This is an optimization exercise on Yosys and OpenROAD, whose aim is small area and a short achievable clock period, not a production implementation.
RTL that was checked went through simulation tests only; none was proved equivalent to the original.
The series may have gaps, and a smaller design here may also do less where the tests do not look.
Function not checked in runs 2 to 5: the RTL went through the layout flow alone.

[design/flow/config.mk]
export PLATFORM = sky130hd
export DESIGN_NAME = dit_fft_8
export DESIGN_NICKNAME = dit_fft_8
export VERILOG_FILES = /design/flow/design.v
export SDC_FILE = /design/flow/constraint.sdc
export NUM_CORES = 4
export LEC_CHECK = 0
export CAP_MARGIN = 20
export CORE_MARGIN = 2
export CORE_UTILIZATION = 40
export SLEW_MARGIN = 20
[design/flow/constraint.sdc]
create_clock -name core_clock -period 10.0 [get_ports {clk}]
set_input_delay 2.0000 -clock core_clock [delete_from_list [all_inputs] [get_ports {clk}]]
set_output_delay 2.0000 -clock core_clock [all_outputs]
set_load 0.01 [all_outputs]
[design/flow/design.v]
module dit_fft_8(clk,rst_n,in1r,in1i,in2r,in2i,in3r,in3i,in4r,in4i,in5r,in5i,in6r,in6i,in7r,in7i,in8r,in8i,y1r,y1i,y2r,y2i,y3r,y3i,y4r,y4i,y5r,y5i,y6r,y6i,y7r,y7i,y8r,y8i,write,start,ready);
input clk,rst_n,write,start;
input [15:0] in1r,in2r,in3r,in4r,in5r,in6r,in7r,in8r;
input [15:0] in1i,in2i,in3i,in4i,in5i,in6i,in7i,in8i;
output [15:0] y1r,y2r,y3r,y4r,y5r,y6r,y7r,y8r,y1i,y2i,y3i,y4i,y5i,y6i,y7i,y8i;
output ready;
reg write_n,start_n,ready;
wire [15:0] in1r,in2r,in3r,in4r,in5r,in6r,in7r,in8r,in1i,in2i,in3i,in4i,in5i,in6i,in7i,in8i;
wire [15:0] y1r,y2r,y3r,y4r,y5r,y6r,y7r,y8r,y1i,y2i,y3i,y4i,y5i,y6i,y7i,y8i;
wire signed [15:0] inc1_r,inc2_r,inc3_r,inc4_r,inc5_r,inc6_r,inc7_r,inc8_r,inc1_i,inc2_i,inc3_i,inc4_i,inc5_i,inc6_i,inc7_i,inc8_i;
reg signed [15:0] in11r,in11i,in12r,in12i,in13r,in13i,in14r,in14i,in15r,in15i,in16r,in16i,in17r,in17i,in18r,in18i;
wire [15:0] f1r,f1i,f2r,f2i,f3r,f3i,f4r,f4i,f5r,f5i,f6r,f6i,f7r,f7i,f8r,f8i;
reg signed [15:0]  m1r,m1i,m2r,m2i,m3r,m3i,m4r,m4i,m5r,m5i,m6r,m6i,m7r,m7i,m8r,m8i;
reg signed [15:0]  n1r,n1i,n2r,n2i,n3r,n3i,n4r,n4i,n5r,n5i,n6r,n6i,n7r,n7i,n8r,n8i;
wire signed [15:0] twi_1r,twi_1i,twi_2r,twi_2i,twi_3r,twi_3i,twi_4r,twi_4i,twi_5r,twi_5i,twi_6r,twi_6i,twi_7r,twi_7i,twi_8r,twi_8i;
two_comp c0i(in1i,in2i,in3i,in4i,in5i,in6i,in7i,in8i,inc1_i,inc2_i,inc3_i,inc4_i,inc5_i,inc6_i,inc7_i,inc8_i);
two_comp c0r(in1r,in2r,in3r,in4r,in5r,in6r,in7r,in8r,inc1_r,inc2_r,inc3_r,inc4_r,inc5_r,inc6_r,inc7_r,inc8_r);
inv_comp d0r(n1r,n2r,n3r,n4r,n5r,n6r,n7r,n8r,f1r,f2r,f3r,f4r,f5r,f6r,f7r,f8r);
inv_comp d0i(n1i,n2i,n3i,n4i,n5i,n6i,n7i,n8i,f1i,f2i,f3i,f4i,f5i,f6i,f7i,f8i);
bfly_stage4 S0(m1r,m1i,m3r,m3i,m5r,m5i,m7r,m7i,twi_1r,twi_1i,twi_2r,twi_2i,twi_3r,twi_3i,twi_4r,twi_4i);
bfly_stage4 S1(m2r,m2i,m4r,m4i,m6r,m6i,m8r,m8i,twi_5r,twi_5i,twi_6r,twi_6i,twi_7r,twi_7i,twi_8r,twi_8i);
assign y1r = f1r;
assign y2r = f2r;
assign y3r = f3r;
assign y4r = f4r;
assign y5r = f5r;
assign y6r = f6r;
assign y7r = f7r;
assign y8r = f8r;
assign y1i = f1i;
assign y2i = f2i;
assign y3i = f3i;
assign y4i = f4i;
assign y5i = f5i;
assign y6i = f6i;
assign y7i = f7i;
assign y8i = f8i;
always@(posedge clk) begin
if (~rst_n) begin
	ready <=1'b0;
	write_n <= 1'b0;
	start_n <= 1'b0;
end
else begin
	write_n <= write;
	start_n <= start;
        if (start_n) begin
		n1r <= twi_1r + twi_5r;
		n1i <= twi_1i + twi_5i;
		n2i <= twi_2i - ((twi_6r>>>1)+(twi_6r>>>2)-(twi_6r>>>4)+(twi_6r>>>5)-(twi_6r>>>6)+(twi_6r>>>7)-(twi_6r>>>8)) + ((twi_6i>>>1)+(twi_6i>>>2)-(twi_6i>>>4)+(twi_6i>>>5)-(twi_6i>>>6)+(twi_6i>>>7)-(twi_6i>>>8)) ;
 		n2r <= twi_2r + ((twi_6r>>>1)+(twi_6r>>>2)-(twi_6r>>>4)+(twi_6r>>>5)-(twi_6r>>>6)+(twi_6r>>>7)-(twi_6r>>>8)) + ((twi_6i>>>1)+(twi_6i>>>2)-(twi_6i>>>4)+(twi_6i>>>5)-(twi_6i>>>6)+(twi_6i>>>7)-(twi_6i>>>8))   ;
		n3r <= twi_3r + twi_7i;
 		n3i <= twi_3i - twi_7r;
 		n4r <= twi_4r + ((twi_8i>>>1)+(twi_8i>>>2)-(twi_8i>>>4)+(twi_8i>>>5)-(twi_8i>>>6)+(twi_8i>>>7)-(twi_8i>>>8)) - ((twi_8r>>>1)+(twi_8r>>>2)-(twi_8r>>>4)+(twi_8r>>>5)-(twi_8r>>>6)+(twi_8r>>>7)-(twi_8r>>>8)) ;
 		n4i <= twi_4i - ((twi_8i>>>1)+(twi_8i>>>2)-(twi_8i>>>4)+(twi_8i>>>5)-(twi_8i>>>6)+(twi_8i>>>7)-(twi_8i>>>8)) - ((twi_8r>>>1)+(twi_8r>>>2)-(twi_8r>>>4)+(twi_8r>>>5)-(twi_8r>>>6)+(twi_8r>>>7)-(twi_8r>>>8)) ;
 		n5r <= twi_1r - twi_5r;
		n5i <= twi_1i - twi_5i;
		n6i <= twi_2i + ((twi_6r>>>1)+(twi_6r>>>2)-(twi_6r>>>4)+(twi_6r>>>5)-(twi_6r>>>6)+(twi_6r>>>7)-(twi_6r>>>8)) - ((twi_6i>>>1)+(twi_6i>>>2)-(twi_6i>>>4)+(twi_6i>>>5)-(twi_6i>>>6)+(twi_6i>>>7)-(twi_6i>>>8)) ;
		n6r <= twi_2r - ((twi_6i>>>1)+(twi_6i>>>2)-(twi_6i>>>4)+(twi_6i>>>5)-(twi_6i>>>6)+(twi_6i>>>7)-(twi_6i>>>8)) - ((twi_6r>>>1)+(twi_6r>>>2)-(twi_6r>>>4)+(twi_6r>>>5)-(twi_6r>>>6)+(twi_6r>>>7)-(twi_6r>>>8)) ;
 		n7r <= twi_3r - twi_7i;
		n7i <= twi_3i + twi_7r;
		n8r <= twi_4r - ((twi_8i>>>1)+(twi_8i>>>2)-(twi_8i>>>4)+(twi_8i>>>5)-(twi_8i>>>6)+(twi_8i>>>7)-(twi_8i>>>8)) + ((twi_8r>>>1)+(twi_8r>>>2)-(twi_8r>>>4)+(twi_8r>>>5)-(twi_8r>>>6)+(twi_8r>>>7)-(twi_8r>>>8)) ;
 		n8i <= twi_4i + ((twi_8i>>>1)+(twi_8i>>>2)-(twi_8i>>>4)+(twi_8i>>>5)-(twi_8i>>>6)+(twi_8i>>>7)-(twi_8i>>>8)) + ((twi_8r>>>1)+(twi_8r>>>2)-(twi_8r>>>4)+(twi_8r>>>5)-(twi_8r>>>6)+(twi_8r>>>7)-(twi_8r>>>8)) ;
        	ready <= 1'b1;
        end
        else begin
        if (write_n) begin
        	m1r <= inc1_r;
        	m2r <= inc2_r;
        	m3r <= inc3_r;
        	m4r <= inc4_r;
        	m5r <= inc5_r;
        	m6r <= inc6_r;
        	m7r <= inc7_r;
        	m8r <= inc8_r;
        	m1i <= inc1_i;
        	m2i <= inc2_i;
        	m3i <= inc3_i;
        	m4i <= inc4_i;
        	m5i <= inc5_i;
        	m6i <= inc6_i;
        	m7i <= inc7_i;
        	m8i <= inc8_i;
        end
        ready <= 1'b0;
end
end
end
endmodule
module bfly_stage4(a1_r,a1_i,a2_r,a2_i,a3_r,a3_i,a4_r,a4_i,inX1r,inX1i,inX2r,inX2i,inX3r,inX3i,inX4r,inX4i);
input [15:0] a1_r,a1_i,a2_r,a2_i,a3_r,a3_i,a4_r,a4_i;
output [15:0] inX1r,inX1i,inX2r,inX2i,inX3r,inX3i,inX4r,inX4i;
wire signed [15:0] a1_r,a1_i,a2_r,a2_i,a3_r,a3_i,a4_r,a4_i;
wire signed [15:0] inX1r,inX1i,inX2r,inX2i,inX3r,inX3i,inX4r,inX4i;
assign inX1r = a1_r + a2_r + a3_r + a4_r;
assign inX1i = a1_i + a2_i + a3_i + a4_i;
assign inX2i = a1_i - a2_r - a3_i + a4_r;
assign inX2r = a1_r + a2_i - a3_r - a4_i;
assign inX3r = a1_r - a2_r + a3_r - a4_r;
assign inX3i = a1_i - a2_i + a3_i - a4_i;
assign inX4r = a1_r - a2_i - a3_r + a4_i;
assign inX4i = a1_i + a2_r - a3_i - a4_r ;
endmodule
module two_comp(ip1,ip2,ip3,ip4,ip5,ip6,ip7,ip8,op1,op2,op3,op4,op5,op6,op7,op8);
	input [15:0] ip1,ip2,ip3,ip4,ip5,ip6,ip7,ip8;
	output [15:0] op1,op2,op3,op4,op5,op6,op7,op8;
	reg  [15:0] op1,op2,op3,op4,op5,op6,op7,op8;
	reg  [14:0] val;
	always @* begin
	if (ip1[15]== 1) begin
		val = ~(ip1)+1'b1;
		op1 = {1'b1,val};
	end
	else begin
		op1 = ip1;
	end
	if (ip2[15]== 1) begin
		val = ~(ip2)+1'b1;
		op2 = {1'b1,val};
	end
	else begin
		op2 = ip2;
	end
	if (ip3[15]== 1) begin
		val = ~(ip3)+1'b1;
		op3 = {1'b1,val};
	end
	else begin
		op3 = ip3;
	end
	if (ip4[15]== 1) begin
		val = ~(ip4)+1'b1;
		op4 = {1'b1,val};
	end
	else begin
		op4 = ip4;
	end
	if (ip5[15]== 1) begin
		val = ~(ip5)+1'b1;
		op5 = {1'b1,val};
	end
	else begin
		op5 = ip5;
	end
	if (ip6[15]== 1) begin
		val = ~(ip6)+1'b1;
		op6 = {1'b1,val};
	end
	else begin
		op6 = ip6;
	end
	if (ip7[15]== 1) begin
		val = ~(ip7)+1'b1;
		op7 = {1'b1,val};
	end
	else begin
		op7 = ip7;
	end
	if (ip8[15]== 1) begin
		val = ~(ip8)+1'b1;
		op8 = {1'b1,val};
	end
	else begin
		op8 = ip8;
	end
	end
endmodule
module inv_comp(ip1,ip2,ip3,ip4,ip5,ip6,ip7,ip8,op1,op2,op3,op4,op5,op6,op7,op8);
	input [15:0] ip1,ip2,ip3,ip4,ip5,ip6,ip7,ip8;
	output [15:0] op1,op2,op3,op4,op5,op6,op7,op8;
	wire signed [15:0] ip1,ip2,ip3,ip4,ip5,ip6,ip7,ip8;
	reg  [15:0] op1,op2,op3,op4,op5,op6,op7,op8;
	reg  [14:0] val;
	always @* begin
	if (ip1[15]== 1) begin
		val = ip1-1;
		op1 = {1'b1,~val};
	end
	else begin
		op1 = ip1;
	end
	if (ip2[15]== 1) begin
		val = ip2-1;
		op2 = {1'b1,~val};
	end
	else begin
		op2 = ip2;
	end
	if (ip3[15]== 1) begin
		val = ip3-1;
		op3 = {1'b1,~val};
	end
	else begin
		op3 = ip3;
	end
	if (ip4[15]== 1) begin
		val = ip4-1;
		op4 = {1'b1,~val};
	end
	else begin
		op4 = ip4;
	end
	if (ip5[15]== 1) begin
		val = ip5-1;
		op5 = {1'b1,~val};
	end
	else begin
		op5 = ip5;
	end
	if (ip6[15]== 1) begin
		val = ip6-1;
		op6 = {1'b1,~val};
	end
	else begin
		op6 = ip6;
	end
	if (ip7[15]== 1) begin
		val = ip7-1;
		op7 = {1'b1,~val};
	end
	else begin
		op7 = ip7;
	end
	if (ip8[15]== 1) begin
		val = ip8-1;
		op8 = {1'b1,~val};
	end
	else begin
		op8 = ip8;
	end
	end
endmodule
[design/flow/run.sh]
#!/bin/bash
# synth_recipe.tcl (not shown) runs the flow's synth.tcl, then flattens the netlist and writes it again
# the make line also repeats each setting of config.mk as NAME=value (left out here)
make -C /OpenROAD-flow-scripts/flow DESIGN_CONFIG=/design/flow/config.mk WORK_HOME=/design/flow/orfs CLKGATE_MAP_FILE= SYNTH_SCRIPT=/design/flow/synth_recipe.tcl finish
==> run_1/clock_tree.png <==
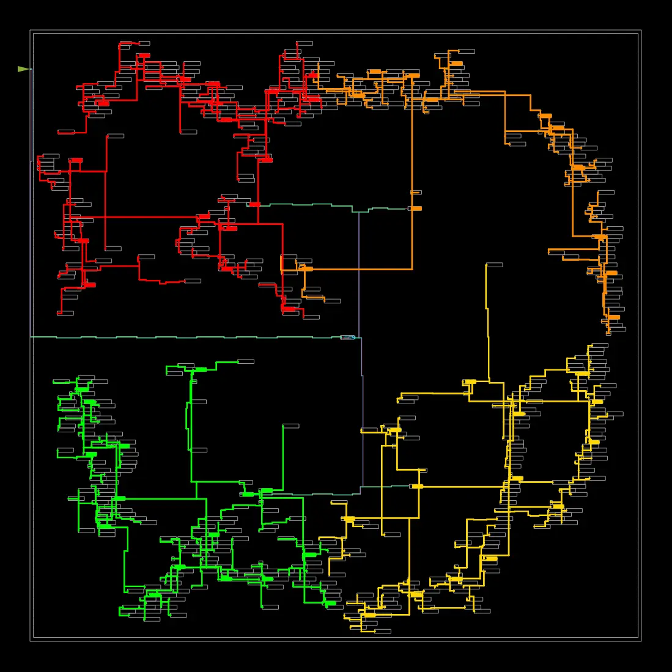
CTS Buf Count: 61
sequential cell count: 510
H-tree depth: 2
root buffer cell: clkbuf_16
Sink Count: 510

==> run_1/placement_by_type.png <==
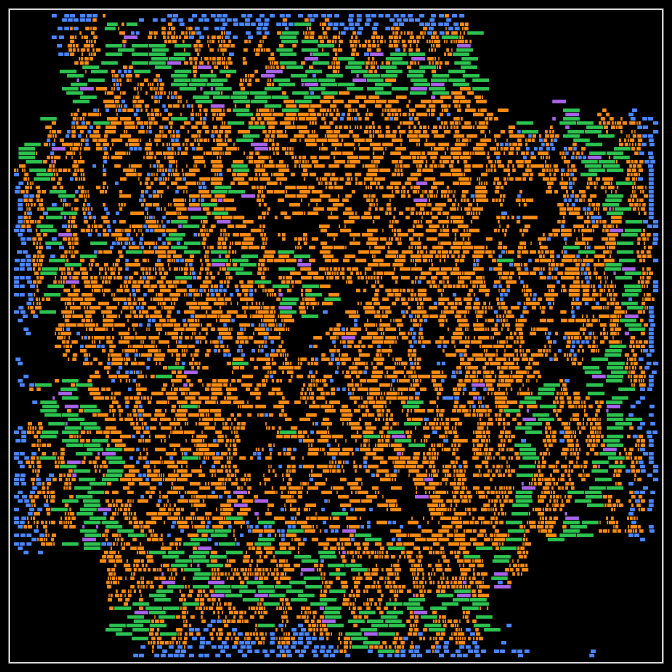
class	color	cells
remaining buffers and delay cells	blue	970
sequential cells	green	510
clock drivers and dummy loads	purple	114
combinational and other logic	orange	6059

==> impl_results.md, run 1 <==
- Drt drc: 0
- First-pass GRT wire length: 329000 microns
- Post-route insts no fill: 9861
- Worst path max stage delay: 600 ps
- RR Endpoint: n6r[15]
- Flop2flop setup slack: 310 ps
- Met1 Usage GRT: 34.1%
- CTS clock-pin slew for the worst setup and hold paths: 70 ps
- Ys flop type: edfxtp_1
- Top Metal Used: met5
- Area grow syn2layout: 20.8%
- Largest cells by area after synthesis: edfxtp_1 (23%), fa_1 (23%), ha_1 (13%)
- PortBufs: 516
- CP startpoint kind: flop
- Reg-to-Reg Start: m6r[1]
- DR WL/cell: 23.0 microns
- Final GP Congestion: 0.985
- Synthesized area: 0.0669 sq mm
- Final min period: 9690 ps
- Core Footprint: 0.167 sq mm
- DR vias: 51600
- Share of the synthesized area in the top cell type: 22.8%
- Worst EP arrival: 10120 ps
- HPWL Detailed: 199000 microns
- Commonest cells in the synthesized netlist: inv_1 (1022), xnor2_1 (759), fa_1 (758)
- IO Pins: 517
- Synth cell types: 80
- Die ar.: 0.171 sq mm
- Met2 wire len: 99200 microns
- Share of cells above drive strength 1: 10.0%
- GRT busiest layer: met2
- Routed vias/inst: 5.24
- Maximum root-to-sink buffer count: 3
- Worst-margin pin slew: 1190 ps
- Met1 Wirelength: 95100 microns
- Yosys top cell by area: edfxtp_1
- WHS Endpoint: ready
- Met3 WL: 20600 microns
- Most common cell after layout, fill and taps aside: inv_1
- Status: finished clean
- WL final: 227000 microns
==> run_1/wires.png <==
Scale bar: 100 microns.
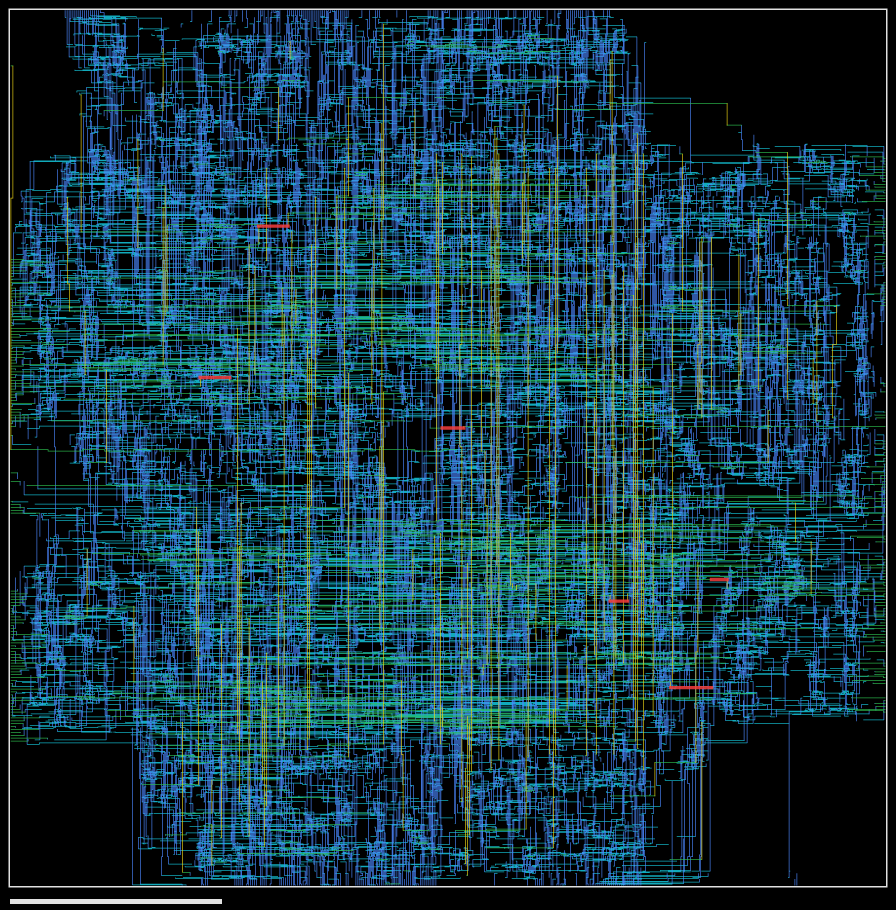
layer	color	wire length
metal 1	cyan	95.1 mm
metal 2	blue	99.2 mm
metal 4	yellow	11900 microns
metal 5	red	72.7 microns
metal 3	green	20.6 mm

==> run_1/detail.png <==
Window x 78 to 128, y 285 to 335 microns. Cells in gray, sequential cells in the stronger gray; small squares are vias.
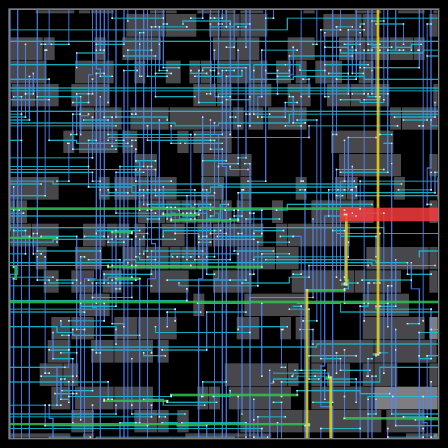
layer	color
metal 3	green
metal 2	blue
metal 4	yellow
metal 1	cyan
metal 5	red
netlist names of flops here include	m7i (1)
most frequent	inv_1 (33), buf_4 (27), ha_1 (21)
sequential cells in the window	1
cells with their middle in the window	151

## run 1: worst max path at each step
stage,endpoint,cells past startpoint
floorplan,n2i[15],42
global route,n4i[15],42
global placement,n2i[15],41
finish,n6r[15],39
detailed placement,n8i[15],37
CTS,n8i[15],39
## run 1: worst max-delay path: cells and delay by family (launching register included)
family | cells | cell delay (ps)
XOR/XNOR | 3 | 500
AND/OR/NAND/NOR | 5 | 1390
multiplexers | 1 | 350
flip-flops | 1 | 560
adder cells (fa/ha/maj) | 10 | 3980
AO/OA/AOI/OAI | 11 | 1800
buffers and inverters | 9 | 840
## run 1: layout make-up
class | instances | area [sq um]
Antenna cell | 4 | 10.0
Timing Repair Buffer | 970 | 8600
Clock buffer | 70 | 1580
Tap cell | 2204 | 2760
Clock inverter | 44 | 422
Inverter | 1026 | 3850
Multi-Input combinational cell | 5033 | 48300
Fill cell | 15600 | 85800
Sequential cell | 510 | 15300
## run 1: per-stage QoR
| step | instance area [sq um] | worst slack (ps) | utilization [%] | hold WS [ps] |
|---|---|---|---|---|
| after floorplan | 66900 | 199 | - | 465 |
| after global placement | 77600 | -145 | 46.6 | 513 |
| after detailed placement | 77600 | -221 | 46.6 | 519 |
| after CTS | 79700 | 0.360 | 47.8 | 528 |
| after global routing | 80800 | -93.7 | 48.5 | 545 |
| final | 80800 | 313 | 48.5 | 526 |
## run 1: logic make-up (layout without fill, tap and decap cells)
group	count (synthesis)	after routing	synth area share, %
adder cells (fa/ha/maj)	1439	1439	35.4
AND/OR/NAND/NOR	1293	1293	9.32
AO/OA/AOI/OAI	1269	1269	12.3
buffers and inverters	1123	2110	6.50
XOR/XNOR	1022	1022	13.5
flip-flops	510	510	22.8
multiplexers	10	10	0.153
other	0	4	0
## run 1: what timing repair did
item,CTS,global route
pin swaps,4,85
setup buffers,3,23
gates resized for setup,23,182
endpoints found under the setup margin,9,41
## Run 2: large edit since run 1, in outline
design/flow/design.v: 232 -> 5753 lines; modules unchanged: 0
  dit_fft_8: edited, 89 -> 5741 lines
  fa: new, 6 lines
  ha: new, 6 lines
  removed: bfly_stage4, two_comp, inv_comp
==> module ha as of run 2 <==
module ha(a, b, s, co);
input a, b;
output s, co;
assign s = a ^ b;
assign co = a & b;
endmodule
==> module fa as of run 2 <==
module fa(a, b, c, s, co);
input a, b, c;
output s, co;
assign s = a ^ b ^ c;
assign co = (a & b) | (a & c) | (b & c);
endmodule
==> design/flow/flow/run.sh (new file) <==
#!/bin/bash
# The standard layout, with small buffers on the ports (timing repair
# upsizes the ones that need it). make's full output goes to make.log here;
# ORFS keeps each step's own log under orfs/logs.
set -euo pipefail
export BUFFER_PORTS_ARGS="-buffer_cell sky130_fd_sc_hd__buf_2"
bash standard.sh > make.log 2>&1
==> design/flow/standard.sh (new file) <==
#!/bin/bash
# synth_recipe.tcl (not shown) runs the flow's synth.tcl, then flattens the netlist and writes it again
# the make line also repeats each setting of config.mk as NAME=value (left out here)
make -C /OpenROAD-flow-scripts/flow DESIGN_CONFIG=/design/flow/config.mk WORK_HOME=/design/flow/orfs CLKGATE_MAP_FILE= SYNTH_SCRIPT=/design/flow/synth_recipe.tcl "${@:-finish}"
--- a/design/flow/config.mk
+++ b/design/flow/config.mk
@@ -9,3 +9,5 @@
 export CORE_MARGIN = 2
 export CORE_UTILIZATION = 40
+export SETUP_SLACK_MARGIN = 4.0
 export SLEW_MARGIN = 20
+export SYNTH_HIERARCHICAL = 1
removed: design/flow/run.sh
==> run_2/clock_tree.png <==
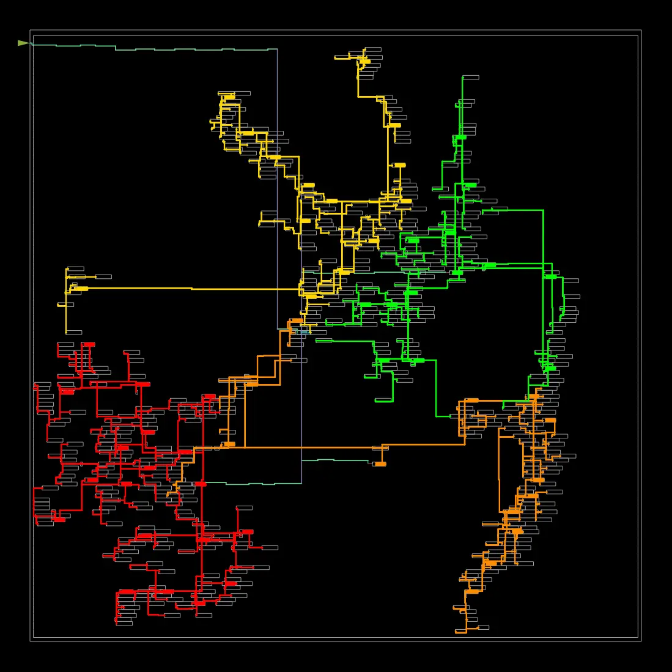
sequential cell count: 505
CTS Buf Count: 60
Sink Count: 505

==> run_2/detail.png <==
Window x 79 to 129, y 288 to 338 microns. Cells in gray, sequential cells in the stronger gray; small squares are vias.
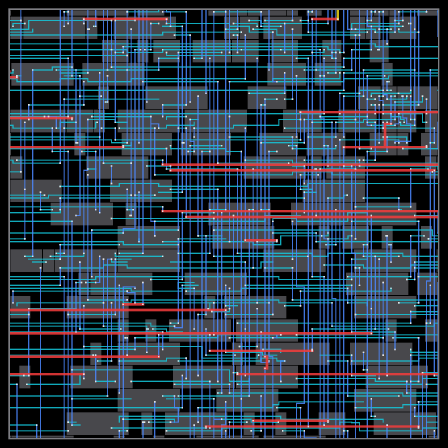
layer	color
metal 3	red
metal 1	cyan
metal 4	yellow
metal 2	blue
sequential cells in the window	0
cells with their middle in the window	107
most frequent	fa_1 (45), inv_1 (26), ha_1 (10)

==> run_2/placement_by_type.png <==
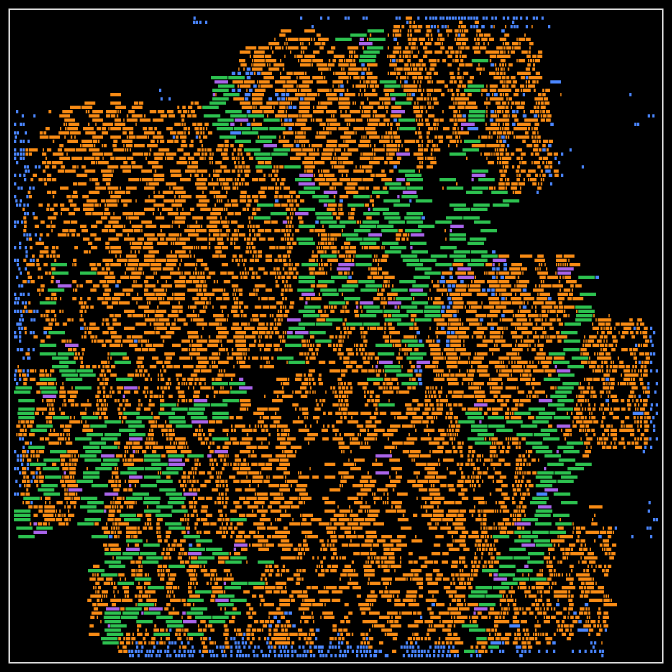
class	color	cells
remaining buffers and delay cells	blue	653
combinational and other logic	orange	5718
sequential cells	green	505
clock drivers and dummy loads	purple	110

==> run 2 against run 1 <==
Effect of this change: clock-buffer cell count shrank 5; critical path depth shrank 26; synthesized area grew 2.1%; register-to-register slack gained 3800 ps; non-clock buffer count shrank 317; maximum frequency grew 63%; clock skew grew 15 ps; final cell count shrank 6.7%; synthesized cell count shrank 5.1%; global-route usage shrank 1.7 points; critical endpoint is now y2i[9].
==> impl_results.md, run 2 <==
- Status: finished clean
- Clock latency on the worst-skew pair: 710 ps
- Final GP Congestion: 1.03 (+4.3%)
- Post-DP Area: 0.0736 sq mm (-5.1%)
- Flop2flop setup slack: 4120 ps (+3810 ps)
- Routed vias/inst: 5.19 (-1.0%)
- Unrepaired setup endpoints after global routing: true
- Ys flop type: edfxtp_1
- GRT busiest layer: met2
- Root buffer cell: clkbuf_16
- CP endpoint: y2i[9]
- Drt drc: 0 (unchanged)
- Worst EP arrival: 3940 ps (-6180 ps)
- Most common cell after layout, fill and taps aside: inv_1
- HPWL Detailed: 188000 microns (-5.8%)
- Final hold viol count: 0
- Post-route insts no fill: 9204 (-6.7%)
- Max_slew headroom: 30.8%
- Final min period: 5940 ps (-3750 ps)
- Cell area after layout: 0.0782 sq mm (-3.3%)
- Worst-margin pin slew: 1030 ps (-158 ps)
- IO Pins: 517 (unchanged)
- H-tree depth: 2 (unchanged)
- Area grow syn2layout: 14.4%
- Yosys top cell by area: fa_1
- DR vias: 47700 (-7.6%)
- Multi-input gate area: 0.0499 sq mm (+3.3%)
- Met1 Usage GRT: 31.9% (-2.2 points)
- Die ar.: 0.174 sq mm (+2.1%)
- Utilization after layout: 46.1% (-2.4 points)
- Final Cycle Share: 59.4%
- Largest cells by area after synthesis: fa_1 (28%), edfxtp_1 (22%), ha_1 (15%)
- Maximum root-to-sink buffer count: 3 (unchanged)
- First-pass GRT wire length: 318000 microns (-3.2%)
- Reg-to-Reg Start: O1r[5]
- WL final: 216000 microns (-4.8%)
- Register area: 0.0151 sq mm (-0.98%)
- Share of cells above drive strength 1: 15.0% (+4.9 points)
- Fillers: 15800 (+0.91%)
- PortBufs: 516 (unchanged)
- Met2 Usage GRT: 42.1%
- Post-synth ARST share: 0%
- Share of the synthesized area in the top cell type: 27.7% (+4.9 points)
- Hold_ws: 407 ps (-119 ps)
- CTS clock-pin slew for the worst setup and hold paths: 70 ps (about the same)
- Synth cell types: 63 (-21%)
- Core Footprint: 0.169 sq mm (+1.7%)
- ANT cells: 0 (-4)
- Setup tns final: 0 ps
- Commonest cells in the synthesized netlist: inv_1 (1222), fa_1 (944), ha_1 (844)
- Post-Synthesis Cells: 6327
- RR Endpoint: NS1[15]
- DR WL/cell: 23.5 microns (+2.0%)
- Dpl cells: 8973
- Synthesized area: 0.0683 sq mm (+2.1%)
## run 2: cell count changes in the layout (fill, tap and decap cells not counted), moves of 74 or more
cell,change
clkdlybuf4s50_1,-516
ha_1,+131
nand2_1,-186
o31ai_1,-74
nor2_1,-96
xnor2_1,-320
o21ai_0,-112
nor3_1,-92
fa_1,+190
buf_4,-319
buf_2,+504
inv_1,+194
mux2i_1,+106
## run 2: logic make-up (layout without fill, tap and decap cells)
family	Yosys count	after routing	share of synthesized area (%)
compound gates	994	994	9.31
xor+xnor	796	796	10.2
fa+ha+maj	1788	1788	43.1
buf+inv	1329	1985	7.46
flops	505	505	22.2
mux	120	120	1.76
other cells	1	4	0.00549
simple gates	794	794	5.99
## run 2: cell type report
cell class,instances,share of cell area [%]
inverter,1222,5.87
clock buffer,65,1.95
sequential,505,19.4
multi-input combinational,4496,63.9
clock inverter,45,0.572
tap,2218,3.55
timing repair buffer,653,4.82
## run 2: per-module statistics from Yosys, one instance, submodules excluded
module | flops+latches | cells inside
ha | 0 | 1
dit_fft_8 | 505 | 5329
fa | 0 | 1
## run 2: stage by stage
stage,setup slack [ps]
after global routing,3890
after floorplan,3820
after global placement,2420
final,4060
after CTS,3990
after detailed placement,2720
## run 2: critical path: stages, from the launching register on
cell	delay, ps
edfxtp_1	490
inv_1	80
ha_2	380
inv_1	80
ha_1	410
a21oi_2	250
inv_1	100
a31oi_4	230
o21ai_4	100
o211ai_4	210
buf_12	190
mux2i_2	250
xor2_1	260
buf_2	180
## run 2: repair_timing
action | in CTS | in global routing
gates resized for setup | 128 | 152
setup endpoints to repair | 162 | 152
setup buffers | 78 | 42
cloned | 1 | 0
pin swaps | 8 | 41
## run 2: metal layers
layer	routed length, microns	part of all wire, %
met1	90100	42
met2	104000	48
met3	10500	4.9
met4	11100	5.1
met5	0	0
## run 2: worst min-delay path by stage
stage,from,end,slack [ps],depth (start not counted)
after floorplan,E1i[0],NE1i[0],400,0
after global placement,E3i[14],NE3i[14],400,0
after detailed placement,E1r[5],NE1r[5],400,0
after CTS,E1r[6],NE1r[6],410,0
after global routing,E1i[0],NE1i[0],420,0
final,E1r[9],NE1r[9],410,0
==> run 3, diff against run 2 <==
--- a/design/flow/config.mk
+++ b/design/flow/config.mk
@@ -8,6 +8,6 @@
 export CAP_MARGIN = 20
 export CORE_MARGIN = 2
 export CORE_UTILIZATION = 40
-export SETUP_SLACK_MARGIN = 4.0
+export SETUP_SLACK_MARGIN = 4.2
 export SLEW_MARGIN = 20
 export SYNTH_HIERARCHICAL = 1
==> run_3/clock_tree.png <==
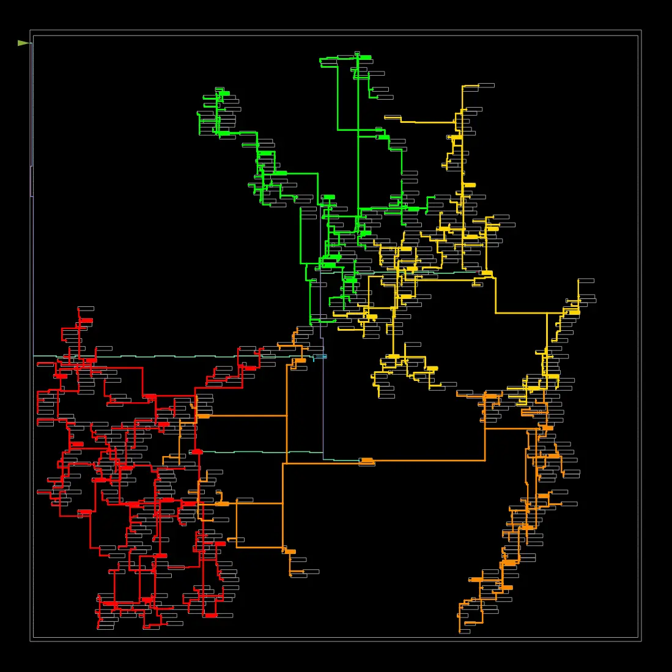

==> run_3/detail.png <==
Window x 79 to 129, y 288 to 338 microns. Cells in gray, sequential cells in the stronger gray; small squares are vias.
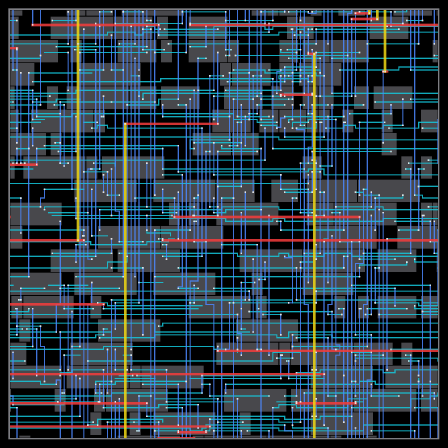
layer	color
metal 3	red
metal 2	blue
metal 4	yellow
metal 1	cyan
cells with their middle in the window	114
sequential cells in the window	0
most frequent	fa_1 (42), inv_1 (34), ha_1 (16)

==> run_3/wires.png <==
Scale bar: 100 microns.
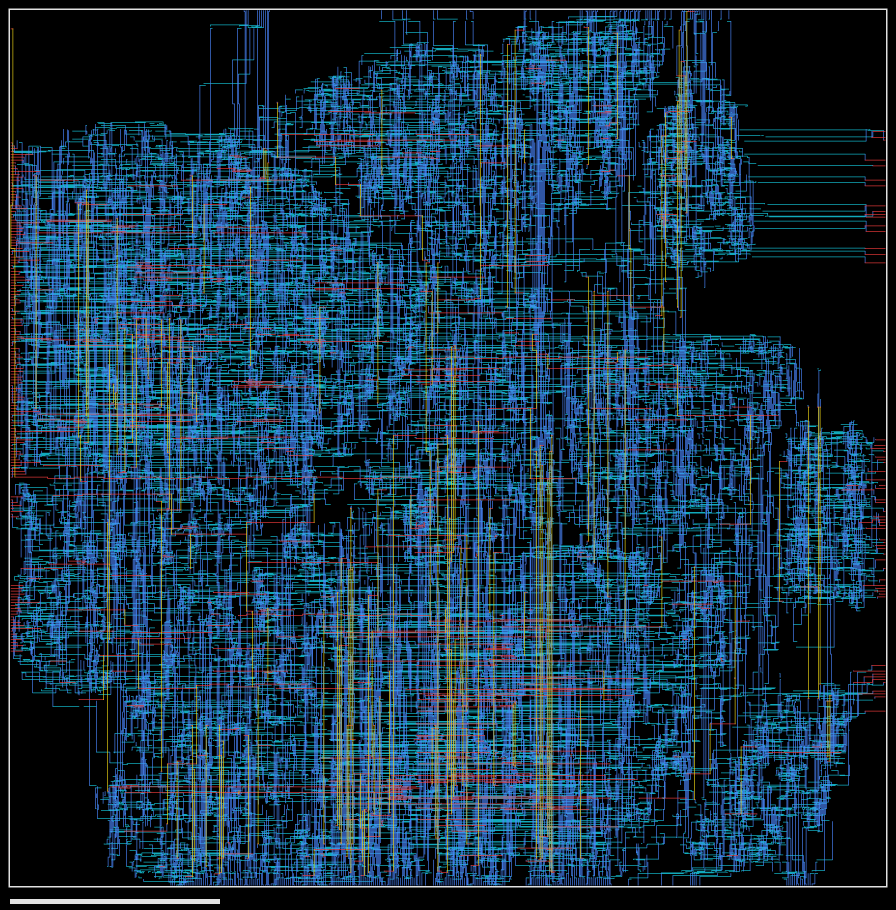
layer	color	wire length
metal 4	yellow	10700 microns
metal 3	red	9420 microns
metal 2	blue	107 mm
metal 1	cyan	93.0 mm

==> run 3 against run 2 <==
Effect of this change: still clean on timing, DRC and antenna; synthesized area unchanged; non-clock buffer count up 112; final area is 3.7% higher; final cell count up 1.3%; largest cell class unchanged.
==> impl_results.md, run 3 <==
- IO Pins: 517 (unchanged)
- Share of the synthesized area in the top cell type: 27.7% (unchanged)
- Hold_ws: 395 ps (-12.4 ps)
- Cells along the critical path: buf_4 -> or4_4 -> or4_4 -> or3_4 -> or3_4 -> or3_4 -> o21ai_4 -> xnor2_4 -> buf_6
- RR Endpoint: NS1[15]
- Final min period: 5770 ps (-165 ps)
- Worst-margin pin slew: 1020 ps (-10.2 ps)
- HP Start: E1r[6]
- Synth cell types: 63 (unchanged)
- DR WL/cell: 23.6 microns (+0.37%)
- Initial antenna violation count: 6
- First-pass GRT wire length: 320000 microns (+0.49%)
- Most numerous cell in the Yosys netlist: inv_1
- HPWL Detailed: 188000 microns (+0.18%)
- Top Family by Delay on Critical Path: simple AND/OR/NAND/NOR gates
- Most common cell after layout, fill and taps aside: inv_1
- Unrepaired setup endpoints after global routing: true
- Slowest cell on crit path: or4_4
- Final GP Congestion: 0.972 (-5.4%)
- Root buffer cell: clkbuf_16
- Hold path cells: 0 (unchanged)
- Clock latency on the worst-skew pair: 710 ps (about the same)
- Status: finished clean
- Final Cycle Share: 57.7% (-1.7 points)
- Yosys top cell by area: fa_1
- Cell area after layout: 0.0811 sq mm (+3.7%)
- Die ar.: 0.174 sq mm (unchanged)
- CTS clock-pin slew for the worst setup and hold paths: 60 ps (about the same)
- Worst EP arrival: 3770 ps (-170 ps)
- WL final: 220000 microns (+1.7%)
- Final hold viol count: 0 (unchanged)
- Largest cells by area after synthesis: fa_1 (28%), edfxtp_1 (22%), ha_1 (15%)
- Utilization after layout: 47.8% (+1.7 points)
- Most used cell, CP: or3_4
- Drt drc: 0 (unchanged)
- Critical path buffers and inverters: 2 (-3)
- Sink Count: 505 (unchanged)
- Post-DP Area: 0.0740 sq mm (+0.46%)
- Synthesized area: 0.0683 sq mm (unchanged)
- DR vias: 48400 (+1.5%)
- Setup Skew: 55.0 ps
- Worst path max stage delay: 460 ps (-30 ps)
- Share of cells above drive strength 1: 19.3% (+4.3 points)
- Routed vias/inst: 5.19 (+0.18%)
- Post-synth ARST share: 0% (unchanged)
- CTS Buf Count: 60 (unchanged)
- Flop2flop setup slack: 4270 ps (+150 ps)
- WHS Endpoint: NE1r[6]
- Drt pass-1 iters: 6
- CTS tree: built
- Maximum root-to-sink buffer count: 3 (unchanged)
- Fin nets: 9099
- Commonest cells in the synthesized netlist: inv_1 (1222), fa_1 (944), ha_1 (844)
- Setup tns final: 0 ps (unchanged)
- PortBufs: 516 (unchanged)
- Reg-to-Reg Start: O1r[5]
- Post-Synthesis Cells: 6327 (unchanged)
- Ys flop type: edfxtp_1
- Most frequent cells in the layout: inv_1 (1172), fa_1 (907), ha_1 (750)
- Crit path kind: reg -> out
- H-tree depth: 2 (unchanged)
- Area grow syn2layout: 18.6%
- CP startpoint kind: flop
- Max_slew headroom: 32.0% (+1.2 points)
- Core Footprint: 0.169 sq mm (unchanged)
-- run 3: worst max-delay path by stage --
stage | endpoint | cells past startpoint | from
after global placement | E1i[10] | 15 | in1i[15]
after CTS | y8i[1] | 13 | NS3[7]
after global routing | y4r[1] | 13 | NE3r[7]
after detailed placement | E1i[10] | 15 | in1i[15]
after floorplan | E0i[0] | 2 | rst_n
final | y3r[14] | 9 | X6r[0]
-- run 3: metal layers --
layer	GRT usage (%)	share of wire, %	vias to the layer above
met5	0	0	-
met4	10.2	4.9	0
met3	2.41	4.3	319
met2	42.4	49	1251
met1	32.7	42	24600
li1	-	-	22300
-- run 3: logic make-up (layout without fill, tap and decap cells) --
logic type,after synthesis,in the layout,synth area share [%]
buffers and inverters,1329,2099,7.46
AOI/OAI and AO/OA,994,994,9.31
DFF,505,505,22.2
muxes,120,120,1.76
other,1,8,0.00549
adders and majority gates,1788,1788,43.1
xor gates and xnor gates,796,796,10.2
and+or+nand+nor,794,795,5.99
-- run 3: cell type report --
type	instances	area, sq um
fillers	15400	88400
multi-input cells	4497	51700
flip-flops and latches	505	15100
repair buffers	765	4800
inverters	1222	4600
well taps	2218	2780
clock buffers	67	1530
clock inverters	45	515
diodes	4	10.0
-- run 3: stage by stage --
step           std cells  setup slack, ps
2_1_floorplan       6330             3820
3_3_place_gp        8971             2820
3_5_place_dp        8971             2860
4_1_cts             9212             4120
5_1_grt             9320             4090
6_report            9323             4230
-- run 3: modules after synthesis (local to each module, per instance) --
module	cells inside	cell area, sq um	flip-flops and latches	copies in the design
ha	1	12.5	0	182
fa	1	20.0	0	816
dit_fft_8	5329	49700	505	1
-- run 3: what timing repair did --
action,in CTS,in global routing
endpoints found under the setup margin,244,201
resized for setup,276,283
hold buffers,0,0
setup buffers,125,105
pin swaps,67,144
cloned,4,2
==> run 4, diff against run 3 <==
==> design/flow/flow/run.sh (replaced) <==
#!/bin/bash
# The standard layout, with small buffers on the ports (timing repair
# upsizes the ones that need it). make's full output goes to make.log here;
# ORFS keeps each step's own log under orfs/logs.
set -euo pipefail
export BUFFER_PORTS_ARGS="-buffer_cell sky130_fd_sc_hd__buf_1"
bash standard.sh > make.log 2>&1
--- a/design/flow/config.mk
+++ b/design/flow/config.mk
@@ -8,6 +8,6 @@
 export CAP_MARGIN = 20
 export CORE_MARGIN = 2
 export CORE_UTILIZATION = 40
-export SETUP_SLACK_MARGIN = 4.2
+export SETUP_SLACK_MARGIN = 4.0
 export SLEW_MARGIN = 20
 export SYNTH_HIERARCHICAL = 1
==> run_4/wires.png <==
Scale bar: 100 microns.
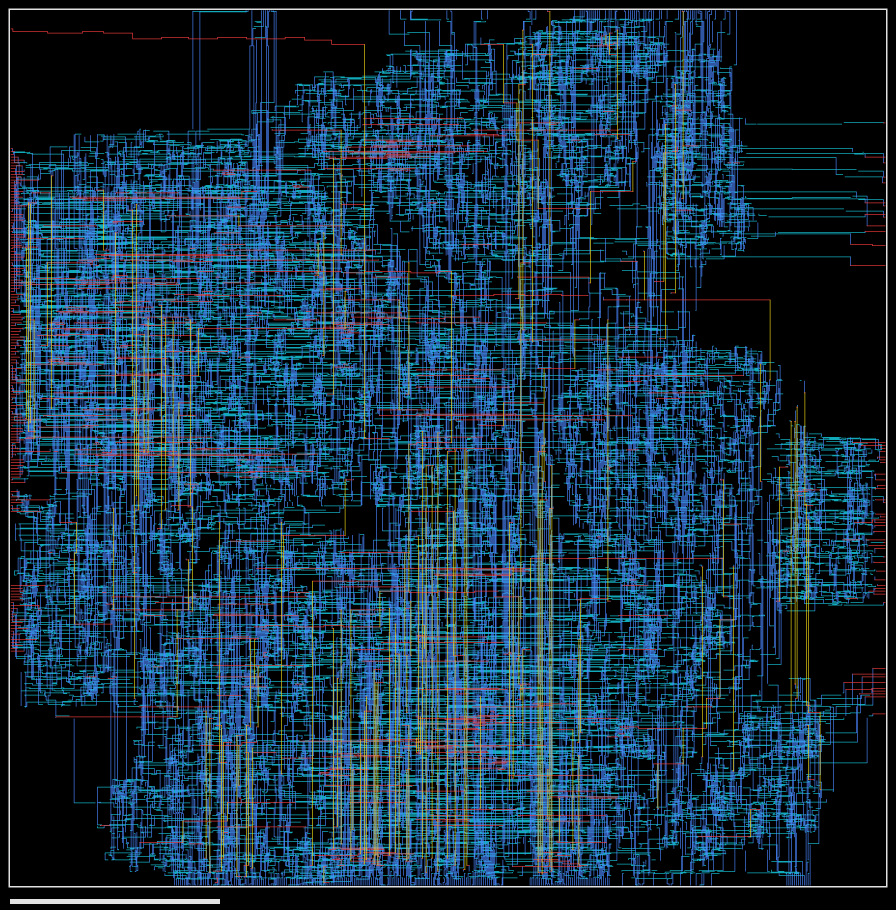
layer	color	wire length
metal 1	cyan	89.6 mm
metal 3	red	9820 microns
metal 4	yellow	11100 microns
metal 2	blue	104 mm

==> run_4/clock_tree.png <==
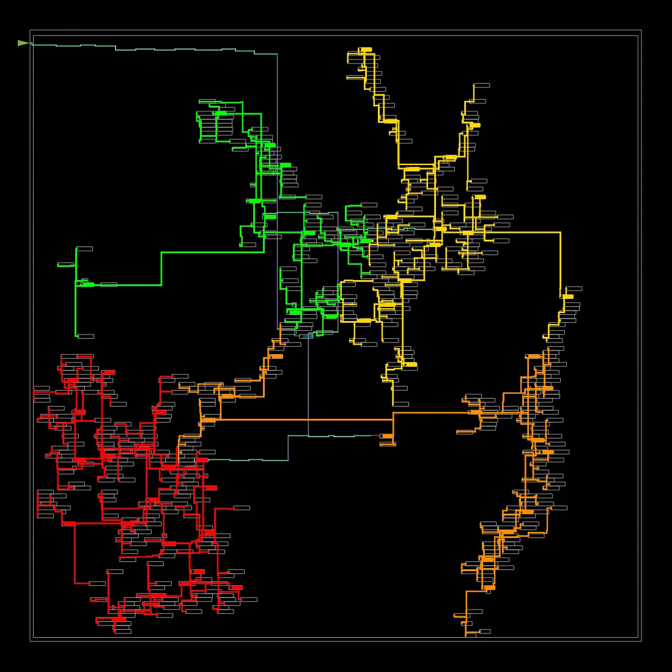
CTS Buf Count: 59

==> run_4/detail.png <==
Window x 79 to 129, y 288 to 338 microns. Cells in gray, sequential cells in the stronger gray; small squares are vias.
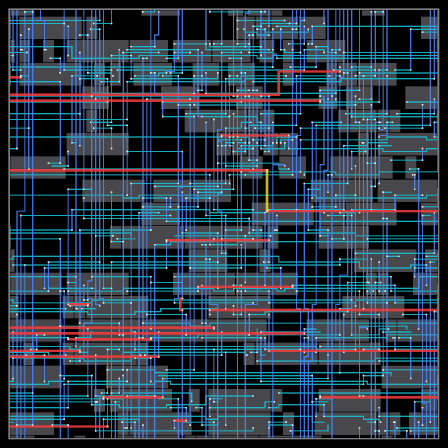
layer	color
metal 4	yellow
metal 3	red
metal 2	blue
metal 1	cyan
most frequent	fa_1 (39), inv_1 (33), ha_1 (14)
sequential cells in the window	0
cells with their middle in the window	112

==> run 4 against run 3 <==
Effect of this change: critical path type is now in -> reg; non-clock buffer count shrank 89; critical endpoint is now E1r[15]; maximum frequency shrank 2.5%; still clean; register-to-register slack lost 130 ps; clock-buffer cell count shrank 1.
==> impl_results.md, run 4 <==
- Reg-to-Reg Start: O3r[4]
- Hold_buf cts: 0 (unchanged)
- H-tree depth: 2 (unchanged)
- Sequential share of the synthesized area: 22.2%
- Average size of a mapped cell: 10.8 sq um
- DRT antenna net count: 0
- CTS tree: built
- Final Cycle Share: 59.2% (+1.5 points)
- HPWL Detailed: 185000 microns (-1.6%)
- Drt pass-1 iters: 5 (-1)
- IO Pins: 517 (unchanged)
- Most frequent cells in the layout: inv_1 (1206), fa_1 (937), ha_1 (787)
- Worst slack, placed: 2730 ps (-122 ps)
- Met1 Wirelength: 89600 microns (-3.6%)
- R2R cell count: 21
- Maximum root-to-sink buffer count: 3 (unchanged)
- CP Max Fanout: 20
- Hold path cells: 0 (unchanged)
- DIE WIDTH: 417 microns
- CP startpoint kind: primary input
- DR vias: 47600 (-1.6%)
- Synthesized area: 0.0683 sq mm (unchanged)
- Std cell rows: 151
- Final GP Congestion: 1.00 (+3.0%)
- Commonest cells in the synthesized netlist: inv_1 (1222), fa_1 (944), ha_1 (844)
- Yosys top cell by area: fa_1
- Yosys reg bits: 505
- Slew Limit Fails: 0
- Largest cells by area after synthesis: fa_1 (28%), edfxtp_1 (22%), ha_1 (15%)
- 1st-iter DRT viols: 3194
- Synth warn: 7
- Root buffer cell: clkbuf_16
- Share of cells above drive strength 1: 8.72% (-11 points)
- Largest net degree at the start of global routing: 137
- Tightest Hold Check Type: reg -> reg
- Unrepaired setup endpoints after global routing: true
- Core Footprint: 0.169 sq mm (unchanged)
- Number of enable flip-flop cells after synthesis: 502
- Fin nets: 9008 (-1.0%)
- Achievable Freq: 0.169 GHz
- WHS Endpoint: NE1i[9]
- Sink Count: 505 (unchanged)
- Area grow syn2layout: 14.5%
- Drt drc: 0 (unchanged)
- Die ar.: 0.174 sq mm (unchanged)
- CP Capture Type: flop
- Die Ht: 417 microns
- Top Metal Used: met4
- GRT overflow: 0
- RR Endpoint: NS3[15]
- HP Start: E1i[9]
- Hold_ws: 393 ps (-1.99 ps)
- Setup Skew: 39.5 ps (-15.5 ps)
- Met2 wire len: 104000 microns (-2.9%)
- Clock latency on the worst-skew pair: 690 ps (-20 ps)
- MaxCap Viol Count: 0
- Setup tns final: 0 ps (unchanged)
- Flop2flop setup slack: 4140 ps (-130 ps)
- Post-Synthesis Cells: 6327 (unchanged)
- CTS clock-pin slew for the worst setup and hold paths: 60 ps (about the same)
- Vias in the first global route: 49900
- Routed vias/inst: 5.16 (-0.62%)
- Setup-failing EPs final: 0
- Met3 WL: 9820 microns (+4.2%)
- Status: finished clean
- Post-synth ARST share: 0% (unchanged)
- Fillers: 15700 (+2.3%)
- Most common cell after layout, fill and taps aside: inv_1
- DR WL/cell: 23.2 microns (-1.6%)
- PortBufs: 516 (unchanged)
- Initial Util: 40.3%
- Share of the synthesized area in the top cell type: 27.7% (unchanged)
- Worst-margin pin slew: 1090 ps (+74.1 ps)
- GRT Util Overall: 24.4%
- Crit path kind: in -> reg
- Max_slew headroom: 26.8% (-5.2 points)
- Worst EP arrival: 6330 ps (+2560 ps)
- Final hold viol count: 0 (unchanged)
- Initial antenna violation count: 6 (unchanged)
- Worst Setup Slack, final: 4080 ps (-145 ps)
- WL final: 214000 microns (-2.6%)
- Final min period: 5920 ps (+145 ps)
- Critical path required time: 10410 ps
- ANT cells: 0 (-4)
- First-pass GRT wire length: 314000 microns (-1.9%)
- Synth cell types: 63 (unchanged)
- Most numerous cell in the Yosys netlist: inv_1
- Ys flop type: edfxtp_1
-- run 4: cells by family (layout without fill, tap and decap cells) --
logic type      count (synthesis)  after routing  synth area share (%)
fa+ha+maj                    1788           1788                  43.1
buf+inv                      1329           2009                  7.46
compound gates                994            994                  9.31
xor+xnor                      796            796                  10.2
simple gates                  794            794                  5.99
flops                         505            505                  22.2
mux                           120            120                  1.76
other cells                     1              4               0.00549
-- run 4: per-module statistics from Yosys, one instance, submodules excluded --
module,copies in the design,cells,area [sq um]
dit_fft_8,1,5329,49700
fa,816,1,20.0
ha,182,1,12.5
-- run 4: timing repair --
item / CTS / global route
endpoints found under the hold margin: 0 / 0
endpoints found under the setup margin: 187 / 174
pin swaps: 14 / 40
buffers inserted: 71 / 56
resized for setup: 130 / 225
gates cloned: 2 / 1
-- run 4: per-layer routing --
metal,vias up,global-route usage (%)
li1,22100,-
met1,24000,31.7
met2,1236,41.6
met3,309,2.55
met4,0,10.3
met5,-,0
-- run 4: layout make-up --
cell class	count	area [sq um]	share of cell area (%)
inverters	1222	4590	5.87
clock buffers	66	1500	1.92
flip-flops and latches	505	15100	19.3
multi-input cells	4496	50400	64.4
well taps	2218	2780	3.55
clock inverters	45	527	0.673
repair buffers	676	3340	4.27
-- run 4: worst max path at each step --
stage / start / to / slack, ps / depth (start not counted)
after global routing: in2r[15] / O3r[15] / 3830 / 15
after global placement: in4i[15] / O1r[15] / 2780 / 12
after CTS: NE1i[5] / y2i[14] / 3990 / 13
after detailed placement: in4i[15] / O1r[15] / 2730 / 12
final: in1r[15] / E1r[15] / 4080 / 11
after floorplan: rst_n / E0i[0] / 3820 / 2
-- run 4: worst max-delay path, cell delays in order --
cell	delay (ps)
buf_4	540
xor2_1	910
fa_1	570
fa_1	440
ha_1	290
ha_1	430
nand4_1	150
or4b_2	640
nand3_1	90
a21oi_1	80
xnor2_1	150
-- run 4: stage by stage --
stage | cell area [sq um] | utilization, % | instances
after CTS | 76400 | 45.1 | 9171
final | 78200 | 46.2 | 9228
after global routing | 78200 | 46.2 | 9228
after global placement | 73100 | 43.1 | 8987
after floorplan | 68700 | - | 6330
after detailed placement | 73100 | 43.1 | 8987
==> run_4/placement_by_type.png <==
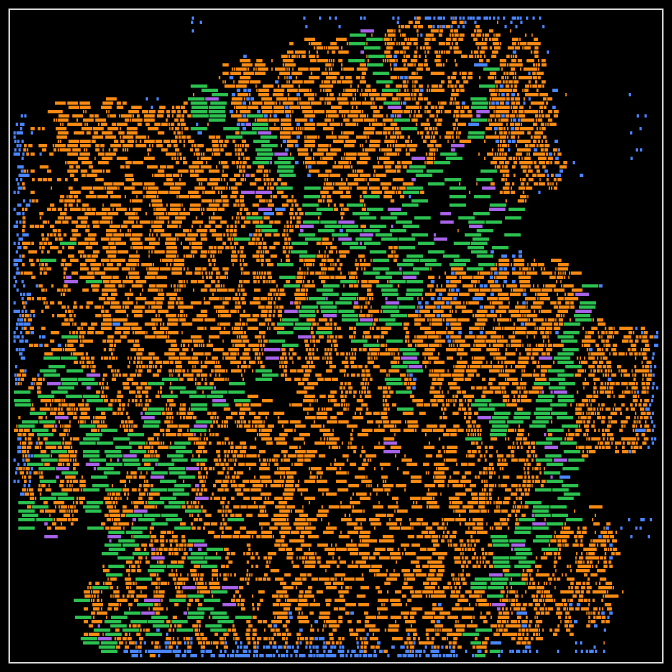

==> run 5: too many edits to list; what changed since run 4 <==
design/flow/design.v: 5753 -> 5169 lines; modules unchanged: 2
  dit_fft_8: edited, 5741 -> 5157 lines
--- a/design/flow/flow/run.sh
+++ b/design/flow/flow/run.sh
@@ -4,4 +4,4 @@
 # ORFS keeps each step's own log under orfs/logs.
 set -euo pipefail
-export BUFFER_PORTS_ARGS="-buffer_cell sky130_fd_sc_hd__buf_1"
+export BUFFER_PORTS_ARGS="-buffer_cell sky130_fd_sc_hd__buf_2"
 bash standard.sh > make.log 2>&1
--- a/design/flow/config.mk
+++ b/design/flow/config.mk
@@ -9,5 +9,5 @@
 export CORE_MARGIN = 2
 export CORE_UTILIZATION = 40
-export SETUP_SLACK_MARGIN = 4.0
+export SETUP_SLACK_MARGIN = 4.3
 export SLEW_MARGIN = 20
 export SYNTH_HIERARCHICAL = 1
==> run_5/placement_by_type.png <==
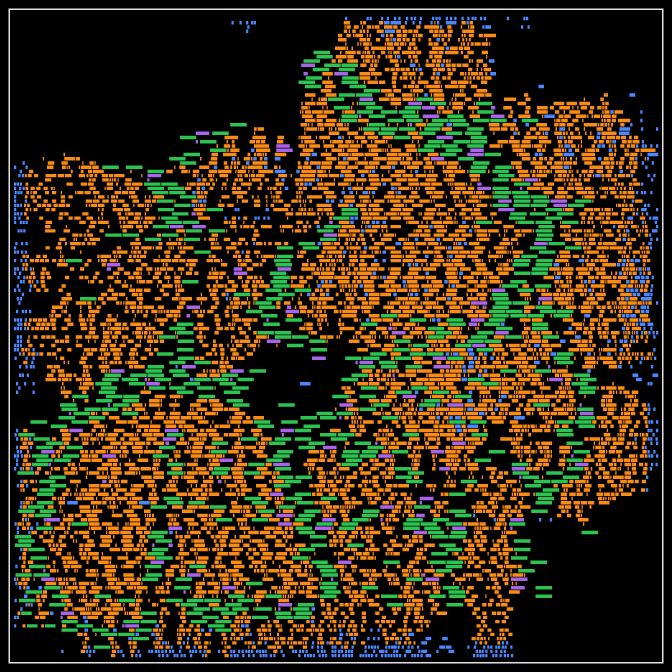
class	color	cells
remaining buffers and delay cells	blue	767
clock drivers and dummy loads	purple	139
combinational and other logic	orange	5467
sequential cells	green	575

==> run_5/wires.png <==
Scale bar: 100 microns.
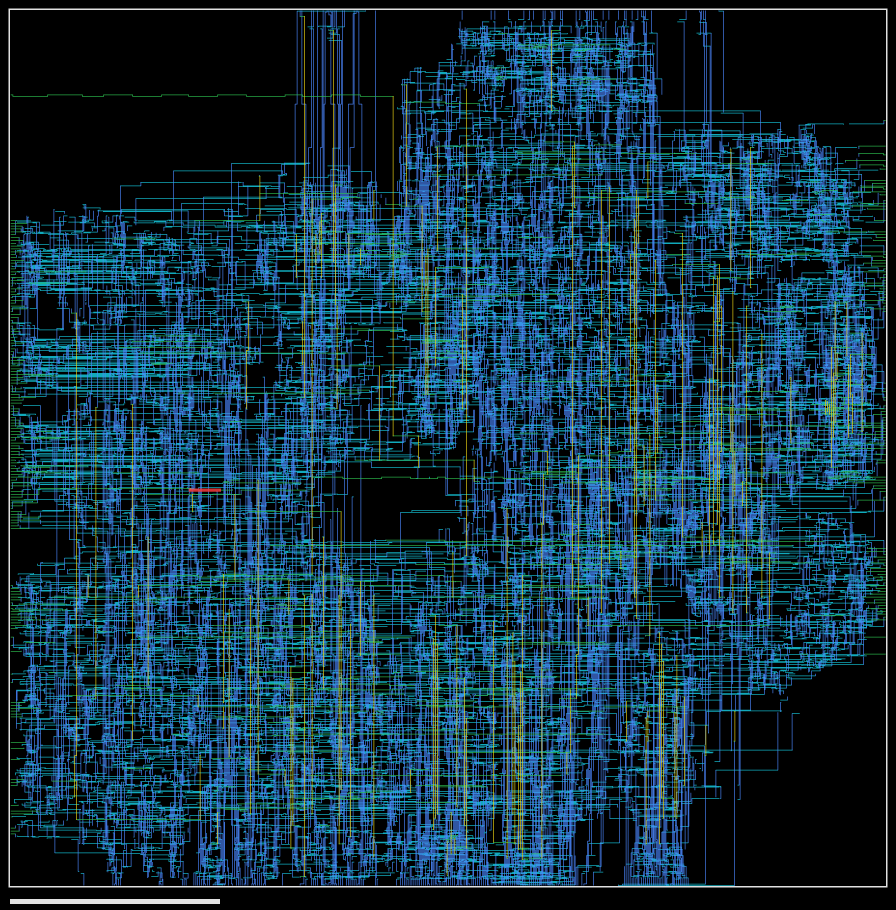
layer	color	wire length
metal 3	green	9320 microns
metal 5	red	13.8 microns
metal 1	cyan	89.2 mm
metal 2	blue	96.5 mm
metal 4	yellow	9050 microns

==> run_5/clock_tree.png <==
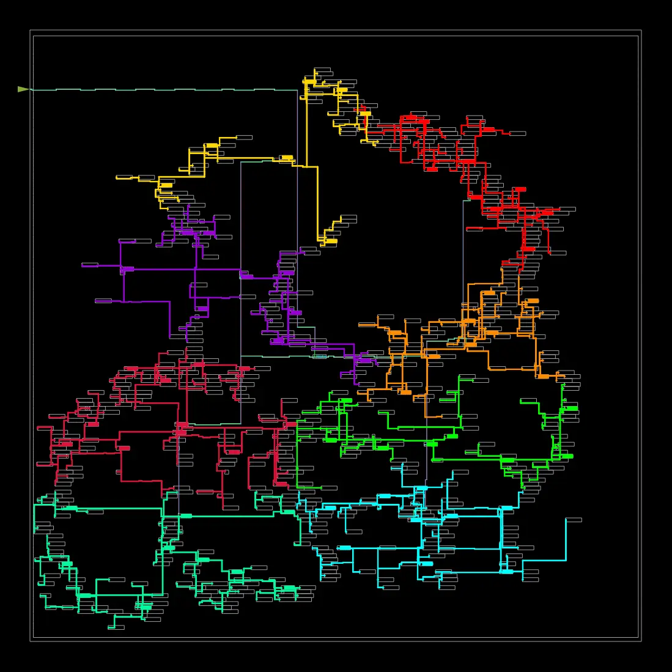
H-tree depth: 3
sequential cell count: 575

==> run 5 against run 4 <==
Effect of this change: final area increased by 4.6%; still clean; die area rose by 0.12%; highest routed layer is now met5; utilization rose by 2.1 points; via count down 0.90%; sequential share of layout area up 1.7 points; hold slack improved by 130 ps; maximum frequency fell by 4.7%; critical path depth rose by 2; register-to-register slack better by 170 ps.
==> impl_results.md, run 5 <==
- Std cell rows: 151 (unchanged)
- Tightest Hold Check Type: reg -> reg
- DR vias: 47200 (-0.90%)
- Critical path required time: 8000 ps (-2410 ps)
- Commonest cells in the synthesized netlist: inv_1 (1256), fa_1 (894), ha_1 (852)
- Initial Util: 40.3% (about the same)
- Cell area after layout: 0.0818 sq mm (+4.6%)
- Fin nets: 8892 (-1.3%)
- Post-synth ARST share: 0% (unchanged)
- Achievable Freq: 0.161 GHz (-4.7%)
- Setup-failing EPs final: 0 (unchanged)
- Sink Count: 575 (+14%)
- Synthesized area: 0.0684 sq mm (+0.12%)
- CTS clock-pin slew for the worst setup and hold paths: 60 ps (about the same)
- CTS Buf Count: 75 (+27%)
- 1st-iter DRT viols: 2821 (-12%)
- Cts repair resizes: 399 (+210%)
- Die ar.: 0.174 sq mm (+0.12%)
- Worst EP arrival: 4210 ps (-2120 ps)
- Synth cell types: 63 (unchanged)
- Routed vias/inst: 5.14 (-0.34%)
- Share of the synthesized area in the top cell type: 26.2% (-1.5 points)
- Yosys reg bits: 575 (+14%)
- Setup tns final: 0 ps (unchanged)
- DRT antenna net count: 0 (unchanged)
- Sequential share of the synthesized area: 25.2% (+3.0 points)
- CP startpoint kind: flop
- Die Ht: 418 microns (about the same)
- Clock latency on the worst-skew pair: 690 ps (about the same)
- Ys flop type: edfxtp_1
- Core Footprint: 0.170 sq mm (+0.11%)
- Root buffer cell: clkbuf_16
- Maximum root-to-sink buffer count: 3 (unchanged)
- Crit path kind: reg -> out
- Final Cycle Share: 62.1% (+2.9 points)
- Dpl cells: 8791 (-2.2%)
- Worst-margin pin slew: 1080 ps (-16.6 ps)
- Largest net degree at the start of global routing: 162 (+18%)
- Initial antenna violation count: 29 (+23)
- Most numerous cell in the Yosys netlist: inv_1
- MaxCap Viol Count: 0 (unchanged)
- CP Max Fanout: 5 (-75%)
- Postcts setup bufs: 150 (+110%)
- First-pass GRT wire length: 303000 microns (-3.4%)
- WL final: 204000 microns (-4.7%)
- Drt pass-1 iters: 5 (unchanged)
- HP Start: start_n
- Most frequent cells in the layout: inv_1 (1228), fa_1 (879), ha_1 (785)
- Number of enable flip-flop cells after synthesis: 572 (+14%)
- CP Capture Type: primary output
- DR WL/cell: 22.2 microns (-4.2%)
- Setup Skew: 39.3 ps (-0.187 ps)
- Area grow syn2layout: 19.7%
- Largest cells by area after synthesis: fa_1 (26%), edfxtp_1 (25%), ha_1 (16%)
- Share of cells above drive strength 1: 19.9% (+11 points)
- Most common cell after layout, fill and taps aside: inv_1
- Average size of a mapped cell: 11.1 sq um (+3.0%)
- Post-DP Area: 0.0736 sq mm (+0.68%)
- Final GP Congestion: 0.946 (-5.5%)
- Hold_buf cts: 0 (unchanged)
- Post-Synthesis Cells: 6151 (-2.8%)
- Final hold viol count: 0 (unchanged)
- GRT Util Overall: 23.4% (-1.0 points)
- IO Pins: 517 (unchanged)
- HPWL Detailed: 172000 microns (-7.2%)
- Post-route insts no fill: 9176 (-0.56%)
- CTS tree: built
- Crit. Startpoint: NS1_1[5]
- Max_slew headroom: 27.7% (+0.84 points)
- Reg-to-Reg Start: b37i[1]
- Yosys top cell by area: fa_1
- Status: finished clean
- Final min period: 6210 ps (+292 ps)
- DIE WIDTH: 418 microns (about the same)
- Drt drc: 0 (unchanged)
- Slew Limit Fails: 0 (unchanged)
- Synth warn: 7 (unchanged)
-- run 5: cell types whose count changed in the layout (fill, tap and decap cells not counted), sizes merged, moves of 37 or more --
cell,previous run,this run
buf,668,767
edfxtp,502,572
nor2,168,103
a21oi,291,228
fa,944,894
o21bai,57,16
inv,1228,1265
-- run 5: routing by layer --
layer | global-route usage [%] | wire length (microns)
met2 | 38.4 | 96500
met1 | 31.9 | 89200
met4 | 9.26 | 9050
met5 | 0 | 13
met3 | 2.47 | 9320
-- run 5: final cells by class --
cell class | count | area [sq um]
Fill cell | 15400 | 87800
Multi-Input combinational cell | 4207 | 49500
Sequential cell | 575 | 17200
Timing Repair Buffer | 767 | 4950
Inverter | 1260 | 4750
Tap cell | 2218 | 2780
Clock buffer | 84 | 1910
Clock inverter | 55 | 682
Antenna cell | 10 | 25.0
-- run 5: kinds of logic after synthesis --
| group | Yosys count | share of synthesized area, % |
|---|---|---|
| AO/OA/AOI/OAI | 900 | 8.67 |
| XOR/XNOR | 777 | 9.95 |
| adder cells (fa/ha/maj) | 1746 | 41.8 |
| buffers and inverters | 1373 | 7.67 |
| flip-flops | 575 | 25.2 |
| multiplexers | 108 | 1.60 |
| AND/OR/NAND/NOR | 672 | 5.16 |
-- run 5: metrics by stage --
step                      worst slack, ps  utilization [%]  hold WS (ps)
final                                3790             48.2           520
after global routing                 3710             48.2           544
after CTS                            3800             47.0           527
after detailed placement             3700             43.4           512
after global placement               3760             43.4           513
after floorplan                      3760                -           501
-- run 5: critical path: stages (launching register included) --
cell and delay, ps:
edfxtp_1 440, fa_1 620, ha_4 220, a21o_1 180, a31o_2 270, a221o_1 420
o21ai_4 230, xnor2_4 100, buf_6 160, inv_8 100, buf_6 120, mux2i_4 220
xor2_2 260, buf_2 190
-- run 5: worst paths after layout --
path | cells after the start | end | slack [ps]
worst max register to register | 18 | NS1_1[9] | 4310
worst max-delay path | 13 | y2r[1] | 3790
worst min register to register | 1 | ready | 520
worst min-delay path | 1 | ready | 520

-- what the ideal ports hide --
The results above use ideal ports. As a check the final layouts listed here were re-extracted and re-timed, cells and wires unchanged.
Step 1 (the two cells are an assumption about what drives the block):
set clk [get_ports {clk}]
set_driving_cell -lib_cell sky130_fd_sc_hd__clkbuf_16 $clk
set_driving_cell -lib_cell sky130_fd_sc_hd__buf_2 [delete_from_list [all_inputs] $clk]
Step 2 also shifts input and output timing later by t, the mid clock arrival at the registers, as if the neighbouring blocks saw the same clock.
Slacks: no drivers / after step 1 / after step 2; pairs: no drivers / after step 1.
| run | t, ns | setup WS [ns] | hold slack, ns | worst register clock-pin slew, ns | cell pins on the clock port's net |
|---|---|---|---|---|---|
| run 1 | 0.769 | 0.313 / 0.313 / 0.313 | 0.526 / 0.526 / 0.526 | 0.08 / 0.08 | 1 |
| run 2 | 0.760 | 4.064 / 3.985 / 3.401 | 0.407 / 0.407 / 0.407 | 0.07 / 0.07 | 1 |
| run 3 | 0.766 | 4.229 / 4.141 / 3.584 | 0.395 / 0.395 / 0.395 | 0.07 / 0.07 | 1 |
| run 4 | 0.756 | 4.084 / 4.017 / 3.376 | 0.393 / 0.393 / 0.393 | 0.07 / 0.07 | 1 |
| run 5 | 0.743 | 3.792 / 3.718 / 3.861 | 0.520 / 0.520 / 0.520 | 0.07 / 0.07 | 1 |
After both steps every run listed still meets setup and hold. The setup slack of run 4, which loses most, moves by -0.067 ns with the drivers and by -0.708 ns with both steps.
